Background: an optimization exercise with open tools, aiming at small area. Do not read the settings as production practice.
At most, simulation tests tie the RTL to the original design; equivalence was not proved.
Some runs may be left out. An edit can pass the tests and still lose a function that they never use.
For runs 2 to 4 and 7 to 9, only the layout was checked, not whether the RTL still works. No driver is modelled on the clock port, so clocking that relies on it looks cheaper here than on a real chip.

--- flow/run.sh ---
#!/bin/bash
# synth_recipe.tcl (not shown) runs the flow's synth.tcl, then flattens the netlist and writes it again
# the make line also repeats each setting of config.mk as NAME=value (left out here)
make -C /OpenROAD-flow-scripts/flow DESIGN_CONFIG=/design/flow/config.mk WORK_HOME=/design/flow/orfs CLKGATE_MAP_FILE= SYNTH_SCRIPT=/design/flow/synth_recipe.tcl finish
--- flow/config.mk ---
export PLATFORM = sky130hd
export DESIGN_NAME = tpu
export DESIGN_NICKNAME = tpu
export VERILOG_FILES = /design/flow/design.v
export SDC_FILE = /design/flow/constraint.sdc
export NUM_CORES = 4
export LEC_CHECK = 0
export CAP_MARGIN = 20
export CORE_MARGIN = 2
export CORE_UTILIZATION = 40
export PLACE_DENSITY = 0.6
export SLEW_MARGIN = 20
--- flow/constraint.sdc ---
create_clock -name core_clock -period 6.0 [get_ports {s_clk}]
set_input_delay 1.2000 -clock core_clock [delete_from_list [all_inputs] [get_ports {s_clk}]]
set_output_delay 1.2000 -clock core_clock [all_outputs]
set_load 0.01 [all_outputs]
--- flow/design.v ---
module tpu #(parameter N = 4, parameter K = 8) (
    input  logic s_clk,
    input  logic s_rst_n,
    input  logic s_update,
    input  logic s_in,
    output logic s_out
);
    reg [133:0] chain;
    always @(posedge s_clk)
        if (!s_update) chain <= {s_in, chain[133:1]};
    reg [7:0] zc;
    always @(posedge s_clk)
        if (!s_rst_n) zc <= 8'd134;
        else if (!s_update && zc != 8'd0) zc <= zc - 8'd1;
    reg [1:0] ucnt;
    always @(posedge s_clk)
        if (!s_rst_n || !s_update) ucnt <= 2'd0;
        else if (ucnt != 2'd3) ucnt <= ucnt + 2'd1;
    wire [2:0] opcode = chain[133:131];
    wire [2:0] regno  = chain[130:128];
    wire start = s_rst_n && s_update && (ucnt == 2'd0) && (opcode <= 3'd4);
    reg       act;
    reg [2:0] op;
    reg [2:0] rsel;
    reg [6:0] cnt;
    wire is_rhm = (op == 3'd0);
    wire is_lw  = (op == 3'd1);
    wire is_ls  = (op == 3'd2);
    wire is_mm  = (op == 3'd3);
    wire is_whm = (op == 3'd4);
    wire adv = act && (is_mm || !s_update);
    always @(posedge s_clk) begin
        if (start) begin
            act  <= 1'b1;
            op   <= opcode;
            rsel <= regno;
            cnt  <= 7'd0;
        end else if (adv) begin
            cnt <= cnt + 7'd1;
            if (cnt == 7'd127) act <= 1'b0;
        end
    end
    reg wz, sz, mmz;
    always @(posedge s_clk) begin
        if (!s_rst_n) begin
            wz <= 1'b1;
            sz <= 1'b1;
        end else if (start) begin
            if (opcode == 3'd1) wz <= 1'b0;
            if (opcode == 3'd2) sz <= 1'b0;
        end
        if (start) mmz <= wz | sz;
    end
    reg [127:0] rf [0:K-1];
    wire rout = rf[rsel][0];
    reg [15:0] wk [0:N-1];
    reg [15:0] sk [0:N-1];
    reg [5:0]  acc;
    wire [2:0] q = cnt[2:0];
    wire       slot = !q[2] && !mmz;     
    wire [5:0] psum = ({2'b0, sk[0][0] && slot ? wk[0][3:0] : 4'd0}
                     + {2'b0, sk[1][0] && slot ? wk[1][3:0] : 4'd0})
                    + ({2'b0, sk[2][0] && slot ? wk[2][3:0] : 4'd0}
                     + {2'b0, sk[3][0] && slot ? wk[3][3:0] : 4'd0});
    wire [6:0] msum = {1'b0, (q == 3'd0) ? 6'd0 : acc} + {1'b0, psum};
    wire       mbit = msum[0];
    always @(posedge s_clk)
        if (adv && is_mm) acc <= msum[6:1];
    wire wd = is_mm ? mbit : chain[0];
    wire wr = is_rhm || is_mm;
    genvar r, k;
    generate
        for (r = 0; r < K; r = r + 1) begin : g_rf
            always @(posedge s_clk)
                if (adv && rsel == r)
                    rf[r] <= {wr ? wd : rf[r][0], rf[r][127:1]};
        end
        for (k = 0; k < N; k = k + 1) begin : g_ws
            wire wen = adv && ((is_lw && !cnt[2] && cnt[4:3] == k) ||
                               (is_mm && cnt[4:2] == 3'b111));
            wire sen = adv && ((is_ls && !cnt[2] && cnt[6:5] == k) ||
                               (is_mm && !cnt[2]));
            always @(posedge s_clk) begin
                if (wen) wk[k] <= {is_mm ? wk[k][0] : rout, wk[k][15:1]};
                if (sen) sk[k] <= {is_mm ? sk[k][0] : rout, sk[k][15:1]};
            end
        end
    endgenerate
    wire ovr = act && is_whm && (ucnt[1] == ucnt[0]);
    assign s_out = (zc == 8'd0) && (ovr ? rout : chain[0]);
endmodule
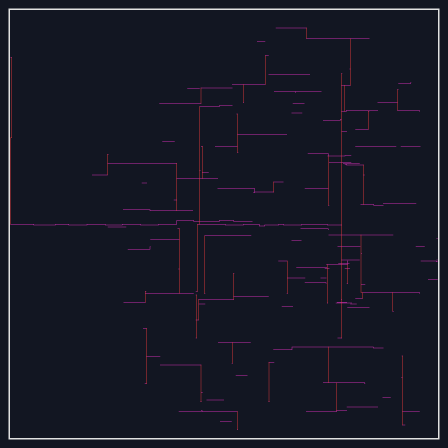
Figure 1: run 1, metal layers overlaid.
Two of the layers only.
- metal 4: red (wire length 1320 um)
- metal 3: magenta (wire length 2050 um)
via count: 14300
WL/cell: 15.4 um
Final Routed Wirelength: 48800 um

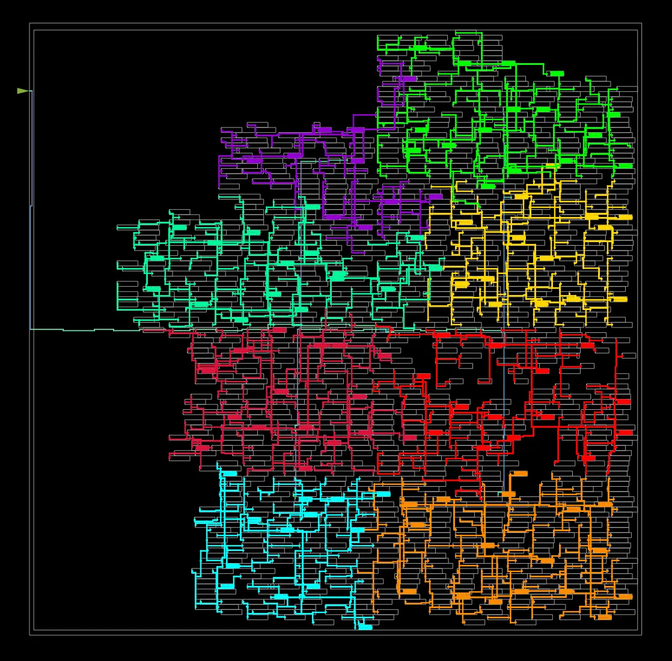
Figure 2: run 1, clock tree after CTS.
H-Tree Depth: 3
clock sink count: 1319
number of buffers created by CTS: 118

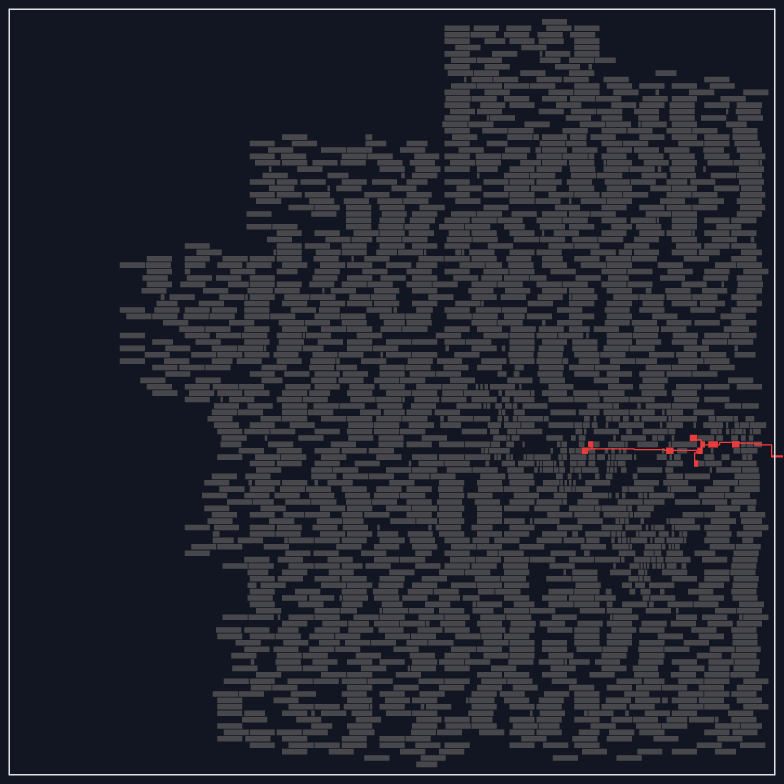
Figure 3: run 1, I/O nets highlighted.
- s_update: red (bits 1; direction input; end cells 10; buffers 1; wire 108 um)
number of top-level pins: 5
count of input and output buffers: 4

==> implementation parameters, run 1 <==
Parameter                              Value

Clocking
  Post-cts gate resize count ... 0
  Clock-pin slew of the registers on the worst-case setup and hold paths ... 0.06 ns
  CTS tree ... yes
  Cts-stage hold buffer count ... 0
  Maximum clock path buffer count ... 3
  Root Buffer ... sky130_fd_sc_hd__clkbuf_16
  Worst-Skew Late Latency ... around 0.68 ns
  Post-CTS setup-driven buffer insertion count ... 0

Die
  Starting utilization of the core area ... 40.4%
  Placeable core region ... between 0.1 and 0.15 sq mm
  Die Span X ... ~320 um
  Die Height ... around 320 um
  Number of cell rows ... 117
  Die area ... 0.105 sq mm

Status
  Status ... no timing/DRC/antenna violations

Place
  Routability cong. ... ~0.73
  Detailed placement HPWL ... roughly 21000 um
  Placed cell count ... ~3000
  Post-Place Cell Area ... roughly 0.043 sq mm

STA
  Number of max-slew violations in the final report ... 0
  Highest clock frequency the design can meet ... approximately 0.24 GHz
  Clock skew ... between 0.03 and 0.04 ns
  Final Cycle Share ... around 69%
  Least-Margin Pin Slew ... around 1.1 ns
  Slew margin rel. ... 23.8%
  Post-layout minimum cycle time ... ~4.1 ns
  Unrepaired setup endpoints after global routing ... false
  Number of setup violations in the final report ... 0
  Final Hold Violating Endpoints ... 0

Layout
  Leading cell types in the layout, fill and taps excluded ... sky130_fd_sc_hd__edfxtp_1, sky130_fd_sc_hd__clkbuf_16, sky130_fd_sc_hd__clkinv_2, sky130_fd_sc_hd__inv_1, sky130_fd_sc_hd__nand2_1
  Area occupied by multi-input gates ... between 0.0015 and 0.002 sq mm
  Layout cell share with drive strength beyond 1 ... 12.3%
  Layout Utilization ... 46.3%
  Number of inserted diodes ... 0
  Post-layout instance count excluding filler cells ... approximately 3200
  Area growth from synthesis to layout ... 14.6%
  Final standard cell area without fillers ... 0.0471 sq mm
  Number of fill cells in the layout ... 8265
  Commonest non-fill, non-tap cell in the layout ... sky130_fd_sc_hd__edfxtp_1
  Register area ... about 0.039 sq mm
  Count of nets after finishing ... between 1500 and 2000

Synth
  Share of synthesized registers carrying an async set or reset ... 0%
  Mean cell area of the mapped netlist ... roughly 26 sq um
  Total of warnings raised by yosys ... 4
  Synth cell types ... 54
  Part of the Yosys area used for sequential elements ... a little over nine tenths
  Number of flops mapped to enable cells by yosys ... around 1300
  Cell area after technology mapping ... roughly 0.04 sq mm
  Top cells by area, synth ... sky130_fd_sc_hd__edfxtp_1, sky130_fd_sc_hd__dfxtp_1, sky130_fd_sc_hd__fa_1
  Top cells by instance count after synthesis ... sky130_fd_sc_hd__edfxtp_1, sky130_fd_sc_hd__inv_1, sky130_fd_sc_hd__nand2_1
  Cell accounting for the most synthesized area ... sky130_fd_sc_hd__edfxtp_1
  Post-synth net total ... 1599
  Synthesized flop and latch total ... around 1300
  Most common cell in the netlist ... sky130_fd_sc_hd__edfxtp_1
  Synthesized instance count ... ~1600
  Top_reg_cell synth ... sky130_fd_sc_hd__edfxtp_1
  Share of the synthesized area in the top cell type ... ~95%

Critical path
  FF-to-FF Start ... cnt[2]
  Category of the critical setup timing path ... reg2out
  Setup crit start ... zc[3]
  Kind of cell adding the most delay to the critical path ... simple AND/OR/NAND/NOR gates
  Cell with the biggest individual delay on the critical path ... sky130_fd_sc_hd__clkdlybuf4s50_1
  Max stage delay on crit path ... ~0.62 ns
  Ordered list of cells on the worst path ... or4_4 > nor4b_4 > o2111ai_1 > nand2_1 > clkdlybuf4s50_1
  Kind of start point of the critical path ... flip-flop
  Maximum fanout along the worst path ... 6
  Required time at the worst-slack endpoint ... around 4.8 ns
  Crit path buffers/inverters ... 1
  Kind of end point of the critical path ... output pin
  Endpoint arrival time on the critical path ... ~3 ns

Global routing
  Global-route wire length before repair ... between 70000 and 80000 um
  Initial antenna violation count ... 0
  Maximum number of pins on one net before global-route repair ... about 130
  Number of global-route vias before repair ... around 14000
  GR Overflow Total ... 0
  All-layer global routing usage ... under 10%

Hold path
  Class of the most critical hold timing path ... reg2reg
  Launch point of the worst hold path ... rf[5][6]

Route
  Met2 wirelength from detailed routing ... 19400 um
  Number of design-rule violations left by the first detailed-router iteration ... around 1400
  Number of routed nets with antenna violations ... 0
  Routed length on met1 ... around 26000 um
  Remaining routing DRC violations ... 0
  Ratio of routed vias to standard cells ... between 4 and 5
  Wire length on met3 ... just over 2000 um
  Top Metal Used ... met4
  Number of iterations in the first detailed-routing pass ... 5

Flow run
  Reported max-cap violation count ... 0
==> run 1: path summary, 6_finish.rpt <==
check / cells past startpoint / slack [ns] / to
worst max-delay path: 5 / 1.86 / s_out
worst min-delay path: 0 / 0.38 / rf[5][5]
worst max register to register: 12 / 1.87 / acc[4]
worst min register to register: 0 / 0.38 / rf[5][5]
==> run 1: cells by family (layout without fill, tap and decap cells) <==
logic type,after synthesis,in the layout,share of synthesized area (%)
flops,1319,1319,95.8
simple gates,111,111,1.47
compound gates,58,58,0.974
buf+inv,37,276,0.353
fa+ha+maj,26,26,0.992
xor+xnor,14,14,0.298
mux,4,4,0.100
==> run 1: metrics by stage <==
step                hold WS, ns  setup TNS [ns]  worst slack (ns)
floorplan                 0.400        -1688.24             -1.84
global placement          0.401               0              1.95
detailed placement        0.405               0              1.88
CTS                       0.378               0              1.81
global route              0.384               0              1.56
finish                    0.384               0              1.86
==> run 1: layout make-up <==
| type | instances | area share, % |
|---|---|---|
| well taps | 1368 | 3.63 |
| multi-input cells | 213 | 3.56 |
| clock inverters | 75 | 1.55 |
| repair buffers | 28 | 0.759 |
| inverters | 27 | 0.220 |
| clock buffers | 146 | 6.69 |
| flip-flops and latches | 1319 | 83.6 |
==> run 1: registers in the layout, summed over array words and instances, names as in the netlist <==
name   flops
wz         1
mmz        1
zc         8
sz         1
rsel       3
chain    134
sk        64
wk        64
acc        6
rf      1024
act        1
ucnt       2
cnt        7
op         3
==> run 1: layer usage <==
metal / GRT usage, % / vias to the layer above
li1: - / 6552
met1: 14.6 / 7388
met2: 11.7 / 209
met3: 2.15 / 101
met4: 4.01 / 0
met5: 0 / -
Figure 4. Register map, names as in the netlist (run 1).
Bar = 100 um.
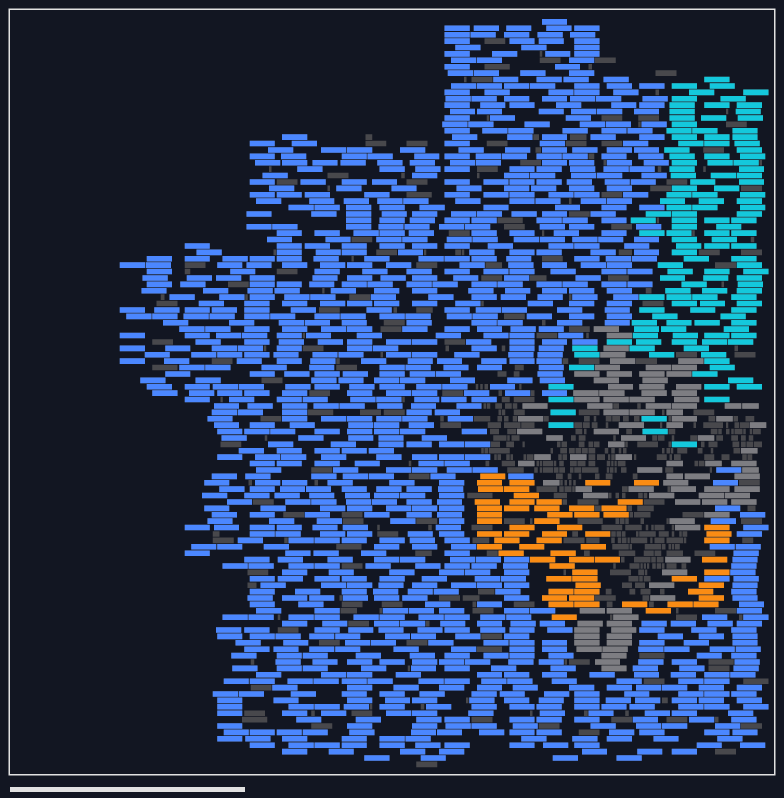

--- run 2 (diff from run 1) ---
--- a/flow/design.v
+++ b/flow/design.v
@@ -7,16 +7,28 @@
 );
-    reg [133:0] chain;
+    reg [148:0] pc;
     always @(posedge s_clk)
-        if (!s_update) chain <= {s_in, chain[133:1]};
-    reg [7:0] zc;
-    always @(posedge s_clk)
-        if (!s_rst_n) zc <= 8'd134;
-        else if (!s_update && zc != 8'd0) zc <= zc - 8'd1;
-    reg [1:0] ucnt;
-    always @(posedge s_clk)
-        if (!s_rst_n || !s_update) ucnt <= 2'd0;
-        else if (ucnt != 2'd3) ucnt <= ucnt + 2'd1;
-    wire [2:0] opcode = chain[133:131];
-    wire [2:0] regno  = chain[130:128];
-    wire start = s_rst_n && s_update && (ucnt == 2'd0) && (opcode <= 3'd4);
+        pc <= {s_in, pc[148:1]};
+    reg [3:0] off;      
+    reg [7:0] sc;       
+    reg       zf;       
+    always @(posedge s_clk) begin
+        if (!s_rst_n) begin
+            off <= 4'd0;
+            sc  <= 8'd0;
+            zf  <= 1'b1;
+        end else if (s_update) begin
+            off <= off + 4'd1;
+            sc  <= 8'd0;
+        end else if (sc != 8'd134) begin
+            sc <= sc + 8'd1;
+            if (sc == 8'd133) begin
+                off <= 4'd0;
+                zf  <= 1'b0;
+            end
+        end
+    end
+    wire [2:0] opcode = pc[148:146];
+    wire [2:0] regno  = pc[145:143];
+    wire start = s_rst_n && s_update && (off == 4'd0) && (opcode <= 3'd4);
+    wire chain0 = pc[4'd15 - off];
     reg       act;
@@ -30,3 +42,3 @@
     wire is_whm = (op == 3'd4);
-    wire adv = act && (is_mm || !s_update);
+    wire adv = act && (!is_whm || !s_update);
     always @(posedge s_clk) begin
@@ -68,3 +80,3 @@
         if (adv && is_mm) acc <= msum[6:1];
-    wire wd = is_mm ? mbit : chain[0];
+    wire wd = is_mm ? mbit : pc[14];
     wire wr = is_rhm || is_mm;
@@ -88,4 +100,4 @@
     endgenerate
-    wire ovr = act && is_whm && (ucnt[1] == ucnt[0]);
-    assign s_out = (zc == 8'd0) && (ovr ? rout : chain[0]);
+    wire ovr = act && is_whm && off != 4'd1 && off != 4'd2;
+    assign s_out = !zf && (ovr ? rout : chain0);
 endmodule
--- a/flow/config.mk
+++ b/flow/config.mk
@@ -10,2 +10,5 @@
 export CORE_UTILIZATION = 40
+export CTS_BUF_LIST = sky130_fd_sc_hd__clkbuf_8
+export CTS_CLUSTER_DIAMETER = 60
+export CTS_CLUSTER_SIZE = 16
 export PLACE_DENSITY = 0.6
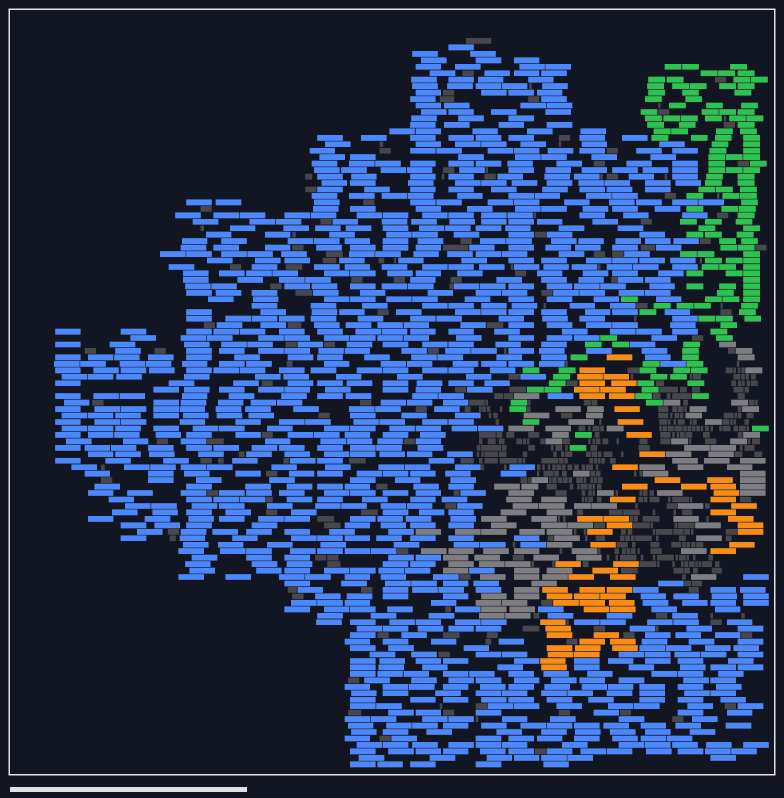
Figure 5: run 2, register map, names as in the netlist.
Bar = 100 um.
- pc: green (flops 149)
- wk: orange (flops 64)
- rf: blue (flops 1024)
flip-flop and latch share of the layout cell area: 86.9%
Layout Utilization: 44.2%
register area: 0.0384 sq mm

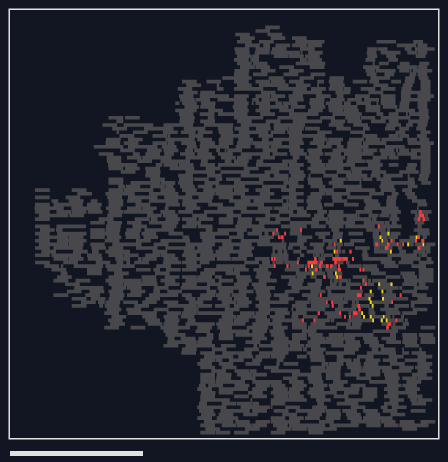
Figure 6: run 2, gate-type map.
Bar = 100 um.
- NAND gates: red (cells 75; where east)
- inverters: yellow (cells 28)
fraction of area in multi-input gates: 4.24%
commonest non-fill, non-tap cell in the layout: sky130_fd_sc_hd__edfxtp_1
post-layout instance count excluding filler cells: 3103

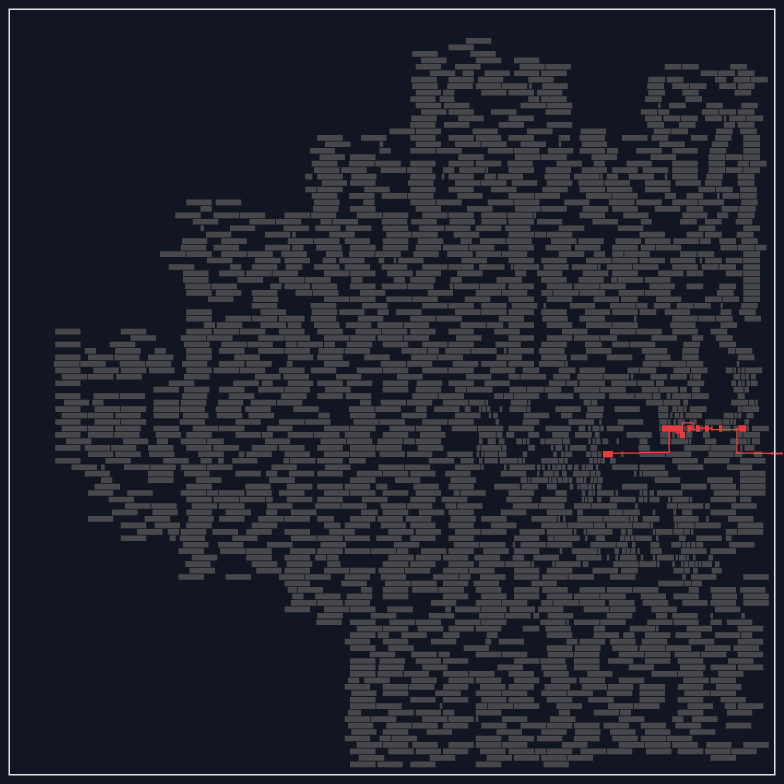
Figure 7: run 2, I/O nets highlighted.
- s_update: red (bits 1; direction input; end cells 10; buffers 1; wire 113 um)

==> implementation parameters, run 2 <==
Parameter                              Value

Synth
  Total of warnings raised by yosys ... 4
  Top cells by area, synth ... sky130_fd_sc_hd__edfxtp_1, sky130_fd_sc_hd__dfxtp_1, sky130_fd_sc_hd__ha_1
  Post-synth net total ... around 1700
  Top_reg_cell synth ... sky130_fd_sc_hd__edfxtp_1
  Top cells by instance count after synthesis ... sky130_fd_sc_hd__edfxtp_1, sky130_fd_sc_hd__dfxtp_1, sky130_fd_sc_hd__nand2_1
  Most common cell in the netlist ... sky130_fd_sc_hd__edfxtp_1
  Number of flops mapped to enable cells by yosys ... 1165
  Part of the Yosys area used for sequential elements ... 95.2%
  Share of synthesized registers carrying an async set or reset ... 0%
  Synth cell types ... 48
  Cell accounting for the most synthesized area ... sky130_fd_sc_hd__edfxtp_1
  Synthesized instance count ... roughly 1600
  Cell area after technology mapping ... just over 0.04 sq mm
  Mean cell area of the mapped netlist ... ~25 sq um
  Synthesized flop and latch total ... 1337
  Share of the synthesized area in the top cell type ... about 87%

Clocking
  Worst-Skew Late Latency ... ~0.75 ns
  Post-CTS setup-driven buffer insertion count ... 0
  Cts-stage hold buffer count ... 0
  H-Tree Depth ... 3
  Clock sink count ... roughly 1300
  Number of buffers created by CTS ... 100
  Clock-pin slew of the registers on the worst-case setup and hold paths ... ~0.09 ns
  Maximum clock path buffer count ... 3
  CTS tree ... yes
  Post-cts gate resize count ... 0
  Root Buffer ... sky130_fd_sc_hd__clkbuf_8

Die
  Die area ... 0.104 sq mm
  Placeable core region ... about 0.1 sq mm
  Die Span X ... 322 um
  Number of cell rows ... between 100 and 150
  Starting utilization of the core area ... about 40%
  Die Height ... roughly 320 um
  Number of top-level pins ... 5

Route
  Via count ... about 14000
  Remaining routing DRC violations ... 0
  WL/cell ... 15.4 um
  Ratio of routed vias to standard cells ... between 4 and 5
  Wire length on met3 ... between 2000 and 2500 um
  Number of routed nets with antenna violations ... 0
  Met2 wirelength from detailed routing ... roughly 19000 um
  Number of design-rule violations left by the first detailed-router iteration ... 1410
  Top Metal Used ... met4
  Number of iterations in the first detailed-routing pass ... 5
  Final Routed Wirelength ... 47800 um
  Routed length on met1 ... between 20000 and 30000 um

Layout
  Top reg by flops ... rf
  Largest register FFs ... roughly 1000
  Count of nets after finishing ... roughly 1800
  Area growth from synthesis to layout ... 9.55%
  Area occupied by multi-input gates ... approximately 0.0019 sq mm
  Registers with the highest flip-flop counts ... rf x1024, pc x149
  Layout cell share with drive strength beyond 1 ... 9.37%
  Number of fill cells in the layout ... a little over 8000
  Leading cell types in the layout, fill and taps excluded ... sky130_fd_sc_hd__edfxtp_1, sky130_fd_sc_hd__dfxtp_1, sky130_fd_sc_hd__clkbuf_8, sky130_fd_sc_hd__inv_1, sky130_fd_sc_hd__nand2_1
  Final standard cell area without fillers ... around 0.044 sq mm

Status
  Status ... no timing/DRC/antenna violations

STA
  Number of setup violations in the final report ... 0
  Highest clock frequency the design can meet ... between 0.2 and 0.25 GHz
  Clock skew ... roughly 0.048 ns
  Number of max-slew violations in the final report ... 0
  Setup TNS ... 0 ns
  Post-layout minimum cycle time ... 4.40 ns
  Slew margin rel. ... around two fifths
  Unrepaired setup endpoints after global routing ... false
  Final Cycle Share ... 73.4%
  Final Hold Violating Endpoints ... 0
  Least-Margin Pin Slew ... 0.909 ns

Hold path
  Class of the most critical hold timing path ... reg2reg
  Min-Delay Path Depth ... 0
  Worst Hold Path EP ... pc[25]
  Launch point of the worst hold path ... pc[26]

Global routing
  All-layer global routing usage ... 9.15%
  GR Overflow Total ... 0
  Maximum number of pins on one net before global-route repair ... 129
  Number of global-route vias before repair ... 13800
  Global-route wire length before repair ... 76300 um
  Initial antenna violation count ... 1

Critical path
  Cell with the biggest individual delay on the critical path ... sky130_fd_sc_hd__edfxtp_1
  Maximum fanout along the worst path ... 8
  Kind of start point of the critical path ... flip-flop
  Reg2Reg Capture Point ... acc[5]
  Ordered list of cells on the worst path ... nand2b_1 > o22ai_1 > o21bai_1 > a221oi_1 > clkdlybuf4s50_1
  Category of the critical setup timing path ... reg2out
  Kind of end point of the critical path ... output pin
  FF-to-FF Start ... cnt[2]
  Setup crit start ... rsel[0]
  Path depth of the worst reg2reg path ... 12
  Max stage delay on crit path ... about 0.7 ns
  Endpoint arrival time on the critical path ... 3.20 ns
  Required time at the worst-slack endpoint ... 4.80 ns
  Worst setup slack for register-to-register paths ... 1.87 ns

Place
  Post-Place Cell Area ... around 0.042 sq mm
  Routability cong. ... 0.758
  Detailed placement HPWL ... 22300 um
  Count of input and output buffers ... 4

Flow run
  Reported max-cap violation count ... 0
run 2: area by class of cell:
cell class / instances / share of cell area [%]
diodes: 1 / 0.00566
clock buffers: 101 / 3.14
clock inverters: 55 / 0.939
inverters: 28 / 0.238
multi-input cells: 252 / 4.24
flip-flops and latches: 1337 / 86.9
well taps: 1298 / 3.67
repair buffers: 31 / 0.916
run 2: how the worst max path moves through the flow:
stage,end,slack [ns],depth (start not counted)
after floorplan,rf[5][0],-1.88,6
after global placement,rf[6][3],1.50,6
after detailed placement,rf[6][7],1.42,6
after CTS,s_out,1.52,5
after global routing,s_out,1.43,5
final,s_out,1.60,5
run 2: critical path: cells and delay by family (launching register included):
kind            cells  cell delay (ns)
buf+inv             1             0.64
simple gates        1             0.29
flops               1             0.70
compound gates      3             0.83
run 2: cell families (layout without fill, tap and decap cells):
logic type,count (synthesis),in the layout,share of synthesized area [%]
muxes,11,11,0.335
other,0,1,0
AOI/OAI and AO/OA,48,48,0.725
xor gates and xnor gates,17,17,0.369
adders and majority gates,30,30,1.13
and+or+nand+nor,146,146,1.80
DFF,1337,1337,95.2
buffers and inverters,45,215,0.489
run 2: metal layers:
metal	track usage (%)	up-vias
li1	-	6520
met2	11.8	249
met4	3.69	0
met1	14.6	7250
met3	2.30	85
met5	0	-
run 2: metrics by stage:
step           hold slack (ns)  std cells  setup slack [ns]  utilization (%)
2_1_floorplan            0.310       1634             -1.88                -
3_3_place_gp             0.312       2946              1.50             42.4
3_5_place_dp             0.312       2946              1.42             42.4
4_1_cts                  0.324       3102              1.52             44.2
5_1_grt                  0.333       3103              1.43             44.2
6_report                 0.325       3103              1.60             44.2
Figure 8. Clock tree after CTS (run 2).
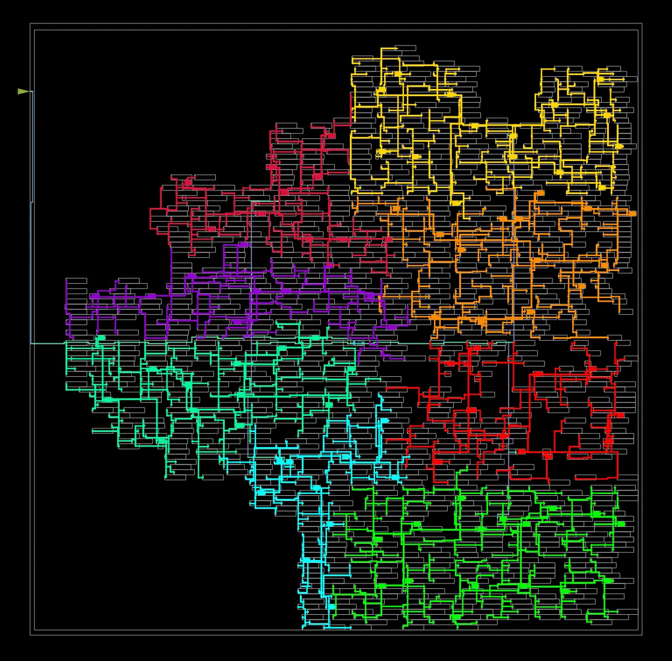

--- run 3 (diff from run 2) ---
--- a/flow/config.mk
+++ b/flow/config.mk
@@ -10,5 +10,5 @@
 export CORE_UTILIZATION = 40
-export CTS_BUF_LIST = sky130_fd_sc_hd__clkbuf_8
-export CTS_CLUSTER_DIAMETER = 60
-export CTS_CLUSTER_SIZE = 16
+export CTS_BUF_LIST = sky130_fd_sc_hd__clkbuf_4 sky130_fd_sc_hd__clkbuf_8
+export CTS_CLUSTER_DIAMETER = 40
+export CTS_CLUSTER_SIZE = 10
 export PLACE_DENSITY = 0.6
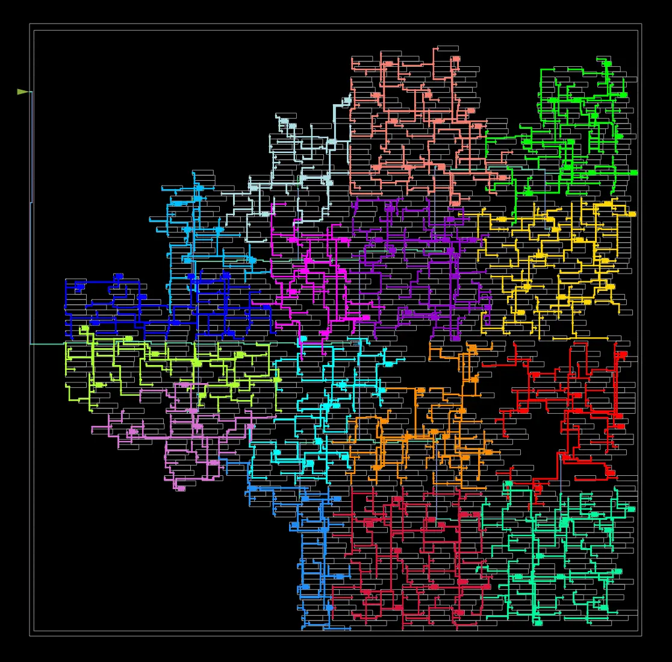
Figure 9: run 3, clock tree after CTS.
clock sink count: 1337
H-Tree Depth: 4
layout sequential cell count: 1337
Root Buffer: sky130_fd_sc_hd__clkbuf_8

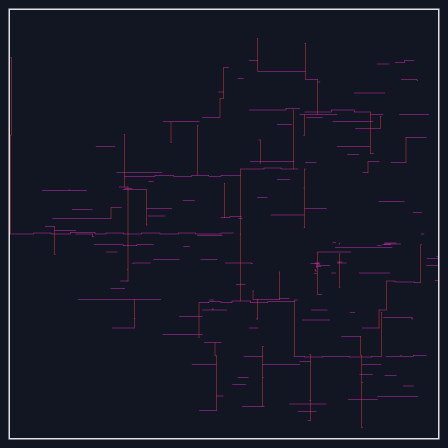
Figure 10: run 3, metal layers overlaid.
Two of the layers only.
- metal 3: magenta (wire length 2320 um)
- metal 4: red (wire length 1280 um)
WL/cell: 15.4 um
via count: 14500

==> implementation parameters, run 3 <==
Parameter                              Value

Critical path
  Kind of end point of the critical path ... output pin
  FF-to-FF Start ... cnt[2]
  Reg2Reg Capture Point ... acc[5]
  Endpoint arrival time on the critical path ... 3.21 ns
  Kind of start point of the critical path ... flip-flop
  Category of the critical setup timing path ... reg2out
  Path depth of the worst reg2reg path ... 12
  Maximum fanout along the worst path ... 8
  Required time at the worst-slack endpoint ... about 4.8 ns
  Worst setup slack for register-to-register paths ... around 1.8 ns

Global routing
  Maximum number of pins on one net before global-route repair ... 129
  Global-route wire length before repair ... just under 80000 um
  Initial antenna violation count ... 1
  All-layer global routing usage ... roughly a tenth
  GR Overflow Total ... 0
  Number of global-route vias before repair ... around 14000

Hold path
  Class of the most critical hold timing path ... reg2reg
  Min-Delay Path Depth ... 0
  Launch point of the worst hold path ... pc[26]
  Worst Hold Path EP ... pc[25]

Synth
  Number of flops mapped to enable cells by yosys ... around 1200
  Post-synth net total ... approximately 1700
  Cell accounting for the most synthesized area ... sky130_fd_sc_hd__edfxtp_1
  Part of the Yosys area used for sequential elements ... roughly 95%
  Total of warnings raised by yosys ... 4
  Share of the synthesized area in the top cell type ... a little under 90%
  Most common cell in the netlist ... sky130_fd_sc_hd__edfxtp_1
  Top cells by instance count after synthesis ... sky130_fd_sc_hd__edfxtp_1, sky130_fd_sc_hd__dfxtp_1, sky130_fd_sc_hd__nand2_1
  Top cells by area, synth ... sky130_fd_sc_hd__edfxtp_1, sky130_fd_sc_hd__dfxtp_1, sky130_fd_sc_hd__ha_1
  Synthesized flop and latch total ... about 1300
  Top_reg_cell synth ... sky130_fd_sc_hd__edfxtp_1
  Synth cell types ... 48
  Synthesized instance count ... 1634
  Cell area after technology mapping ... between 0.04 and 0.05 sq mm
  Mean cell area of the mapped netlist ... 24.7 sq um
  Share of synthesized registers carrying an async set or reset ... 0%

Route
  Number of routed nets with antenna violations ... 0
  Final Routed Wirelength ... 49200 um
  Ratio of routed vias to standard cells ... between 4 and 5
  Number of design-rule violations left by the first detailed-router iteration ... between 1000 and 1500
  Number of iterations in the first detailed-routing pass ... 5
  Remaining routing DRC violations ... 0

Layout
  Layout Utilization ... a little under half
  Count of nets after finishing ... about 1800
  Top reg by flops ... rf
  Register area ... around 0.038 sq mm
  Leading cell types in the layout, fill and taps excluded ... sky130_fd_sc_hd__edfxtp_1, sky130_fd_sc_hd__dfxtp_1, sky130_fd_sc_hd__clkbuf_8, sky130_fd_sc_hd__clkbuf_4, sky130_fd_sc_hd__nand2_1
  Area occupied by multi-input gates ... 0.00187 sq mm
  Registers with the highest flip-flop counts ... rf x1024, pc x149
  Commonest non-fill, non-tap cell in the layout ... sky130_fd_sc_hd__edfxtp_1
  Area growth from synthesis to layout ... 12.6%
  Largest register FFs ... approximately 1000
  Layout cell share with drive strength beyond 1 ... ~15%
  Number of fill cells in the layout ... just over 8000

Die
  Die Span X ... 322 um
  Placeable core region ... around 0.10 sq mm
  Starting utilization of the core area ... between 40 and 50%
  Number of top-level pins ... 5
  Die area ... 0.104 sq mm
  Die Height ... 322 um
  Number of cell rows ... approximately 120

Place
  Placed cell count ... between 2000 and 3000
  Count of input and output buffers ... 4
  Routability cong. ... between 0.7 and 0.8
  Detailed placement HPWL ... ~22000 um
  Post-placement setup slack ... 1.42 ns

Flow run
  Reported max-cap violation count ... 0

STA
  Number of setup violations in the final report ... 0
  Clock skew ... approximately 0.037 ns
  Highest clock frequency the design can meet ... between 0.2 and 0.25 GHz
  Post-route setup slack ... 1.59 ns
  Final Cycle Share ... approximately three quarters
  Final Hold Violating Endpoints ... 0
  Slew margin rel. ... approximately 40%
  Post-layout minimum cycle time ... between 4 and 5 ns
  Unrepaired setup endpoints after global routing ... false
  Least-Margin Pin Slew ... 0.901 ns
  Number of max-slew violations in the final report ... 0

Clocking
  CTS tree ... yes
  Post-cts gate resize count ... 0
  Worst-Skew Late Latency ... about 0.80 ns
  Post-CTS setup-driven buffer insertion count ... 0
  Maximum clock path buffer count ... 3
  Cts-stage hold buffer count ... 0
  Number of buffers created by CTS ... approximately 160
  Clock-pin slew of the registers on the worst-case setup and hold paths ... about 0.07 ns

Status
  Status ... no timing/DRC/antenna violations
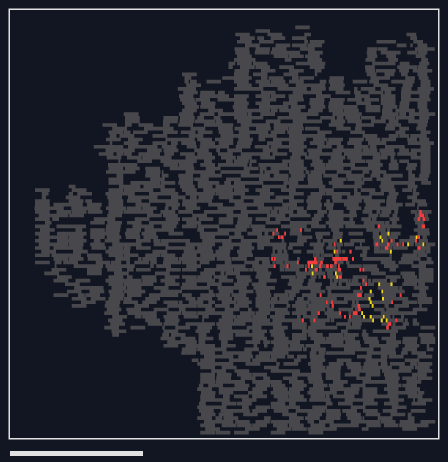
Figure 11: run 3, gate-type map.
Bar = 100 um.
- inverters: yellow (cells 28)
- NAND gates: red (cells 75; where east)
post-layout instance count excluding filler cells: 3198
fraction of area in multi-input gates: 4.12%

run 3: cell counts after synthesis:
No cell type changed its count.
run 3: cells by family (layout without fill, tap and decap cells):
| group | Yosys count | in the layout | synth area share (%) |
|---|---|---|---|
| buf+inv | 45 | 310 | 0.489 |
| other cells | 0 | 1 | 0 |
| fa+ha+maj | 30 | 30 | 1.13 |
| xor+xnor | 17 | 17 | 0.369 |
| compound gates | 48 | 48 | 0.725 |
| mux | 11 | 11 | 0.335 |
| flops | 1337 | 1337 | 95.2 |
| simple gates | 146 | 146 | 1.80 |
run 3: critical path: stages, from the launching register on:
cell                              delay, ns
sky130_fd_sc_hd__edfxtp_1              0.70
sky130_fd_sc_hd__nand2b_1              0.29
sky130_fd_sc_hd__o22ai_1               0.28
sky130_fd_sc_hd__o21bai_1              0.19
sky130_fd_sc_hd__a221oi_1              0.33
sky130_fd_sc_hd__clkdlybuf4s50_1       0.63
run 3: worst max path at each step:
stage,startpoint,depth (start not counted),slack (ns),to
final,rsel[0],5,1.59,s_out
after global routing,rsel[0],5,1.39,s_out
after CTS,rsel[0],5,1.48,s_out
after detailed placement,s_update,6,1.42,rf[6][7]
after global placement,s_update,6,1.50,rf[6][3]
after floorplan,s_update,6,-1.88,rf[5][0]
run 3: per-layer routing:
| layer | share of wire [%] | vias to the layer above | global-route usage, % |
|---|---|---|---|
| met4 | 2.6 | 0 | 4.76 |
| li1 | - | 6681 | - |
| met5 | 0 | - | 0 |
| met3 | 4.7 | 102 | 2.79 |
| met2 | 40 | 279 | 12.0 |
| met1 | 53 | 7426 | 14.7 |
run 3: per-stage QoR:
stage	setup TNS (ns)	hold WS (ns)	cell area, sq um
global placement	0	0.312	42400
global route	0	0.328	45500
detailed placement	0	0.312	42400
CTS	0	0.320	45500
finish	0	0.320	45500
floorplan	-1199.45	0.310	40500
run 3: area by class of cell:
class                      count  area share [%]
clock buffer                 212            5.80
antenna                        1         0.00550
inverter                      28           0.231
clock inverter                39           0.853
tap                         1298            3.57
timing repair buffer          31           0.892
multi-input combinational    252            4.12
sequential                  1337            84.5
Figure 12. I/O nets highlighted (run 3).
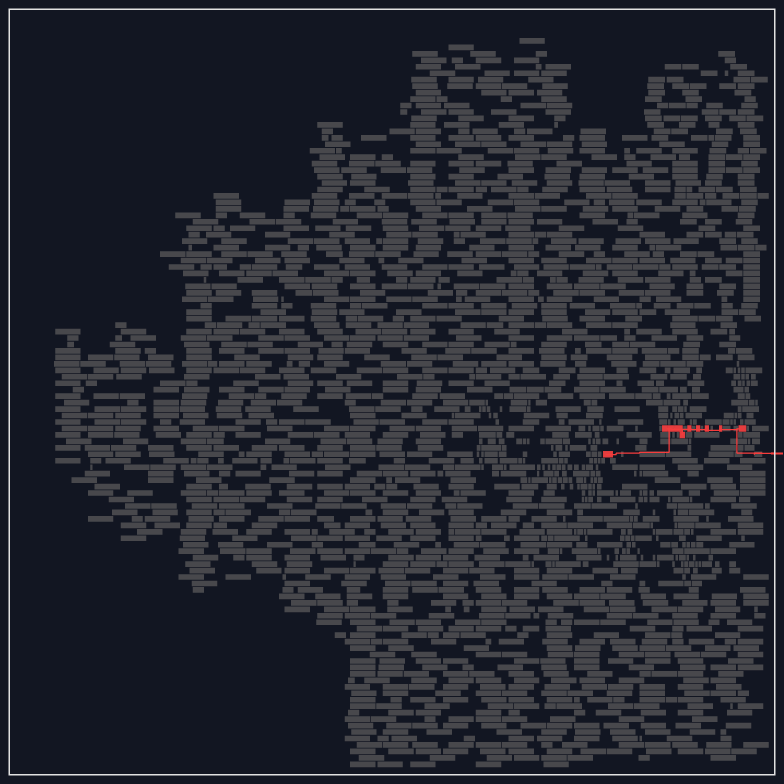

--- run 4 (diff from run 3) ---
==> flow/flow/run.sh (new file) <==
#!/bin/bash
# The standard layout, with the clock tree built without dummy loads.
set -euo pipefail
bash standard.sh finish \
  "CTS_ARGS=-sink_clustering_enable -repair_clock_nets -dont_use_dummy_load -sink_clustering_size 16 -sink_clustering_max_diameter 60 -buf_list sky130_fd_sc_hd__clkbuf_8" \
  > make_finish.log 2>&1
==> flow/standard.sh (new file) <==
#!/bin/bash
# synth_recipe.tcl (not shown) runs the flow's synth.tcl, then flattens the netlist and writes it again
# the make line also repeats each setting of config.mk as NAME=value (left out here)
make -C /OpenROAD-flow-scripts/flow DESIGN_CONFIG=/design/flow/config.mk WORK_HOME=/design/flow/orfs CLKGATE_MAP_FILE= SYNTH_SCRIPT=/design/flow/synth_recipe.tcl "${@:-finish}"
--- a/flow/config.mk
+++ b/flow/config.mk
@@ -10,5 +10,2 @@
 export CORE_UTILIZATION = 40
-export CTS_BUF_LIST = sky130_fd_sc_hd__clkbuf_4 sky130_fd_sc_hd__clkbuf_8
-export CTS_CLUSTER_DIAMETER = 40
-export CTS_CLUSTER_SIZE = 10
 export PLACE_DENSITY = 0.6
removed: flow/run.sh
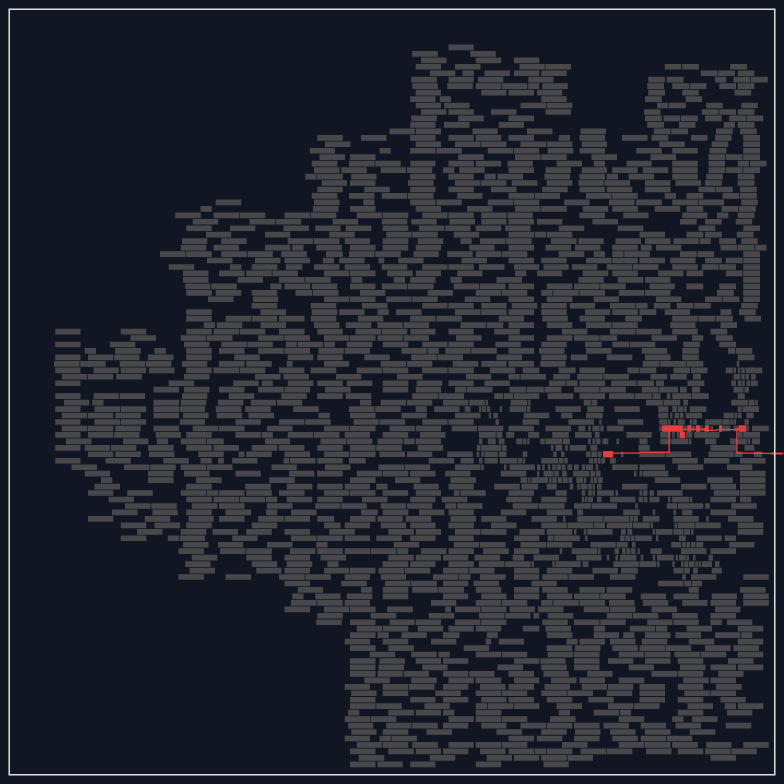
Figure 13: run 4, I/O nets highlighted.
- s_update: red (bits 1; direction input; end cells 10; buffers 1; wire 105 um)

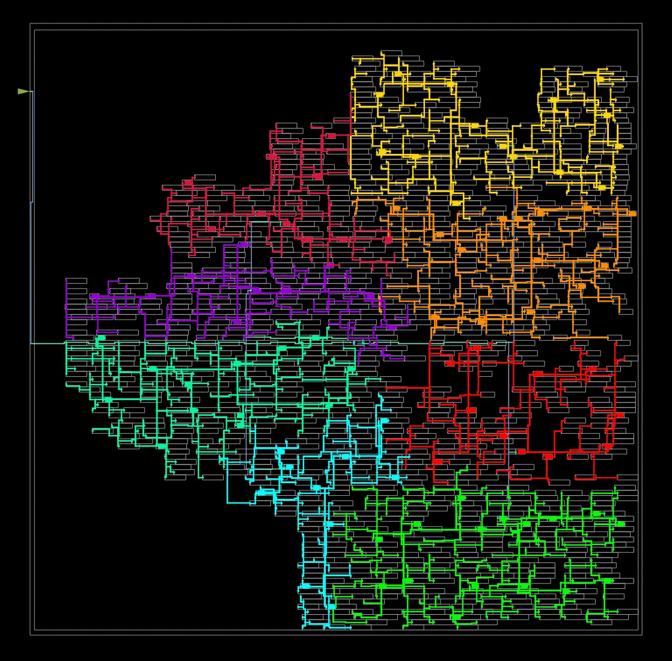
Figure 14: run 4, clock tree after CTS.
H-Tree Depth: 3
number of buffers created by CTS: 100

==> implementation parameters, run 4 <==
Parameter                              Value

Global routing
  Global-route wire length before repair ... 75800 um
  Initial antenna violation count ... 1
  Maximum number of pins on one net before global-route repair ... 129
  GR Overflow Total ... 0
  Number of global-route vias before repair ... roughly 14000
  All-layer global routing usage ... roughly 9%

Critical path
  Endpoint arrival time on the critical path ... about 3.1 ns
  Maximum fanout along the worst path ... 9
  Category of the critical setup timing path ... reg2out
  Ordered list of cells on the worst path ... nand2b_1 > o22ai_1 > o21bai_1 > a221oi_1 > clkdlybuf4s50_1
  Required time at the worst-slack endpoint ... 4.80 ns
  Cell with the biggest individual delay on the critical path ... sky130_fd_sc_hd__clkdlybuf4s50_1
  Kind of start point of the critical path ... flip-flop
  Kind of end point of the critical path ... output pin
  Max stage delay on crit path ... 0.64 ns

Die
  Die Span X ... 322 um
  Placeable core region ... 0.100 sq mm
  Die area ... between 0.1 and 0.15 sq mm
  Die Height ... 322 um
  Starting utilization of the core area ... 40.3%
  Number of top-level pins ... 5
  Number of cell rows ... about 120

Hold path
  Class of the most critical hold timing path ... reg2reg

Layout
  Largest register FFs ... slightly above 1000
  Registers with the highest flip-flop counts ... rf x1024, pc x149
  Number of fill cells in the layout ... around 8300
  Leading cell types in the layout, fill and taps excluded ... sky130_fd_sc_hd__edfxtp_1, sky130_fd_sc_hd__dfxtp_1, sky130_fd_sc_hd__clkbuf_8, sky130_fd_sc_hd__nand2_1, sky130_fd_sc_hd__inv_1
  Commonest non-fill, non-tap cell in the layout ... sky130_fd_sc_hd__edfxtp_1
  Layout cell share with drive strength beyond 1 ... under 10%
  Top reg by flops ... rf
  Final standard cell area without fillers ... ~0.044 sq mm
  Area growth from synthesis to layout ... 8.49%
  Count of nets after finishing ... ~1800

Place
  Count of input and output buffers ... 4
  Post-Place Cell Area ... between 0.04 and 0.05 sq mm
  Routability cong. ... 0.758
  Detailed placement HPWL ... 22300 um

Route
  Ratio of routed vias to standard cells ... 4.59
  Final Routed Wirelength ... approximately 48000 um
  Number of iterations in the first detailed-routing pass ... 5
  Via count ... 14000
  Number of design-rule violations left by the first detailed-router iteration ... 1465
  Remaining routing DRC violations ... 0
  Number of routed nets with antenna violations ... 0
  WL/cell ... about 16 um

Clocking
  Worst-Skew Late Latency ... 0.73 ns
  Cts-stage hold buffer count ... 0
  Maximum clock path buffer count ... 3
  Post-cts gate resize count ... 0
  CTS tree ... yes
  Clock-pin slew of the registers on the worst-case setup and hold paths ... roughly 0.090 ns
  Root Buffer ... sky130_fd_sc_hd__clkbuf_8
  Post-CTS setup-driven buffer insertion count ... 0
  Clock sink count ... approximately 1300

Synth
  Top cells by instance count after synthesis ... sky130_fd_sc_hd__edfxtp_1, sky130_fd_sc_hd__dfxtp_1, sky130_fd_sc_hd__nand2_1
  Share of synthesized registers carrying an async set or reset ... 0%
  Post-synth net total ... 1668
  Total of warnings raised by yosys ... 4
  Top_reg_cell synth ... sky130_fd_sc_hd__edfxtp_1
  Cell area after technology mapping ... around 0.04 sq mm
  Synthesized instance count ... 1634
  Synthesized flop and latch total ... 1337
  Synth cell types ... 48
  Number of flops mapped to enable cells by yosys ... roughly 1200
  Cell accounting for the most synthesized area ... sky130_fd_sc_hd__edfxtp_1
  Mean cell area of the mapped netlist ... 24.7 sq um
  Share of the synthesized area in the top cell type ... approximately 87%
  Top cells by area, synth ... sky130_fd_sc_hd__edfxtp_1, sky130_fd_sc_hd__dfxtp_1, sky130_fd_sc_hd__ha_1
  Part of the Yosys area used for sequential elements ... 95.2%
  Most common cell in the netlist ... sky130_fd_sc_hd__edfxtp_1

STA
  Highest clock frequency the design can meet ... between 0.2 and 0.25 GHz
  Post-layout minimum cycle time ... 4.33 ns
  Least-Margin Pin Slew ... slightly above 0.9 ns
  Final Hold Violating Endpoints ... 0
  Hold Worst Slack ... between 0.3 and 0.4 ns
  Number of max-slew violations in the final report ... 0
  Number of setup violations in the final report ... 0
  Final Cycle Share ... between 70% and 80%
  Clock skew ... approximately 0.11 ns
  Unrepaired setup endpoints after global routing ... false
  Slew margin rel. ... 39.5%

Status
  Status ... no timing/DRC/antenna violations

Flow run
  Reported max-cap violation count ... 0
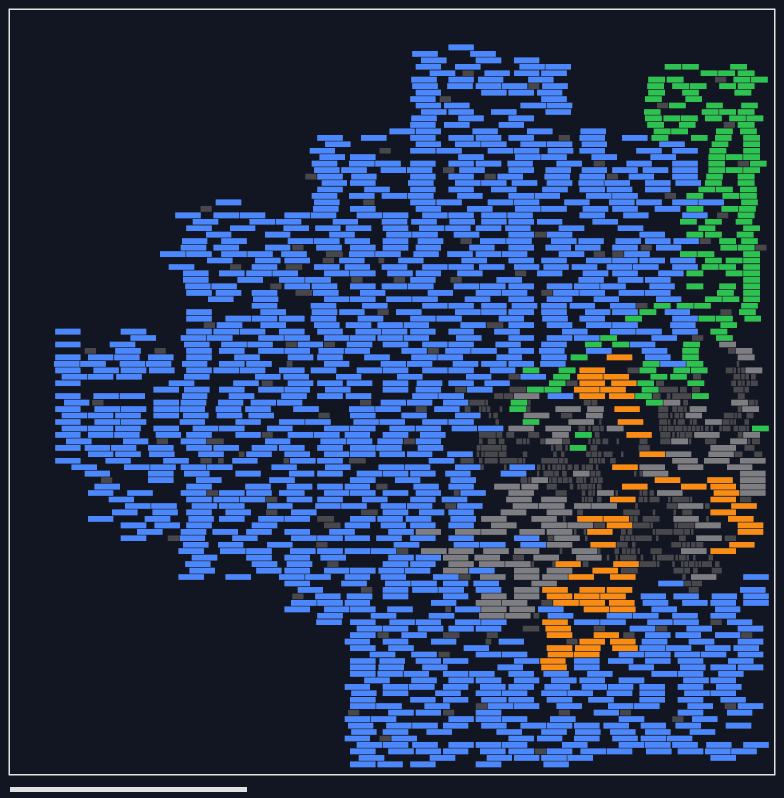
Figure 15: run 4, register map, names as in the netlist.
Bar = 100 um.
- pc: green (flops 149)
- wk: orange (flops 64)
- rf: blue (flops 1024)
- not coloured: 100
flip-flop and latch share of the layout cell area: 87.7%
Layout Utilization: 43.8%

## run 4: cell counts after synthesis
No cell type changed its count.
## run 4: worst paths after layout
path | from | endpoint | slack (ns) | cells past startpoint
min reg2reg | pc[144] | pc[143] | 0.30 | 0
min | pc[144] | pc[143] | 0.30 | 0
max | rsel[1] | s_out | 1.67 | 5
max reg2reg | cnt[2] | acc[4] | 1.84 | 13
## run 4: stage by stage
stage	instances	setup slack [ns]	utilization (%)	TNS [ns]
2_1_floorplan	1634	-1.88	-	-1199.45
3_3_place_gp	2946	1.50	42.4	0
3_5_place_dp	2946	1.42	42.4	0
4_1_cts	3046	1.59	43.7	0
5_1_grt	3047	1.48	43.8	0
6_report	3047	1.67	43.8	0
## run 4: final cells by class
class / count / area [sq um] / area share [%]
well taps: 1298 / 1620 / 3.71
diodes: 1 / 2.50 / 0.00571
multi-input cells: 252 / 1870 / 4.28
repair buffers: 31 / 405 / 0.925
flip-flops and latches: 1337 / 38400 / 87.7
clock buffers: 100 / 1380 / 3.14
inverters: 28 / 105 / 0.240
## run 4: kinds of logic after synthesis
kind of cell    Yosys count  synth area share [%]
xor+xnor                 17                 0.369
simple gates            146                  1.80
buf+inv                  45                 0.489
mux                      11                 0.335
compound gates           48                 0.725
fa+ha+maj                30                  1.13
flops                  1337                  95.2
## run 4: routing by layer
metal	part of all wire, %	vias to the layer above	GRT usage, %
met5	0	-	0
met4	2.6	0	3.62
met3	4.5	88	2.31
met2	40	220	11.8
met1	53	7213	14.5
li1	-	6453	-
## run 4: worst max-delay path, delay by kind of cell, from the launching register on
family | cells | cell delay [ns]
AO/OA/AOI/OAI | 3 | 0.81
buffers and inverters | 1 | 0.64
flip-flops | 1 | 0.60
AND/OR/NAND/NOR | 1 | 0.35
--- run 5 (diff from run 4) ---
--- a/flow/design.v
+++ b/flow/design.v
@@ -100,3 +100,7 @@
     endgenerate
-    wire ovr = act && is_whm && off != 4'd1 && off != 4'd2;
+    reg von;
+    always @(posedge s_clk)
+        if (!s_rst_n) von <= 1'b0;
+        else if (start) von <= (opcode == 3'd4);
+    wire ovr = von && act && off != 4'd1 && off != 4'd2;
     assign s_out = !zf && (ovr ? rout : chain0);
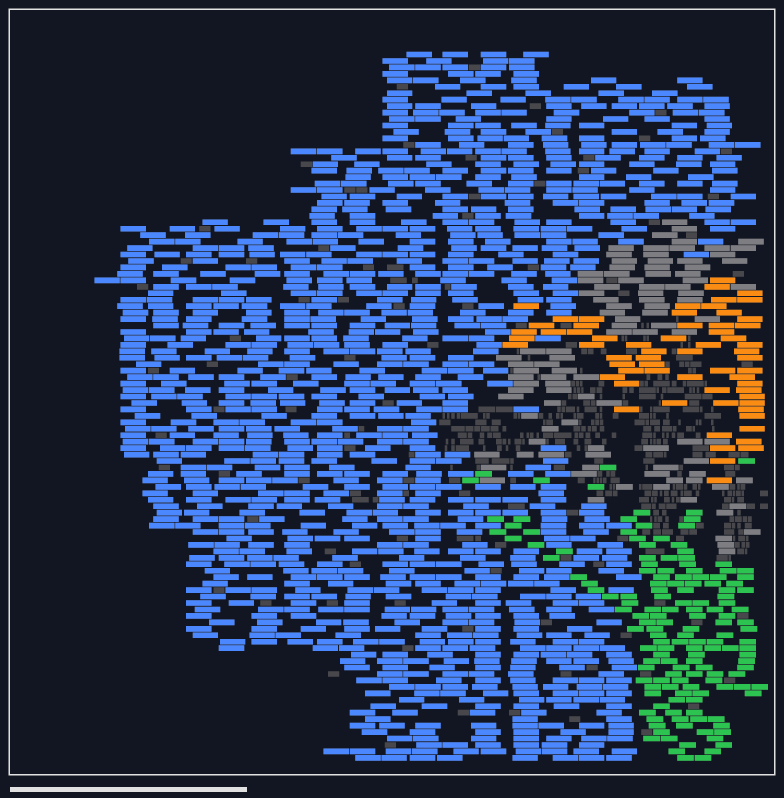
Figure 16: run 5, register map, names as in the netlist.
Bar = 100 um.
- wk: orange (flops 64; where east)
- rf: blue (flops 1024)
- pc: green (flops 149; where south-east)
register area: 0.0384 sq mm
flip-flop and latch share of the layout cell area: 87.9%
Layout Utilization: 43.7%

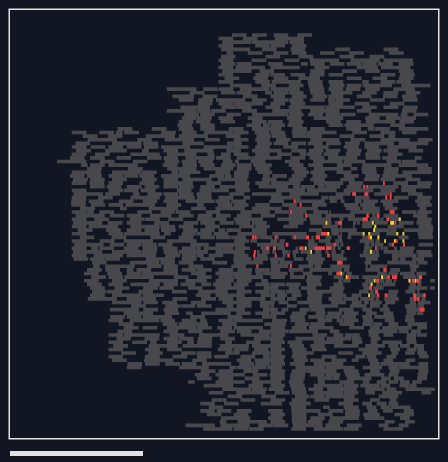
Figure 17: run 5, gate-type map.
Bar = 100 um.
- inverters: yellow (cells 28; where east)
- NAND gates: red (cells 75; where east)
post-layout instance count excluding filler cells: 3049
fraction of area in multi-input gates: 4.36%

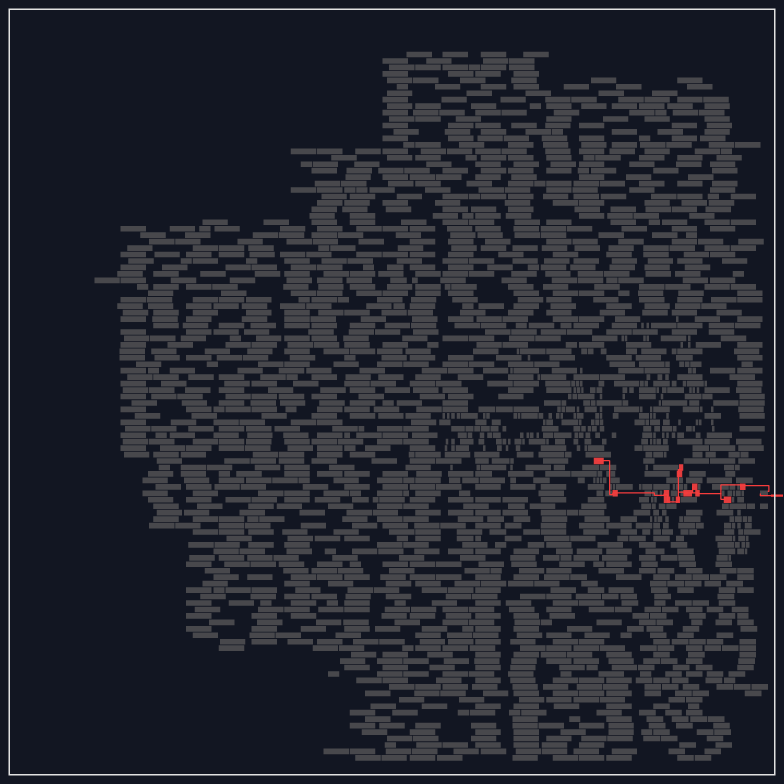
Figure 18: run 5, I/O nets highlighted.
- s_update: red (bits 1; direction input; end cells 12; buffers 1; wire 130 um)

==> implementation parameters, run 5 <==
Parameter                              Value

Status
  Status ... no timing/DRC/antenna violations

Place
  Post-Place Cell Area ... around 0.042 sq mm
  Placed cell count ... between 2000 and 3000
  Routability cong. ... approximately 0.75
  Post-placement setup slack ... roughly 1.6 ns
  Detailed placement HPWL ... 20800 um
  Count of input and output buffers ... 4

Synth
  Most common cell in the netlist ... sky130_fd_sc_hd__edfxtp_1
  Combinational family with the most area after synthesis ... simple AND/OR/NAND/NOR gates
  Fraction of synthesized area in multiplexers ... less than 1%
  Post-synthesis adder-cell area fraction ... 1.13%
  Synthesized flop and latch total ... roughly 1300
  Cell area after technology mapping ... 0.0405 sq mm
  Total of warnings raised by yosys ... 4
  Synth Area in Simple Gates ... approximately 1.9%
  Top cells by instance count after synthesis ... sky130_fd_sc_hd__edfxtp_1, sky130_fd_sc_hd__dfxtp_1, sky130_fd_sc_hd__nand2_1
  Mean cell area of the mapped netlist ... between 20 and 25 sq um
  Post-synth net total ... 1676
  Cell accounting for the most synthesized area ... sky130_fd_sc_hd__edfxtp_1

Critical path
  Kind of end point of the critical path ... flip-flop
  Required time at the worst-slack endpoint ... 6.51 ns
  Kind of start point of the critical path ... flip-flop
  Setup crit start ... cnt[2]

STA
  Clock skew ... about 0.093 ns
  Post-route setup slack ... roughly 1.6 ns
  Final Hold Violating Endpoints ... 0
  Unrepaired setup endpoints after global routing ... false
  Setup TNS ... 0 ns
  Least-Margin Pin Slew ... between 0.9 and 1 ns
  Number of setup violations in the final report ... 0

Clocking
  Cts-stage hold buffer count ... 0
  Maximum clock path buffer count ... 3
  Clock sink count ... 1338
  Post-cts gate resize count ... 0
  CTS tree ... yes
  Post-CTS setup-driven buffer insertion count ... 0
  H-Tree Depth ... 3

Route
  Remaining routing DRC violations ... 0
  Via count ... approximately 14000
  Number of routed nets with antenna violations ... 0
  Final Routed Wirelength ... approximately 46000 um

Layout
  Top reg by flops ... rf
  Area growth from synthesis to layout ... 8.11%
  Largest register FFs ... a little over 1000
  Commonest non-fill, non-tap cell in the layout ... sky130_fd_sc_hd__edfxtp_1

Die
  Starting utilization of the core area ... between 40% and 50%
  Die Height ... approximately 320 um
  Die area ... 0.104 sq mm
  Placeable core region ... between 0.1 and 0.15 sq mm

Global routing
  Maximum number of pins on one net before global-route repair ... between 100 and 150
[run 5: cell count changes after synthesis, sizes merged, moves of 3 or more]
cell / delta
nor3b: -3
nor3: +4
nor2: +4
nand2b: +5
nand2: -3
[run 5: cell families after synthesis]
logic type,Yosys count
AOI/OAI and AO/OA,48
muxes,12
buffers and inverters,46
and+or+nand+nor,151
adders and majority gates,30
xor gates and xnor gates,17
DFF,1338
[run 5: final timing paths]
path | end | slack [ns] | cells after the start
setup / recovery | acc[5] | 1.59 | 12
hold / removal | pc[130] | 0.27 | 0
hold reg to reg | pc[130] | 0.27 | 0
setup reg to reg | acc[5] | 1.59 | 12
[run 5: final cells by class]
cell class	count	area, sq um	area share (%)
tap	1298	1620	3.71
timing repair buffer	28	320	0.732
antenna	2	5.00	0.0114
multi-input combinational	258	1910	4.36
inverter	28	105	0.240
clock buffer	97	1340	3.05
sequential	1338	38400	87.9
[run 5: per-layer routing]
layer,vias up,track usage [%],part of all wire (%),routed length (um)
met5,-,0,0,0
met4,0,3.68,2.6,1200
met3,87,1.99,3.9,1820
met2,177,11.3,39,18000
met1,7113,14.3,55,25400
li1,6469,-,-,-
[run 5: critical path: stages, from the launching register on]
cell                        delay, ns
sky130_fd_sc_hd__dfxtp_1         0.43
sky130_fd_sc_hd__nor2_1          0.64
sky130_fd_sc_hd__and3_1          0.28
sky130_fd_sc_hd__fa_1            0.45
sky130_fd_sc_hd__fa_1            0.54
sky130_fd_sc_hd__inv_1           0.06
sky130_fd_sc_hd__fa_1            0.52
sky130_fd_sc_hd__inv_1           0.07
sky130_fd_sc_hd__ha_1            0.29
sky130_fd_sc_hd__a21o_1          0.10
sky130_fd_sc_hd__a21oi_1         0.10
sky130_fd_sc_hd__or4b_2          0.63
sky130_fd_sc_hd__o2111ai_1       0.12
--- run 6 (diff from run 5) ---
==> flow/flow/run.sh (replaced) <==
#!/bin/bash
# The standard layout, with the clock tree built without dummy loads.
set -euo pipefail
bash standard.sh finish \
  "CTS_ARGS=-sink_clustering_enable -repair_clock_nets -dont_use_dummy_load -sink_clustering_size 32 -sink_clustering_max_diameter 80 -buf_list sky130_fd_sc_hd__clkbuf_16" \
  > make_finish.log 2>&1
==> implementation parameters, run 6 <==
Parameter                              Value

Global routing
  Global-route wire length before repair ... 72200 um
  Maximum number of pins on one net before global-route repair ... about 130
  Initial antenna violation count ... 0
  Number of global-route vias before repair ... 13000

Layout
  Leading cell types in the layout, fill and taps excluded ... sky130_fd_sc_hd__edfxtp_1, sky130_fd_sc_hd__dfxtp_1, sky130_fd_sc_hd__clkbuf_16, sky130_fd_sc_hd__nand2_1, sky130_fd_sc_hd__nor2_1
  Number of fill cells in the layout ... between 8000 and 9000
  Post-layout instance count excluding filler cells ... 3001
  Registers with the highest flip-flop counts ... rf x1024, pc x149
  Top reg by flops ... rf
  Count of nets after finishing ... approximately 1700
  Commonest non-fill, non-tap cell in the layout ... sky130_fd_sc_hd__edfxtp_1
  Layout cell share with drive strength beyond 1 ... roughly 5.3%

Critical path
  Category of the critical setup timing path ... reg2reg
  Maximum fanout along the worst path ... 16
  Required time at the worst-slack endpoint ... around 6.5 ns
  Cell with the biggest individual delay on the critical path ... sky130_fd_sc_hd__nor2_1
  Worst path most repeated cell ... sky130_fd_sc_hd__fa_1
  Ordered list of cells on the worst path ... nor2_1 > and3_1 > fa_1 > fa_1 > inv_1 > fa_1 > inv_1 > ha_1 > a21o_1 > a21oi_1 > or4b_2 > o2111ai_1
  Kind of start point of the critical path ... flip-flop
  Crit path buffers/inverters ... 2
  Cell depth of the worst setup path ... 12
  Path depth of the worst reg2reg path ... 12
  Kind of end point of the critical path ... flip-flop

Place
  Detailed placement HPWL ... around 21000 um
  Placed cell count ... between 2000 and 3000
  Routability cong. ... between 0.7 and 0.8

Synth
  Mean cell area of the mapped netlist ... 24.6 sq um
  Most common cell in the netlist ... sky130_fd_sc_hd__edfxtp_1
  Synthesized flop and latch total ... about 1300
  Top_reg_cell synth ... sky130_fd_sc_hd__edfxtp_1
  Total of warnings raised by yosys ... 4
  Cell accounting for the most synthesized area ... sky130_fd_sc_hd__edfxtp_1
  Top cells by instance count after synthesis ... sky130_fd_sc_hd__edfxtp_1, sky130_fd_sc_hd__dfxtp_1, sky130_fd_sc_hd__nand2_1
  Share of the synthesized area in the top cell type ... roughly 86%
  Fraction of synthesized cell area in xor and xnor cells ... less than 1%
  Fraction of synthesized area in multiplexers ... 0.328%
  Share of the synthesized area in compound gates (AO/OA/AOI/OAI) ... 0.755%
  Synthesized instance count ... between 1500 and 2000
  Part of the Yosys area used for sequential elements ... 95.0%
  Post-synthesis adder-cell area fraction ... 1.13%
  Number of flops mapped to enable cells by yosys ... ~1200
  Share of synthesized registers carrying an async set or reset ... 0%

STA
  Final Hold Violating Endpoints ... 0
  Number of max-slew violations in the final report ... 0
  Least-Margin Pin Slew ... 0.966 ns
  Hold Worst Slack ... 0.314 ns
  Slew margin rel. ... 35.4%
  Highest clock frequency the design can meet ... ~0.23 GHz
  Number of setup violations in the final report ... 0
  Clock skew ... 0.0876 ns
  Final Cycle Share ... between 70 and 80%

Clocking
  Root Buffer ... sky130_fd_sc_hd__clkbuf_16
  Post-cts gate resize count ... 0
  Clock-pin slew of the registers on the worst-case setup and hold paths ... around 0.11 ns
  Number of buffers created by CTS ... 51
  Post-CTS setup-driven buffer insertion count ... 0
  Worst-Skew Late Latency ... between 0.6 and 0.7 ns
  Clock sink count ... between 1000 and 1500
  Maximum clock path buffer count ... 3

Die
  Die area ... approximately 0.10 sq mm
  Die Span X ... between 300 and 400 um
  Die Height ... roughly 320 um
  Number of cell rows ... approximately 120
  Number of top-level pins ... 5
  Starting utilization of the core area ... 40.4%

Route
  Number of iterations in the first detailed-routing pass ... 5
  Ratio of routed vias to standard cells ... about 4.5
  Number of routed nets with antenna violations ... 0
  Top Metal Used ... met4
  Routed length on met1 ... 24900 um
  Number of design-rule violations left by the first detailed-router iteration ... roughly 1400

Hold path
  Min-Delay Path Depth ... 0

Status
  Status ... no timing/DRC/antenna violations

Flow run
  Reported max-cap violation count ... 0
run 6: cell types whose count changed in the layout (fill, tap and decap cells not counted):
cell / before / now
sky130_fd_sc_hd__clkbuf_8: 97 / 0
sky130_fd_sc_hd__clkbuf_16: 0 / 51
sky130_fd_sc_hd__diode_2: 2 / 0
run 6: cell type report:
cell class / instances / area (sq um) / area share (%)
Inverter: 28 / 105 / 0.241
Clock buffer: 51 / 1280 / 2.92
Sequential cell: 1338 / 38400 / 88.0
Tap cell: 1298 / 1620 / 3.72
Multi-Input combinational cell: 258 / 1910 / 4.36
Timing Repair Buffer: 28 / 320 / 0.733
run 6: final timing paths:
path / startpoint / end / slack (ns)
setup reg to reg: cnt[2] / acc[5] / 1.58
hold reg to reg: pc[144] / pc[143] / 0.31
setup / recovery: cnt[2] / acc[5] / 1.58
hold / removal: pc[144] / pc[143] / 0.31
run 6: worst reg2reg max path: cells and delay by family (launching register included):
family / cells / cell delay (ns)
buffers and inverters: 2 / 0.13
adders and majority gates: 4 / 1.80
DFF: 1 / 0.44
and+or+nand+nor: 3 / 1.55
AOI/OAI and AO/OA: 3 / 0.32
run 6: layer usage:
layer	GRT usage, %	up-vias
met5	0	-
met4	2.48	0
met3	1.75	70
li1	-	6390
met2	11.1	120
met1	14.1	7050
run 6: cell families (layout without fill, tap and decap cells):
kind of cell    Yosys count  in the layout
simple gates            151            151
fa+ha+maj                30             30
xor+xnor                 17             17
compound gates           48             48
buf+inv                  46            107
flops                  1338           1338
mux                      12             12
run 6: through the flow:
stage	setup slack, ns	instance area, sq um
global route	1.26	43700
detailed placement	1.60	42400
finish	1.58	43700
CTS	1.59	43700
global placement	1.71	42400
floorplan	-1.55	40500
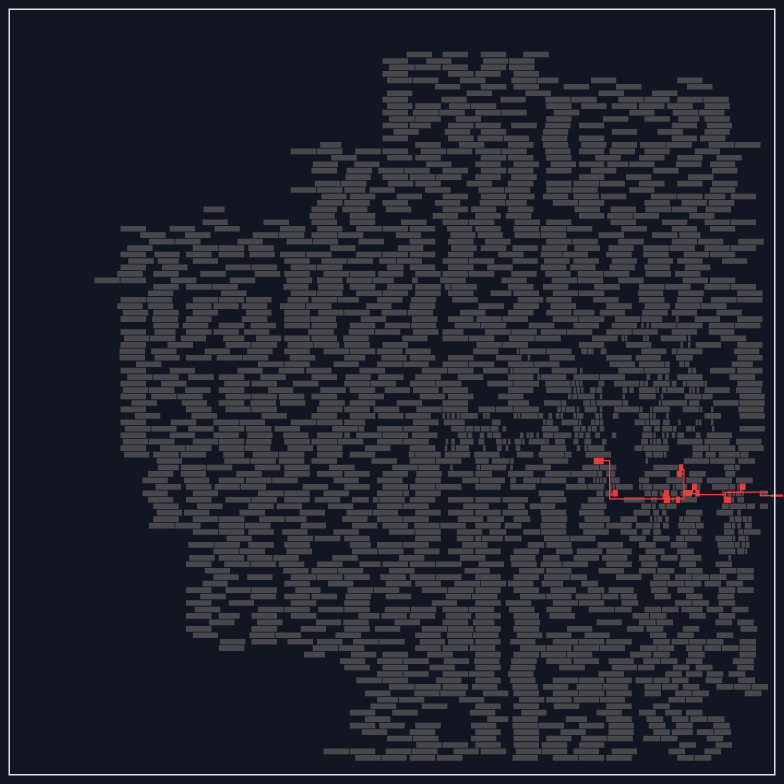
Figure 19: run 6, I/O nets highlighted.
- s_update: red (bits 1; direction input; end cells 12; buffers 1; wire 123 um)

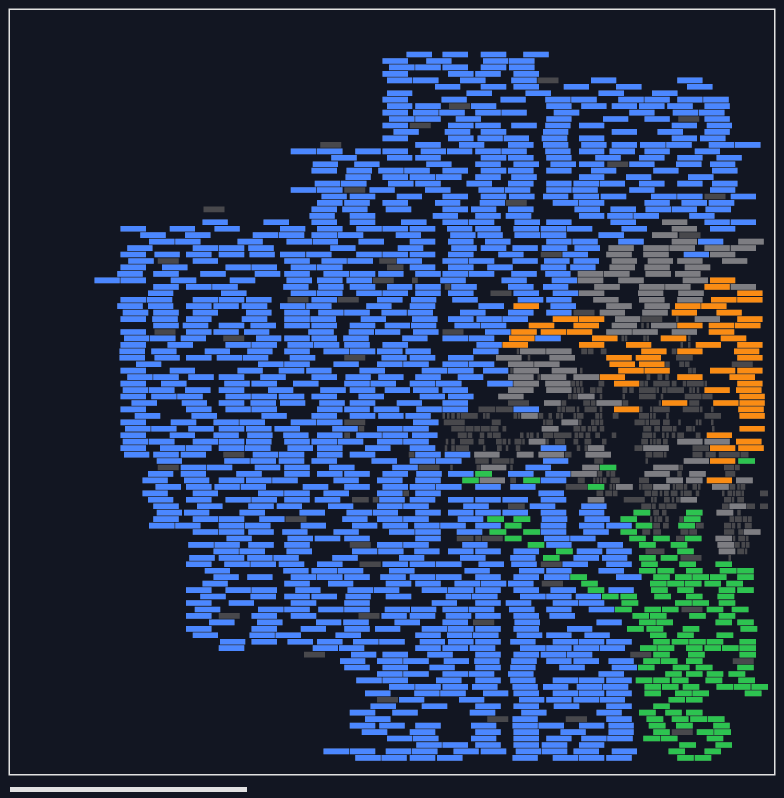
Figure 20: run 6, register map, names as in the netlist.
Bar = 100 um.
- rf: blue (flops 1024)
- wk: orange (flops 64; where east)
- pc: green (flops 149; where south-east)
- not coloured: 101
flip-flop and latch share of the layout cell area: 88.0%
Layout Utilization: 43.6%

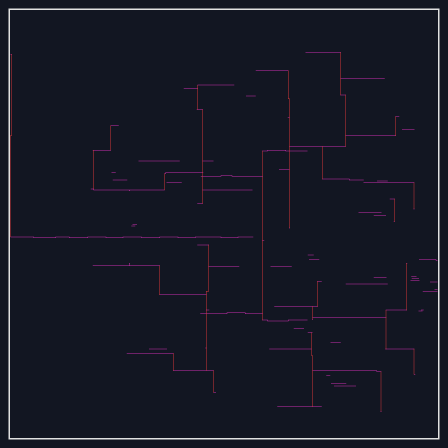
Figure 21: run 6, metal layers overlaid.
Two of the layers only.
- metal 4: red (wire length 1030 um)
- metal 3: magenta (wire length 1530 um)
WL/cell: 15.1 um
via count: 13600
Final Routed Wirelength: 45300 um
all-layer global routing usage: 8.50%

--- run 7 (diff from run 6) ---
--- a/flow/design.v
+++ b/flow/design.v
@@ -100,7 +100,3 @@
     endgenerate
-    reg von;
-    always @(posedge s_clk)
-        if (!s_rst_n) von <= 1'b0;
-        else if (start) von <= (opcode == 3'd4);
-    wire ovr = von && act && off != 4'd1 && off != 4'd2;
+    wire ovr = act && is_whm && off != 4'd1 && off != 4'd2;
     assign s_out = !zf && (ovr ? rout : chain0);
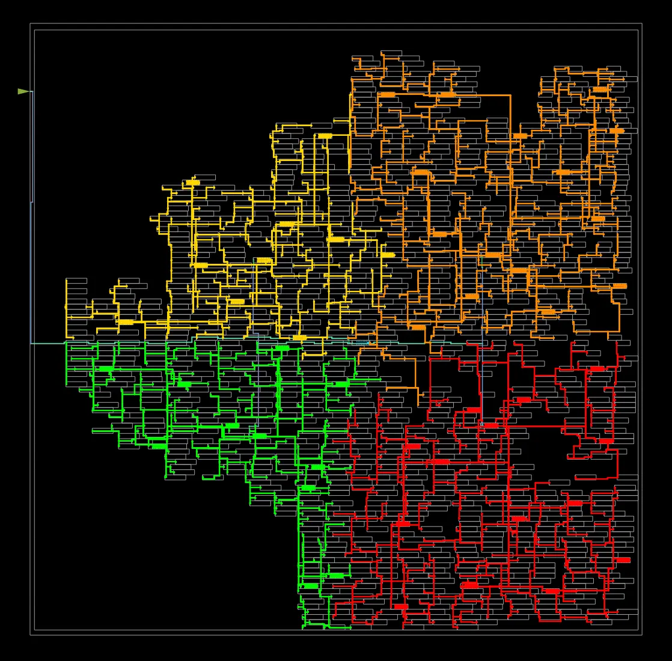
Figure 22: run 7, clock tree after CTS.
Root Buffer: sky130_fd_sc_hd__clkbuf_16
number of buffers created by CTS: 51
H-Tree Depth: 2

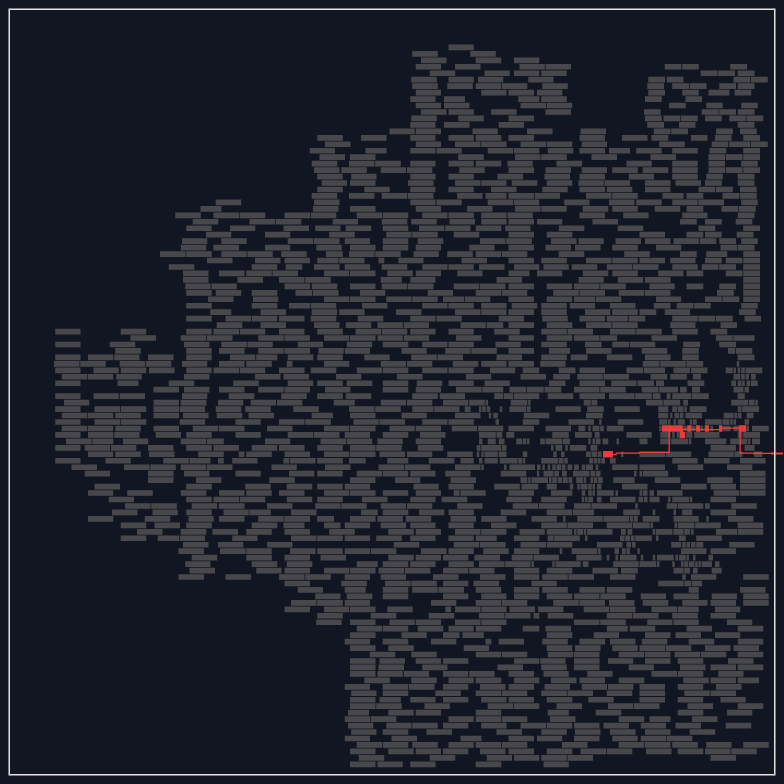
Figure 23: run 7, I/O nets highlighted.
- s_update: red (bits 1; direction input; end cells 10; buffers 1; wire 103 um)

==> implementation parameters, run 7 <==
Parameter                              Value

Status
  Status ... no timing/DRC/antenna violations

Die
  Die Span X ... 322 um
  Die Height ... around 320 um
  Starting utilization of the core area ... about two fifths
  Number of cell rows ... 116
  Number of top-level pins ... 5
  Die area ... approximately 0.10 sq mm
  Placeable core region ... 0.100 sq mm

Synth
  Share of the synthesized area in the top cell type ... 86.6%
  Most common cell in the netlist ... sky130_fd_sc_hd__edfxtp_1
  Synthesized instance count ... between 1500 and 2000
  Part of the Yosys area used for sequential elements ... 95.2%
  Top cells by instance count after synthesis ... sky130_fd_sc_hd__edfxtp_1, sky130_fd_sc_hd__dfxtp_1, sky130_fd_sc_hd__nand2_1
  Cell area after technology mapping ... around 0.040 sq mm
  Cell accounting for the most synthesized area ... sky130_fd_sc_hd__edfxtp_1
  Number of flops mapped to enable cells by yosys ... around 1200
  Share of synthesized registers carrying an async set or reset ... 0%
  Synth cell types ... 48
  Post-synth net total ... 1668
  Top cells by area, synth ... sky130_fd_sc_hd__edfxtp_1, sky130_fd_sc_hd__dfxtp_1, sky130_fd_sc_hd__ha_1
  Mean cell area of the mapped netlist ... ~25 sq um
  Total of warnings raised by yosys ... 4

Critical path
  Maximum fanout along the worst path ... 8
  Worst setup slack for register-to-register paths ... 1.87 ns
  Required time at the worst-slack endpoint ... about 4.8 ns
  Endpoint arrival time on the critical path ... between 3 and 4 ns
  Category of the critical setup timing path ... reg2out
  Reg2Reg Capture Point ... acc[5]
  Path depth of the worst reg2reg path ... 12
  Kind of end point of the critical path ... output pin
  FF-to-FF Start ... cnt[2]
  Setup crit start ... rsel[0]
  Kind of start point of the critical path ... flip-flop

Hold path
  Launch point of the worst hold path ... pc[124]
  Worst Hold Path EP ... pc[123]
  Class of the most critical hold timing path ... reg2reg
  Min-Delay Path Depth ... 0

STA
  Final Cycle Share ... a little under three quarters
  Post-route setup slack ... around 1.7 ns
  Setup TNS ... 0 ns
  Final Hold Violating Endpoints ... 0
  Highest clock frequency the design can meet ... between 0.2 and 0.25 GHz
  Number of setup violations in the final report ... 0
  Least-Margin Pin Slew ... about 0.90 ns
  Slew margin rel. ... between 30 and 40%
  Post-layout minimum cycle time ... around 4.3 ns
  Unrepaired setup endpoints after global routing ... false
  Clock skew ... 0.124 ns
  Hold Worst Slack ... about 0.33 ns
  Number of max-slew violations in the final report ... 0

Layout
  Registers with the highest flip-flop counts ... rf x1024, pc x149
  Layout Utilization ... between 40% and 50%
  Largest register FFs ... between 1000 and 1500
  Top reg by flops ... rf
  Count of nets after finishing ... between 1500 and 2000
  Layout cell share with drive strength beyond 1 ... under 10%
  Commonest non-fill, non-tap cell in the layout ... sky130_fd_sc_hd__edfxtp_1
  Area growth from synthesis to layout ... 8.24%
  Number of inserted diodes ... 0
  Leading cell types in the layout, fill and taps excluded ... sky130_fd_sc_hd__edfxtp_1, sky130_fd_sc_hd__dfxtp_1, sky130_fd_sc_hd__clkbuf_16, sky130_fd_sc_hd__nand2_1, sky130_fd_sc_hd__inv_1

Clocking
  Post-cts gate resize count ... 0
  Post-CTS setup-driven buffer insertion count ... 0
  Worst-Skew Late Latency ... 0.65 ns
  Cts-stage hold buffer count ... 0
  Maximum clock path buffer count ... 3
  Clock sink count ... between 1000 and 1500
  CTS tree ... yes
  Clock-pin slew of the registers on the worst-case setup and hold paths ... roughly 0.11 ns

Global routing
  Initial antenna violation count ... 0
  Global routing met2 resource utilization ... between 10 and 15%
  Met1 routing resource usage after global routing ... between 10% and 20%
  Number of global-route vias before repair ... 13200
  Maximum number of pins on one net before global-route repair ... ~130
  Gr busiest metal ... met1
  All-layer global routing usage ... around 8.7%
  GR Overflow Total ... 0
  Global-route wire length before repair ... ~74000 um
  Routing usage on met3 ... 1.62%

Place
  Detailed placement HPWL ... 22300 um
  Count of input and output buffers ... 4
  Post-placement setup slack ... ~1.4 ns

Route
  WL/cell ... between 15 and 20 um
  Ratio of routed vias to standard cells ... between 4 and 5
  Number of routed nets with antenna violations ... 0
  Number of design-rule violations left by the first detailed-router iteration ... 1555
  Remaining routing DRC violations ... 0
  Via count ... between 10000 and 15000
  Number of iterations in the first detailed-routing pass ... 8
  Final Routed Wirelength ... 46500 um

Flow run
  Reported max-cap violation count ... 0
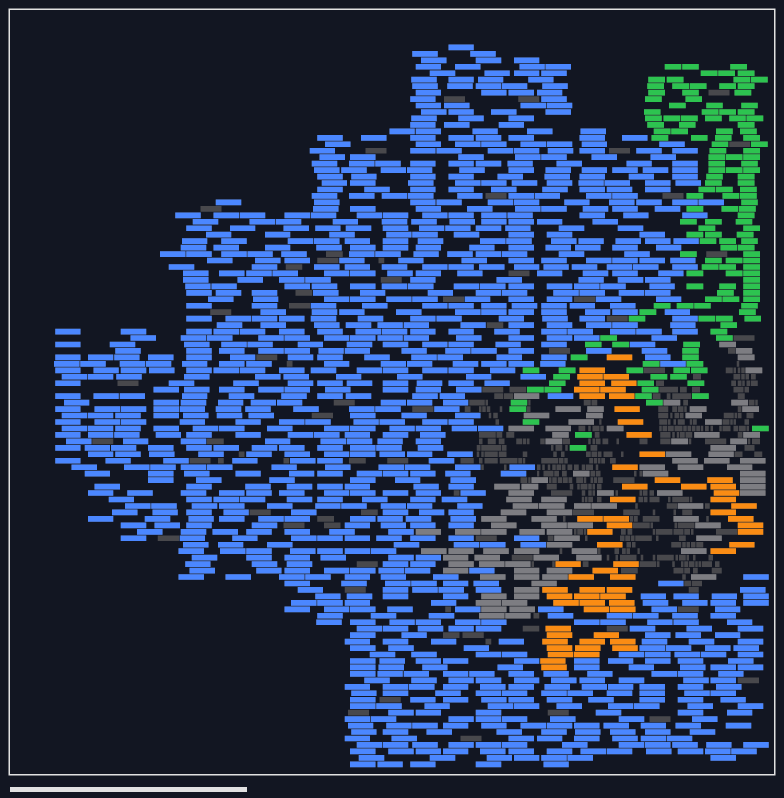
Figure 24: run 7, register map, names as in the netlist.
Bar = 100 um.
- pc: green (flops 149)
- rf: blue (flops 1024)
- wk: orange (flops 64)
- not coloured: 100
register area: 0.0384 sq mm
flip-flop and latch share of the layout cell area: 87.9%

==> run 7: changes by cell type in the layout (fill, tap and decap cells not counted), sizes merged, moves of 2 or more <==
cell / before / now
nand2b: 8 / 3
nand2: 36 / 39
a211oi: 4 / 2
mux2i: 11 / 9
nor3b: 1 / 4
o311ai: 2 / 0
nor2b: 2 / 4
nor3: 7 / 3
a21oi: 12 / 14
buf: 24 / 27
nor2: 34 / 30
==> run 7: logic make-up after synthesis <==
logic type	Yosys count	synth area share [%]
flip-flops	1337	95.2
AND/OR/NAND/NOR	146	1.80
AO/OA/AOI/OAI	48	0.725
buffers and inverters	45	0.489
adder cells (fa/ha/maj)	30	1.13
XOR/XNOR	17	0.369
multiplexers	11	0.335
==> run 7: metrics by stage <==
step / instances / cell area (sq um)
floorplan: 1634 / 40500
CTS: 2997 / 43700
global route: 2997 / 43700
global placement: 2946 / 42400
finish: 2997 / 43700
detailed placement: 2946 / 42400
==> run 7: worst max-delay path by stage <==
| stage | slack (ns) | end |
|---|---|---|
| 6_report | 1.72 | s_out |
| 5_1_grt | 1.53 | s_out |
| 4_1_cts | 1.64 | s_out |
| 3_5_place_dp | 1.42 | rf[6][7] |
| 3_3_place_gp | 1.50 | rf[6][3] |
| 2_1_floorplan | -1.88 | rf[5][0] |
==> run 7: worst max-delay path: stages, from the launching register on <==
cell	delay, ns
sky130_fd_sc_hd__edfxtp_1	0.71
sky130_fd_sc_hd__nand2b_1	0.29
sky130_fd_sc_hd__o22ai_1	0.28
sky130_fd_sc_hd__o21bai_1	0.18
sky130_fd_sc_hd__a221oi_1	0.33
sky130_fd_sc_hd__clkdlybuf4s50_1	0.63
==> run 7: layout make-up <==
class                           instances  area, sq um
Clock buffer                           51         1280
Fill cell                            8273        56400
Inverter                               28          105
Multi-Input combinational cell        252         1870
Sequential cell                      1337        38400
Tap cell                             1298         1620
Timing Repair Buffer                   31          405
==> run 7: metal layers <==
metal | up-vias | wire (um)
li1 | 6373 | -
met1 | 7155 | 25200
met2 | 149 | 18600
met3 | 70 | 1560
met4 | 0 | 1110
met5 | - | 0
--- run 8 (diff from run 7) ---
==> flow/flow/run.sh (replaced) <==
#!/bin/bash
# The standard layout, with the clock tree built without dummy loads.
set -euo pipefail
bash standard.sh finish \
  "CTS_ARGS=-sink_clustering_enable -repair_clock_nets -dont_use_dummy_load -sink_clustering_size 8 -sink_clustering_max_diameter 40 -buf_list sky130_fd_sc_hd__clkbuf_4" \
  > make_finish.log 2>&1
==> implementation parameters, run 8 <==
Parameter                              Value

Critical path
  Maximum fanout along the worst path ... 8
  Cell with the biggest individual delay on the critical path ... sky130_fd_sc_hd__edfxtp_1
  Required time at the worst-slack endpoint ... between 4 and 5 ns
  Crit path buffers/inverters ... 1
  Kind of end point of the critical path ... output pin
  Endpoint arrival time on the critical path ... approximately 3.5 ns

Flow run
  Reported max-cap violation count ... 0

Clocking
  Clock-pin slew of the registers on the worst-case setup and hold paths ... approximately 0.080 ns
  Cts-stage hold buffer count ... 0
  Number of buffers created by CTS ... roughly 190

Die
  Die Span X ... ~320 um
  Die area ... ~0.10 sq mm
  Starting utilization of the core area ... about 40%

Hold path
  Launch point of the worst hold path ... pc[18]
  Worst Hold Path EP ... pc[17]
  Class of the most critical hold timing path ... reg2reg

Synth
  Top cells by area, synth ... sky130_fd_sc_hd__edfxtp_1, sky130_fd_sc_hd__dfxtp_1, sky130_fd_sc_hd__ha_1
  Top_reg_cell synth ... sky130_fd_sc_hd__edfxtp_1
  Number of flops mapped to enable cells by yosys ... about 1200
  Share of the synthesized area in the top cell type ... between 80% and 90%
  Top cells by instance count after synthesis ... sky130_fd_sc_hd__edfxtp_1, sky130_fd_sc_hd__dfxtp_1, sky130_fd_sc_hd__nand2_1
  Cell area after technology mapping ... 0.0404 sq mm
  Synthesized instance count ... approximately 1600
  Post-synth net total ... about 1700
  Cell accounting for the most synthesized area ... sky130_fd_sc_hd__edfxtp_1
  Synthesized flop and latch total ... ~1300

Status
  Status ... no timing/DRC/antenna violations

Global routing
  GR Overflow Total ... 0
  Number of global-route vias before repair ... roughly 15000
  Global-route wire length before repair ... about 78000 um
  Initial antenna violation count ... 2

Route
  Number of iterations in the first detailed-routing pass ... 5
  Remaining routing DRC violations ... 0
  Number of design-rule violations left by the first detailed-router iteration ... roughly 1400

Place
  Detailed placement HPWL ... 22300 um
  Placed cell count ... between 2000 and 3000
  Count of input and output buffers ... 4

STA
  Highest clock frequency the design can meet ... around 0.21 GHz
  Final Cycle Share ... 77.5%

Layout
  Largest register FFs ... 1024
  Registers with the highest flip-flop counts ... rf x1024, pc x149
  Area occupied by multi-input gates ... 0.00187 sq mm
==> run 8: changes by cell type in the layout (fill, tap and decap cells not counted), sizes merged <==
cell and delta:
clkbuf +141, diode +8
==> run 8: cells by family after synthesis <==
family	synth area share, %
DFF	95.2
muxes	0.335
buffers and inverters	0.489
xor gates and xnor gates	0.369
and+or+nand+nor	1.80
AOI/OAI and AO/OA	0.725
adders and majority gates	1.13
==> run 8: layer usage <==
| layer | global-route usage, % | part of all wire, % | vias to the layer above |
|---|---|---|---|
| met5 | 0 | 0 | - |
| met4 | 4.85 | 2.9 | 0 |
| met3 | 3.02 | 5.0 | 133 |
| met2 | 11.8 | 40 | 295 |
| met1 | 14.7 | 53 | 7358 |
| li1 | - | - | 6728 |
==> run 8: layout make-up <==
type / count / area share, %
antenna: 8 / 0.0456
tap: 1298 / 3.70
sequential: 1337 / 87.5
clock buffer: 192 / 3.28
inverter: 28 / 0.239
timing repair buffer: 31 / 0.923
multi-input combinational: 252 / 4.27
==> run 8: worst register-to-register path, stage by stage (launching register included) <==
cell and delay (ns):
sky130_fd_sc_hd__dfxtp_1 0.43, sky130_fd_sc_hd__nor2_1 0.62, sky130_fd_sc_hd__and3_1 0.29, sky130_fd_sc_hd__fa_1 0.46, sky130_fd_sc_hd__fa_1 0.54, sky130_fd_sc_hd__inv_1 0.05, sky130_fd_sc_hd__fa_1 0.52, sky130_fd_sc_hd__inv_1 0.06
sky130_fd_sc_hd__ha_1 0.29, sky130_fd_sc_hd__a21o_1 0.15, sky130_fd_sc_hd__a21oi_1 0.23, sky130_fd_sc_hd__nand3b_1 0.15, sky130_fd_sc_hd__nand3_1 0.07
==> run 8: metrics by stage <==
stage          setup WS, ns  utilization [%]  hold slack, ns  TNS (ns)
6_report               1.35             43.8           0.314         0
5_1_grt                1.09             43.8           0.311         0
4_1_cts                1.20             43.8           0.300         0
3_5_place_dp           1.42             42.4           0.312         0
3_3_place_gp           1.50             42.4           0.312         0
2_1_floorplan         -1.88                -           0.310  -1199.45
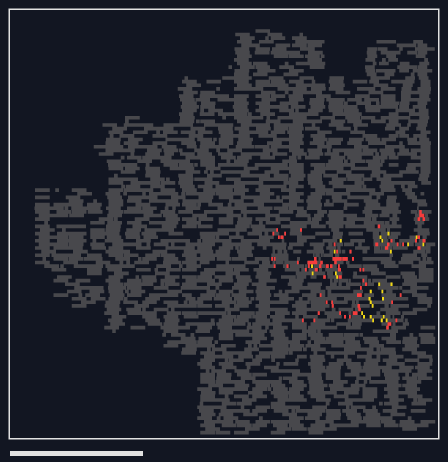
Figure 25: run 8, gate-type map.
Bar = 100 um.
- inverters: yellow (cells 28)
- NAND gates: red (cells 75; where east)
post-layout instance count excluding filler cells: 3146
fraction of area in multi-input gates: 4.27%

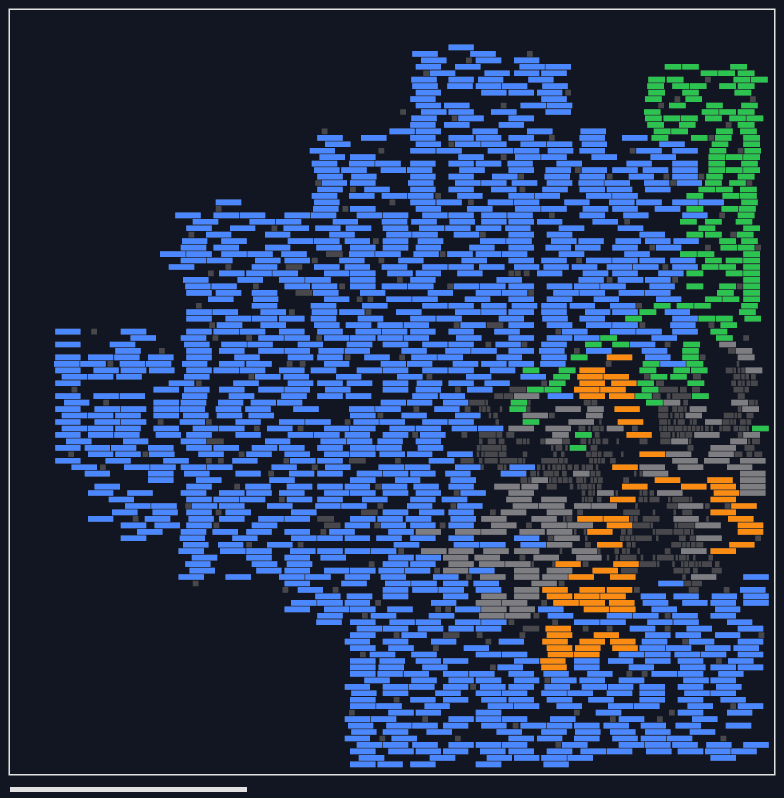
Figure 26: run 8, register map, names as in the netlist.
Bar = 100 um.
- wk: orange (flops 64)
- pc: green (flops 149)
- rf: blue (flops 1024)
- not coloured: 100
Layout Utilization: 43.8%
flip-flop and latch share of the layout cell area: 87.5%

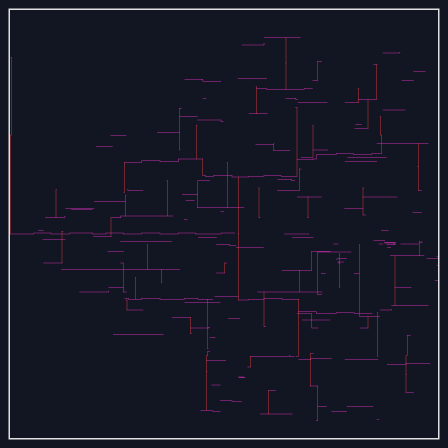
Figure 27: run 8, metal layers overlaid.
Two of the layers only.
- metal 3: magenta (wire length 2440 um)
- metal 4: red (wire length 1430 um)
WL/cell: 15.6 um
Final Routed Wirelength: 49000 um

--- run 9 (diff from run 8) ---
==> flow/flow/run.sh (replaced) <==
#!/bin/bash
# The standard layout, with the clock tree built without dummy loads.
set -euo pipefail
bash standard.sh finish \
  "CTS_ARGS=-sink_clustering_enable -repair_clock_nets -dont_use_dummy_load -sink_clustering_size 20 -sink_clustering_max_diameter 50 -buf_list sky130_fd_sc_hd__clkbuf_8" \
  > make_finish.log 2>&1
--- a/flow/config.mk
+++ b/flow/config.mk
@@ -7,3 +7,3 @@
 export LEC_CHECK = 0
-export CAP_MARGIN = 20
+export CAP_MARGIN = 0
 export CORE_MARGIN = 2
@@ -11,2 +11,2 @@
 export PLACE_DENSITY = 0.6
-export SLEW_MARGIN = 20
+export SLEW_MARGIN = 0
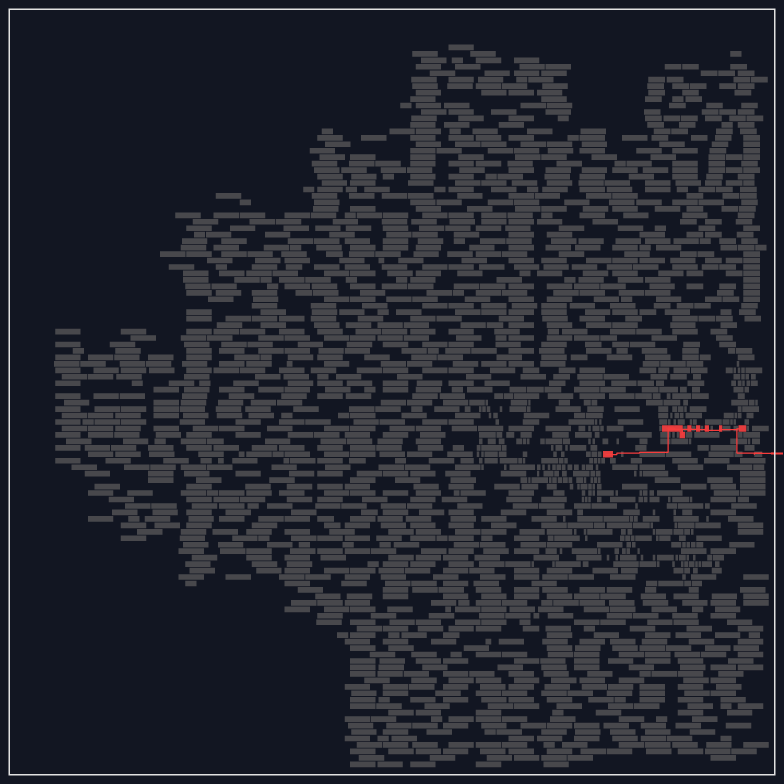
Figure 28: run 9, I/O nets highlighted.
- s_update: red (bits 1; direction input; end cells 10; buffers 1; wire 105 um)

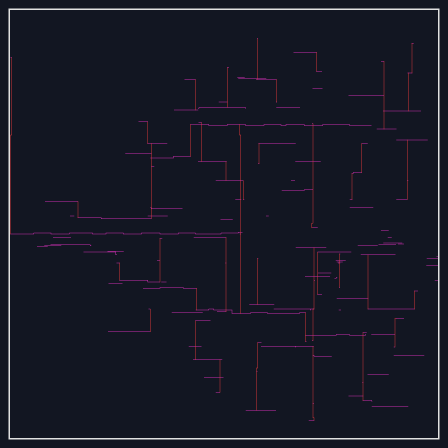
Figure 29: run 9, metal layers overlaid.
Two of the layers only.
- metal 3: magenta (wire length 1930 um)
- metal 4: red (wire length 1450 um)
Final Routed Wirelength: 47900 um
WL/cell: 15.7 um
all-layer global routing usage: 9.13%
via count: 14000

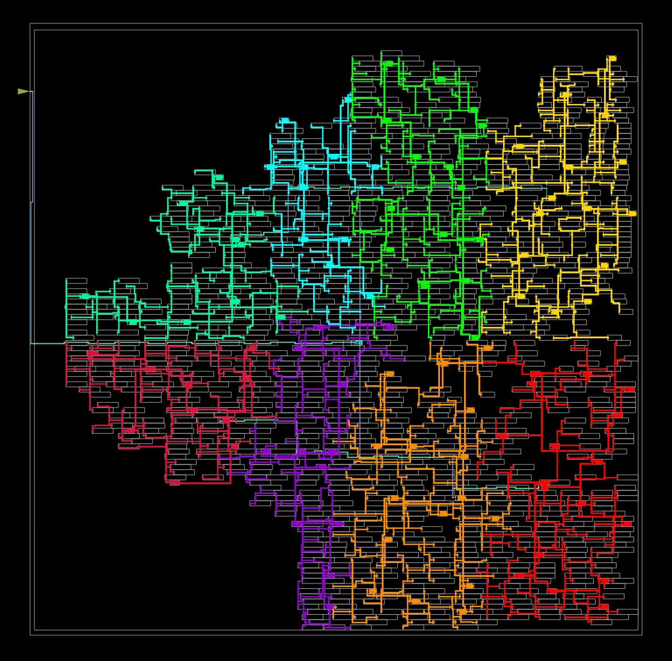
Figure 30: run 9, clock tree after CTS.
H-Tree Depth: 3
Root Buffer: sky130_fd_sc_hd__clkbuf_8
number of buffers created by CTS: 108

==> implementation parameters, run 9 <==
Parameter                              Value

Status
  Status ... no timing/DRC/antenna violations

Die
  Number of cell rows ... 116
  Die Span X ... 322 um
  Starting utilization of the core area ... approximately two fifths
  Die area ... 0.104 sq mm
  Die Height ... about 320 um

Flow run
  Reported max-cap violation count ... 0

STA
  Final Cycle Share ... a little over 70%
  Slew margin rel. ... between 10% and 20%
  Number of max-slew violations in the final report ... 0
  Setup TNS ... 0 ns
  Clock skew ... about 0.11 ns
  Number of setup violations in the final report ... 0
  Post-layout minimum cycle time ... between 4 and 5 ns

Synth
  Top cells by instance count after synthesis ... sky130_fd_sc_hd__edfxtp_1, sky130_fd_sc_hd__dfxtp_1, sky130_fd_sc_hd__nand2_1
  Synthesized instance count ... between 1500 and 2000
  Combinational family with the most area after synthesis ... simple AND/OR/NAND/NOR gates
  Number of flops mapped to enable cells by yosys ... 1165
  Most common cell in the netlist ... sky130_fd_sc_hd__edfxtp_1
  Synthesized flop and latch total ... 1337
  Post-synth net total ... ~1700
  Fraction of synthesized area in multiplexers ... less than 1%
  Top cells by area, synth ... sky130_fd_sc_hd__edfxtp_1, sky130_fd_sc_hd__dfxtp_1, sky130_fd_sc_hd__ha_1
  Top_reg_cell synth ... sky130_fd_sc_hd__edfxtp_1
  Cell accounting for the most synthesized area ... sky130_fd_sc_hd__edfxtp_1
  Mean cell area of the mapped netlist ... between 20 and 25 sq um
  Fraction of synthesized cell area in xor and xnor cells ... less than 1%

Hold path
  Class of the most critical hold timing path ... reg2reg
  Min-Delay Path Depth ... 0
  Launch point of the worst hold path ... rf[7][67]
  Worst Hold Path EP ... rf[7][66]

Route
  Number of routed nets with antenna violations ... 0
  Ratio of routed vias to standard cells ... between 4 and 5

Global routing
  Met1 routing resource usage after global routing ... 14.4%
  Routing usage on met3 ... 2.44%
  Initial antenna violation count ... 1
  Number of global-route vias before repair ... roughly 14000
  Global-route wire length before repair ... between 70000 and 80000 um
  Global routing met2 resource utilization ... 11.8%

Critical path
  Path depth of the worst reg2reg path ... 12
  Cell depth of the worst setup path ... 5
  Ordered list of cells on the worst path ... nand2b_1 > o22ai_1 > o21bai_1 > a221oi_1 > clkdlybuf4s50_1
  Kind of end point of the critical path ... output pin
  Required time at the worst-slack endpoint ... ~4.8 ns
  Kind of start point of the critical path ... flip-flop
  Category of the critical setup timing path ... reg2out
  Endpoint arrival time on the critical path ... 3.17 ns

Clocking
  Post-cts gate resize count ... 0
  Maximum clock path buffer count ... 3
  Worst-Skew Late Latency ... roughly 0.75 ns
  Clock sink count ... approximately 1300
  CTS tree ... yes
  Post-CTS setup-driven buffer insertion count ... 0

Layout
  Commonest non-fill, non-tap cell in the layout ... sky130_fd_sc_hd__edfxtp_1
  Layout cell share with drive strength beyond 1 ... 8.37%
  Area growth from synthesis to layout ... 8.75%
  Final standard cell area without fillers ... 0.0439 sq mm
  Registers with the highest flip-flop counts ... rf x1024, pc x149
  Count of nets after finishing ... 1792
  Largest register FFs ... slightly above 1000

Place
  Routability cong. ... 0.758
  Post-Place Cell Area ... 0.0424 sq mm
  Detailed placement HPWL ... 22300 um
  Count of input and output buffers ... 4
run 9: cells by family (layout without fill, tap and decap cells):
logic type      Yosys count  after routing
flops                  1337           1337
mux                      11             11
compound gates           48             48
xor+xnor                 17             17
simple gates            146            146
buf+inv                  45            167
other cells               0              1
fa+ha+maj                30             30
run 9: worst register-to-register path, delay by kind of cell (launching register included):
kind,cells,cell delay [ns]
fa+ha+maj,4,1.81
flops,1,0.42
buf+inv,2,0.11
compound gates,2,0.38
simple gates,4,1.14
run 9: how the worst max path moves through the flow:
stage	start	endpoint
finish	rsel[0]	s_out
global route	rsel[0]	s_out
CTS	rsel[0]	s_out
detailed placement	s_update	rf[6][7]
global placement	s_update	rf[6][3]
floorplan	s_update	rf[5][0]
run 9: final cells by class:
cell class | count | area [sq um]
Sequential cell | 1337 | 38400
Inverter | 28 | 105
Clock buffer | 108 | 1490
Antenna cell | 1 | 2.50
Multi-Input combinational cell | 252 | 1870
Fill cell | 8277 | 56200
Tap cell | 1298 | 1620
Timing Repair Buffer | 31 | 405
run 9: per-layer routing:
layer	vias up	part of all wire, %
met4	0	3.0
met5	-	0
met1	7222	53
li1	6466	-
met3	102	4.0
met2	202	40
run 9: stage by stage:
stage	std cells	setup slack (ns)
2_1_floorplan	1634	-1.88
3_3_place_gp	2946	1.50
3_5_place_dp	2946	1.42
4_1_cts	3054	1.51
5_1_grt	3055	1.40
6_report	3055	1.63
--- run 10 (diff from run 9) ---
--- a/flow/design.v
+++ b/flow/design.v
@@ -11,3 +11,3 @@
     reg [3:0] off;      
-    reg [7:0] sc;       
+    reg [7:0] sc;
     reg       zf;       
@@ -16,3 +16,3 @@
             off <= 4'd0;
-            sc  <= 8'd0;
+            sc  <= 8'h01;
             zf  <= 1'b1;
@@ -20,6 +20,6 @@
             off <= off + 4'd1;
-            sc  <= 8'd0;
-        end else if (sc != 8'd134) begin
-            sc <= sc + 8'd1;
-            if (sc == 8'd133) begin
+            sc  <= 8'h01;
+        end else if (sc != 8'hd2) begin
+            sc <= {sc[6:0], sc[7] ^ sc[5] ^ sc[4] ^ sc[3]};
+            if (sc == 8'h69) begin
                 off <= 4'd0;
@@ -31,3 +31,3 @@
     wire [2:0] regno  = pc[145:143];
-    wire start = s_rst_n && s_update && (off == 4'd0) && (opcode <= 3'd4);
+    wire dec   = s_rst_n && s_update && (off == 4'd0) && (opcode <= 3'd4);
     wire chain0 = pc[4'd15 - off];
@@ -41,14 +41,15 @@
     wire is_mm  = (op == 3'd3);
-    wire is_whm = (op == 3'd4);
-    wire adv = act && (!is_whm || !s_update);
+    wire start = (dec && opcode != 3'd4) ||
+                 (s_rst_n && s_update && off == 4'd2 && op == 3'd4);
+    wire adv = act;
     always @(posedge s_clk) begin
-        if (start) begin
-            act  <= 1'b1;
+        if (dec) begin
             op   <= opcode;
             rsel <= regno;
-            cnt  <= 7'd0;
-        end else if (adv) begin
-            cnt <= cnt + 7'd1;
-            if (cnt == 7'd127) act <= 1'b0;
         end
+        cnt <= start ? 7'd0 : cnt + 7'd1;
+        if (start)
+            act <= 1'b1;
+        else if (cnt == 7'd127)
+            act <= 1'b0;
     end
@@ -59,3 +60,3 @@
             sz <= 1'b1;
-        end else if (start) begin
+        end else if (dec) begin
             if (opcode == 3'd1) wz <= 1'b0;
@@ -63,3 +64,3 @@
         end
-        if (start) mmz <= wz | sz;
+        if (dec) mmz <= wz | sz;
     end
@@ -79,5 +80,4 @@
     always @(posedge s_clk)
-        if (adv && is_mm) acc <= msum[6:1];
-    wire wd = is_mm ? mbit : pc[14];
-    wire wr = is_rhm || is_mm;
+        acc <= msum[6:1];
+    wire wd = is_mm ? mbit : is_rhm ? pc[14] : rout;
     genvar r, k;
@@ -87,3 +87,3 @@
                 if (adv && rsel == r)
-                    rf[r] <= {wr ? wd : rf[r][0], rf[r][127:1]};
+                    rf[r] <= {wd, rf[r][127:1]};
         end
@@ -100,3 +100,7 @@
     endgenerate
-    wire ovr = act && is_whm && off != 4'd1 && off != 4'd2;
+    reg von;
+    always @(posedge s_clk)
+        if (!s_rst_n) von <= 1'b0;
+        else if (dec) von <= (opcode == 3'd4);
+    wire ovr = von && act;
     assign s_out = !zf && (ovr ? rout : chain0);
==> flow/flow/run.sh (replaced) <==
#!/bin/bash
# The standard layout, with the clock tree built without dummy loads.
set -euo pipefail
bash standard.sh finish \
  "CTS_ARGS=-sink_clustering_enable -repair_clock_nets -dont_use_dummy_load -sink_clustering_size 32 -sink_clustering_max_diameter 80 -buf_list sky130_fd_sc_hd__clkbuf_16" \
  > make_finish.log 2>&1
--- a/flow/config.mk
+++ b/flow/config.mk
@@ -7,6 +7,6 @@
 export LEC_CHECK = 0
-export CAP_MARGIN = 0
+export CAP_MARGIN = 20
 export CORE_MARGIN = 2
-export CORE_UTILIZATION = 40
-export PLACE_DENSITY = 0.6
-export SLEW_MARGIN = 0
+export CORE_UTILIZATION = 60
+export PLACE_DENSITY = 0.75
+export SLEW_MARGIN = 20
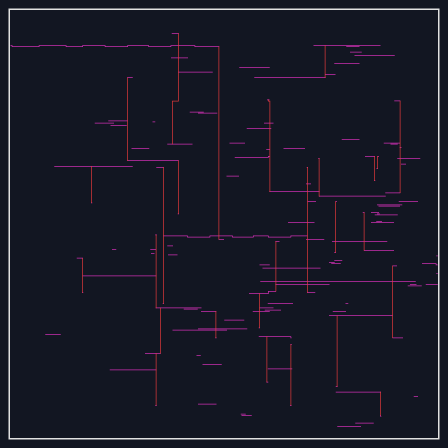
Figure 31: run 10, metal layers overlaid.
Two of the layers only.
- metal 3: magenta (wire length 1660 um)
- metal 4: red (wire length 1050 um)
via count: 13500
Final Routed Wirelength: 48300 um
WL/cell: 19.2 um
all-layer global routing usage: 13.6%

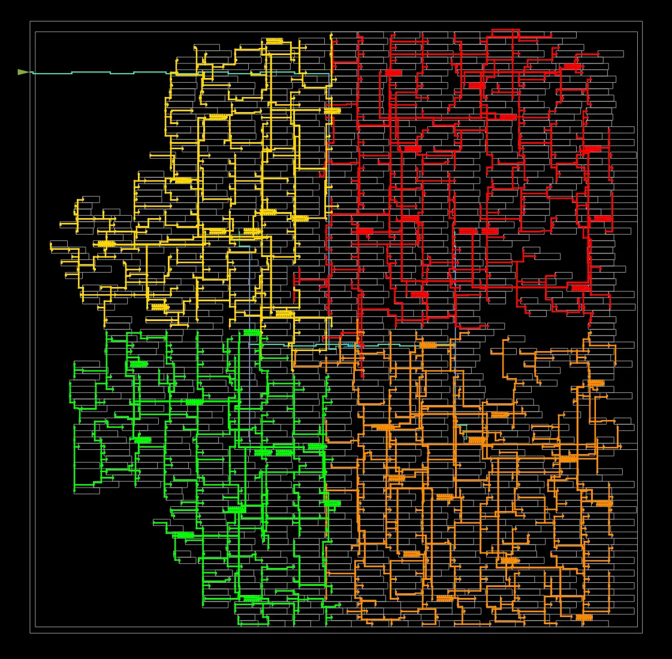
Figure 32: run 10, clock tree after CTS.
Root Buffer: sky130_fd_sc_hd__clkbuf_16
H-Tree Depth: 2
clock sink count: 1338
layout sequential cell count: 1338
number of buffers created by CTS: 49

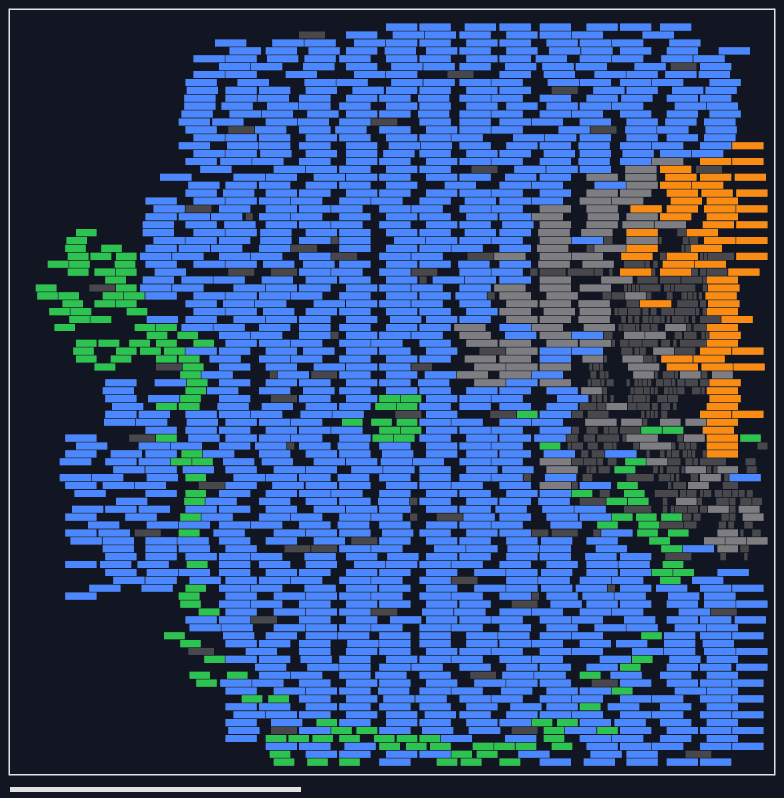
Figure 33: run 10, register map, names as in the netlist.
Bar = 100 um.
- wk: orange (flops 64)
- pc: green (flops 149)
- rf: blue (flops 1024)
flip-flop and latch share of the layout cell area: 89.7%
register area: 0.0384 sq mm
Layout Utilization: 64.7%

==> implementation parameters, run 10 <==
Parameter                              Value

STA
  Setup TNS ... 0 ns
  Final Hold Violating Endpoints ... 0
  Clock skew ... 0.0733 ns
  Number of setup violations in the final report ... 0
  Number of max-slew violations in the final report ... 0

Clocking
  Maximum clock path buffer count ... 3
  Worst-Skew Late Latency ... about 0.63 ns
  Post-cts gate resize count ... 0
  Post-CTS setup-driven buffer insertion count ... 0

Layout
  Commonest non-fill, non-tap cell in the layout ... sky130_fd_sc_hd__edfxtp_1
  Layout cell share with drive strength beyond 1 ... approximately 6.3%
  Area growth from synthesis to layout ... 6.32%
  Registers with the highest flip-flop counts ... rf x1024, pc x149
  Count of nets after finishing ... 1684
  Number of inserted diodes ... 0
  Largest register FFs ... ~1000
  Post-layout instance count excluding filler cells ... ~2500

Synth
  Post-synth net total ... roughly 1600
  Total of warnings raised by yosys ... 4
  Number of flops mapped to enable cells by yosys ... 1159
  Synthesized flop and latch total ... 1338
  Mean cell area of the mapped netlist ... between 20 and 30 sq um
  Share of the synthesized area in the top cell type ... between 80 and 90%
  Cell accounting for the most synthesized area ... sky130_fd_sc_hd__edfxtp_1

Status
  Status ... no timing/DRC/antenna violations

Critical path
  Kind of start point of the critical path ... flip-flop
  Cell depth of the worst setup path ... 12
  Crit path buffers/inverters ... 2
  Setup crit start ... cnt[2]
  Path depth of the worst reg2reg path ... 12
  Cell with the biggest individual delay on the critical path ... sky130_fd_sc_hd__nor2_1
  Endpoint arrival time on the critical path ... 4.92 ns
  Reg2Reg Capture Point ... acc[5]

Die
  Die Height ... 263 um
  Number of top-level pins ... 5
  Number of cell rows ... 94
  Die area ... just under 0.07 sq mm

Place
  Post-Place Cell Area ... 0.0415 sq mm
  Routability cong. ... approximately 0.75
  Count of input and output buffers ... 4

Global routing
  GR Overflow Total ... 0

Hold path
  Class of the most critical hold timing path ... reg2reg

Route
  Number of routed nets with antenna violations ... 0
==> run 10: cell types whose count changed in the layout (fill, tap and decap cells not counted), moves of 8 or more <==
cell / previous run / this run
sky130_fd_sc_hd__clkbuf_8: 108 / 0
sky130_fd_sc_hd__clkbuf_16: 0 / 49
sky130_fd_sc_hd__nand2_1: 38 / 18
sky130_fd_sc_hd__o21ai_0: 15 / 1
sky130_fd_sc_hd__buf_12: 13 / 2
sky130_fd_sc_hd__nor2_1: 28 / 20
sky130_fd_sc_hd__o21ai_2: 0 / 8
==> run 10: metal layers <==
metal / GRT usage [%] / part of all wire (%)
met2: 20.5 / 45
met5: 0 / 0
met4: 4.14 / 2.2
met1: 21.3 / 50
met3: 2.00 / 3.4
==> run 10: cell families (layout without fill, tap and decap cells) <==
logic type,after synthesis,after routing,synth area share (%)
xor+xnor,11,11,0.239
simple gates,109,109,1.51
mux,10,10,0.392
fa+ha+maj,26,26,1.01
buf+inv,48,111,0.491
flops,1338,1338,95.4
compound gates,47,47,0.933
==> run 10: layout make-up <==
class,instances,area [sq um]
Multi-Input combinational cell,203,1720
Sequential cell,1338,38400
Inverter,37,139
Fill cell,4066,23300
Clock buffer,49,1230
Timing Repair Buffer,25,223
Tap cell,864,1080
==> run 10: how the worst min path moves through the flow <==
| stage | from | endpoint | slack (ns) |
|---|---|---|---|
| 2_1_floorplan | pc[101] | pc[100] | 0.31 |
| 3_3_place_gp | pc[109] | pc[108] | 0.31 |
| 3_5_place_dp | pc[120] | pc[119] | 0.31 |
| 4_1_cts | pc[60] | pc[59] | 0.26 |
| 5_1_grt | pc[60] | pc[59] | 0.26 |
| 6_report | pc[60] | pc[59] | 0.26 |
==> run 10: through the flow <==
stage	setup slack [ns]	utilization [%]	hold slack [ns]
6_report	1.59	64.7	0.261
3_5_place_dp	1.68	62.8	0.312
3_3_place_gp	1.80	62.8	0.310
4_1_cts	1.65	64.7	0.261
5_1_grt	1.37	64.7	0.261
2_1_floorplan	-0.660	-	0.310
Figure 34. Gate-type map (run 10).
Bar = 100 um.
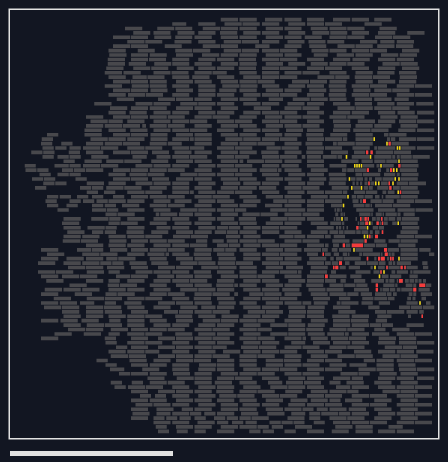

--- run 11 (diff from run 10) ---
--- a/flow/config.mk
+++ b/flow/config.mk
@@ -9,4 +9,5 @@
 export CORE_MARGIN = 2
-export CORE_UTILIZATION = 60
-export PLACE_DENSITY = 0.75
+export CORE_UTILIZATION = 40
+export GPL_TIMING_DRIVEN = 0
+export PLACE_DENSITY = 0.6
 export SLEW_MARGIN = 20
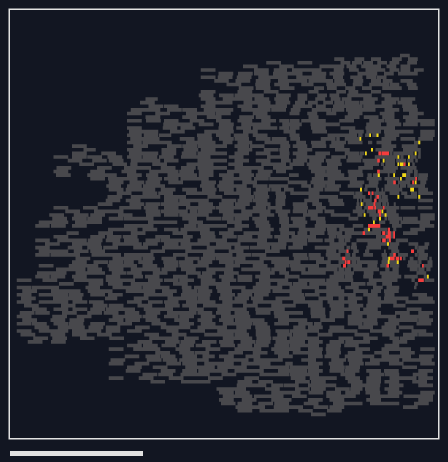
Figure 35: run 11, gate-type map.
Bar = 100 um.
- inverters: yellow (cells 37; where east)
- NAND gates: red (cells 47; where east)
fraction of area in multi-input gates: 3.93%
post-layout instance count excluding filler cells: 2979

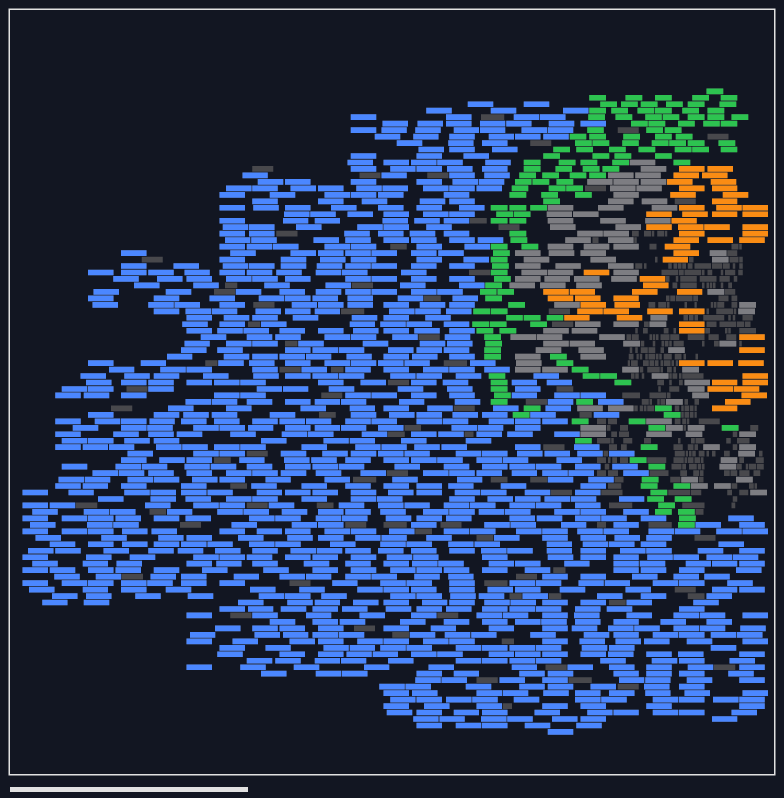
Figure 36: run 11, register map, names as in the netlist.
Bar = 100 um.
- wk: orange (flops 64)
- pc: green (flops 149)
- rf: blue (flops 1024)
- not coloured: 101
flip-flop and latch share of the layout cell area: 87.3%

==> implementation parameters, run 11 <==
Parameter                              Value

Status
  Status ... no timing/DRC/antenna violations

Critical path
  Required time at the worst-slack endpoint ... between 6 and 7 ns
  Path depth of the worst reg2reg path ... 14
  Kind of start point of the critical path ... flip-flop
  Kind of end point of the critical path ... flip-flop
  Reg2Reg Capture Point ... acc[5]
  Worst setup slack for register-to-register paths ... ~1.6 ns
  Ordered list of cells on the worst path ... clkbuf_1 > nor2_1 > clkbuf_1 > and3_1 > fa_1 > fa_1 > inv_1 > fa_1 > inv_1 > ha_1 > a21o_1 > a21o_1 > a2111o_1 > o311ai_1

Route
  Number of design-rule violations left by the first detailed-router iteration ... 1213
  Number of iterations in the first detailed-routing pass ... 5
  Final Routed Wirelength ... approximately 45000 um
  Remaining routing DRC violations ... 0
  WL/cell ... ~15 um

Synth
  Top_reg_cell synth ... sky130_fd_sc_hd__edfxtp_1
  Cell accounting for the most synthesized area ... sky130_fd_sc_hd__edfxtp_1
  Part of the Yosys area used for sequential elements ... a little over nine tenths
  Synthesized flop and latch total ... 1338
  Share of the synthesized area in the top cell type ... between 80% and 90%
  Fraction of synthesized area in multiplexers ... less than 1%
  Top cells by instance count after synthesis ... sky130_fd_sc_hd__edfxtp_1, sky130_fd_sc_hd__dfxtp_1, sky130_fd_sc_hd__inv_1
  Share of the synthesized area in compound gates (AO/OA/AOI/OAI) ... 0.933%
  Combinational family with the most area after synthesis ... simple AND/OR/NAND/NOR gates
  Post-synth net total ... around 1600
  Synthesized instance count ... about 1600

Clocking
  H-Tree Depth ... 2
  Worst-Skew Late Latency ... ~0.64 ns
  Clock sink count ... ~1300
  Maximum clock path buffer count ... 3
  Root Buffer ... sky130_fd_sc_hd__clkbuf_16
  CTS tree ... yes

Layout
  Number of fill cells in the layout ... 8199
  Leading cell types in the layout, fill and taps excluded ... sky130_fd_sc_hd__edfxtp_1, sky130_fd_sc_hd__dfxtp_1, sky130_fd_sc_hd__clkbuf_16, sky130_fd_sc_hd__inv_1
  Count of nets after finishing ... about 1700
  Largest register FFs ... 1024
  Final standard cell area without fillers ... approximately 0.044 sq mm
  Commonest non-fill, non-tap cell in the layout ... sky130_fd_sc_hd__edfxtp_1
  Top reg by flops ... rf

Global routing
  All-layer global routing usage ... 8.69%
  Global-route wire length before repair ... about 74000 um
  Routing usage on met3 ... between 1.5 and 2%
  Global routing met2 resource utilization ... 12.1%
  Initial antenna violation count ... 0
  GR Overflow Total ... 0

Hold path
  Min-Delay Path Depth ... 0
  Launch point of the worst hold path ... pc[19]

Place
  Detailed placement HPWL ... 22900 um
  Routability cong. ... between 0.7 and 0.8
  Post-Place Cell Area ... between 0.04 and 0.05 sq mm

STA
  Clock skew ... between 0.1 and 0.15 ns

Flow run
  Reported max-cap violation count ... 0
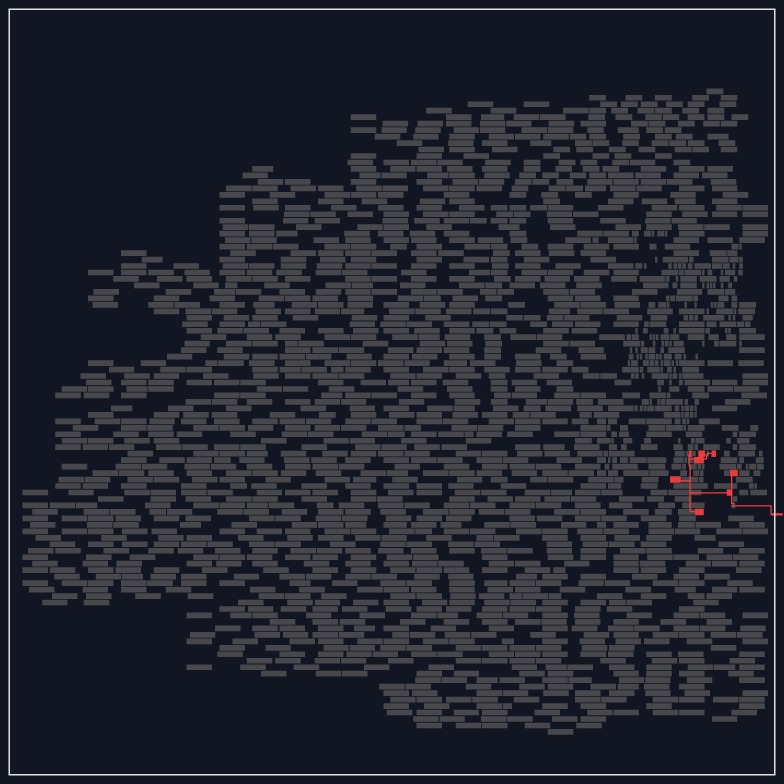
Figure 37: run 11, I/O nets highlighted.
- s_update: red (bits 1; direction input; end cells 9; buffers 1; wire 99.6 um)
count of input and output buffers: 2

[run 11: cell counts after synthesis]
No cell type changed its count.
[run 11: metal layers]
metal  up-vias  wire (um)  part of all wire [%]
met4         0        996                   2.2
li1       6267          -                     -
met3        62       1580                   3.5
met2       157      18800                    42
met1      7009      24000                    53
met5         -          0                     0
[run 11: kinds of logic after synthesis]
group | count (synthesis)
flip-flops | 1338
AND/OR/NAND/NOR | 109
buffers and inverters | 48
AO/OA/AOI/OAI | 47
adder cells (fa/ha/maj) | 26
XOR/XNOR | 11
multiplexers | 10
[run 11: worst max-delay path by stage]
stage,start,to,slack [ns],depth (start not counted)
floorplan,rsel[2],rf[1][0],-0.66,3
global placement,rsel[1],rf[5][72],-2.20,3
detailed placement,cnt[2],acc[5],1.61,14
CTS,cnt[2],acc[5],1.55,14
global route,cnt[2],acc[5],1.23,14
finish,cnt[2],acc[5],1.56,14
[run 11: worst max-delay path: cells and delay by family (launching register included)]
family / cells / cell delay (ns)
and+or+nand+nor: 2 / 0.61
AOI/OAI and AO/OA: 4 / 0.90
buffers and inverters: 4 / 0.67
adders and majority gates: 4 / 1.80
DFF: 1 / 0.31
[run 11: metrics by stage]
| step | setup WS, ns | instances | utilization (%) | setup TNS (ns) |
|---|---|---|---|---|
| CTS | 1.55 | 2979 | 44.1 | 0 |
| finish | 1.56 | 2979 | 44.1 | 0 |
| global placement | -2.20 | 2889 | 41.9 | -1594.34 |
| detailed placement | 1.61 | 2929 | 42.8 | 0 |
| floorplan | -0.660 | 1589 | - | -435.52 |
| global route | 1.23 | 2979 | 44.1 | 0 |
[run 11: layout make-up]
type                    count  area (sq um)  share of cell area [%]
inverters                  37           139                   0.316
clock buffers              50          1250                    2.84
flip-flops and latches   1338         38400                    87.3
plain buffers              11          58.8                   0.134
multi-input cells         203          1730                    3.93
repair buffers             42           808                    1.84
well taps                1298          1620                    3.69

static timing again, ports no longer ideal:
How much do the figures lean on ideal ports? The routed layouts below were timed once more, with nothing changed but the port constraints. Step 1, drivers: a clkbuf_16 drives s_clk and a buf_2 each remaining input, both assumed. Step 2 adds t to the input delays and takes it off the output delays; t is the mean of the earliest and latest rising clock arrival at the registers after step 1. Input paths then give back, and output paths get back, about the clock's delay inside the block. a / b / c = ideal ports / drivers / drivers and shift; a / b = the first two.
| run | t (ns) | setup slack, ns | worst setup path after step 2 | cell pins on the clock port's net |
|---|---|---|---|---|
| run 1 | 0.726 | 1.856 / 1.793 / 1.873 | register to register | 1 |
| run 2 | 0.792 | 1.598 / 1.538 / 1.477 | input to register | 1 |
| run 3 | 0.837 | 1.589 / 1.529 / 1.488 | input to register | 1 |
| run 4 | 0.741 | 1.666 / 1.607 / 1.482 | input to register | 1 |
| run 5 | 0.731 | 1.592 / 1.592 / 1.592 | input to register | 1 |
| run 6 | 0.660 | 1.582 / 1.582 / 1.582 | register to register | 1 |
| run 7 | 0.657 | 1.724 / 1.662 / 1.513 | input to register | 1 |
| run 8 | 1.016 | 1.348 / 1.289 / 1.441 | input to register | 1 |
| run 9 | 0.766 | 1.634 / 1.574 / 1.472 | input to register | 1 |
| run 10 | 0.643 | 1.590 / 1.590 / 1.590 | register to register | 1 |
| run 11 | 0.645 | 1.562 / 1.562 / 1.562 | register to register | 1 |
After both steps setup and hold are still met in every run listed. The setup slack of run 7, which loses most, moves by -0.062 ns with the drivers and by -0.211 ns with both steps.
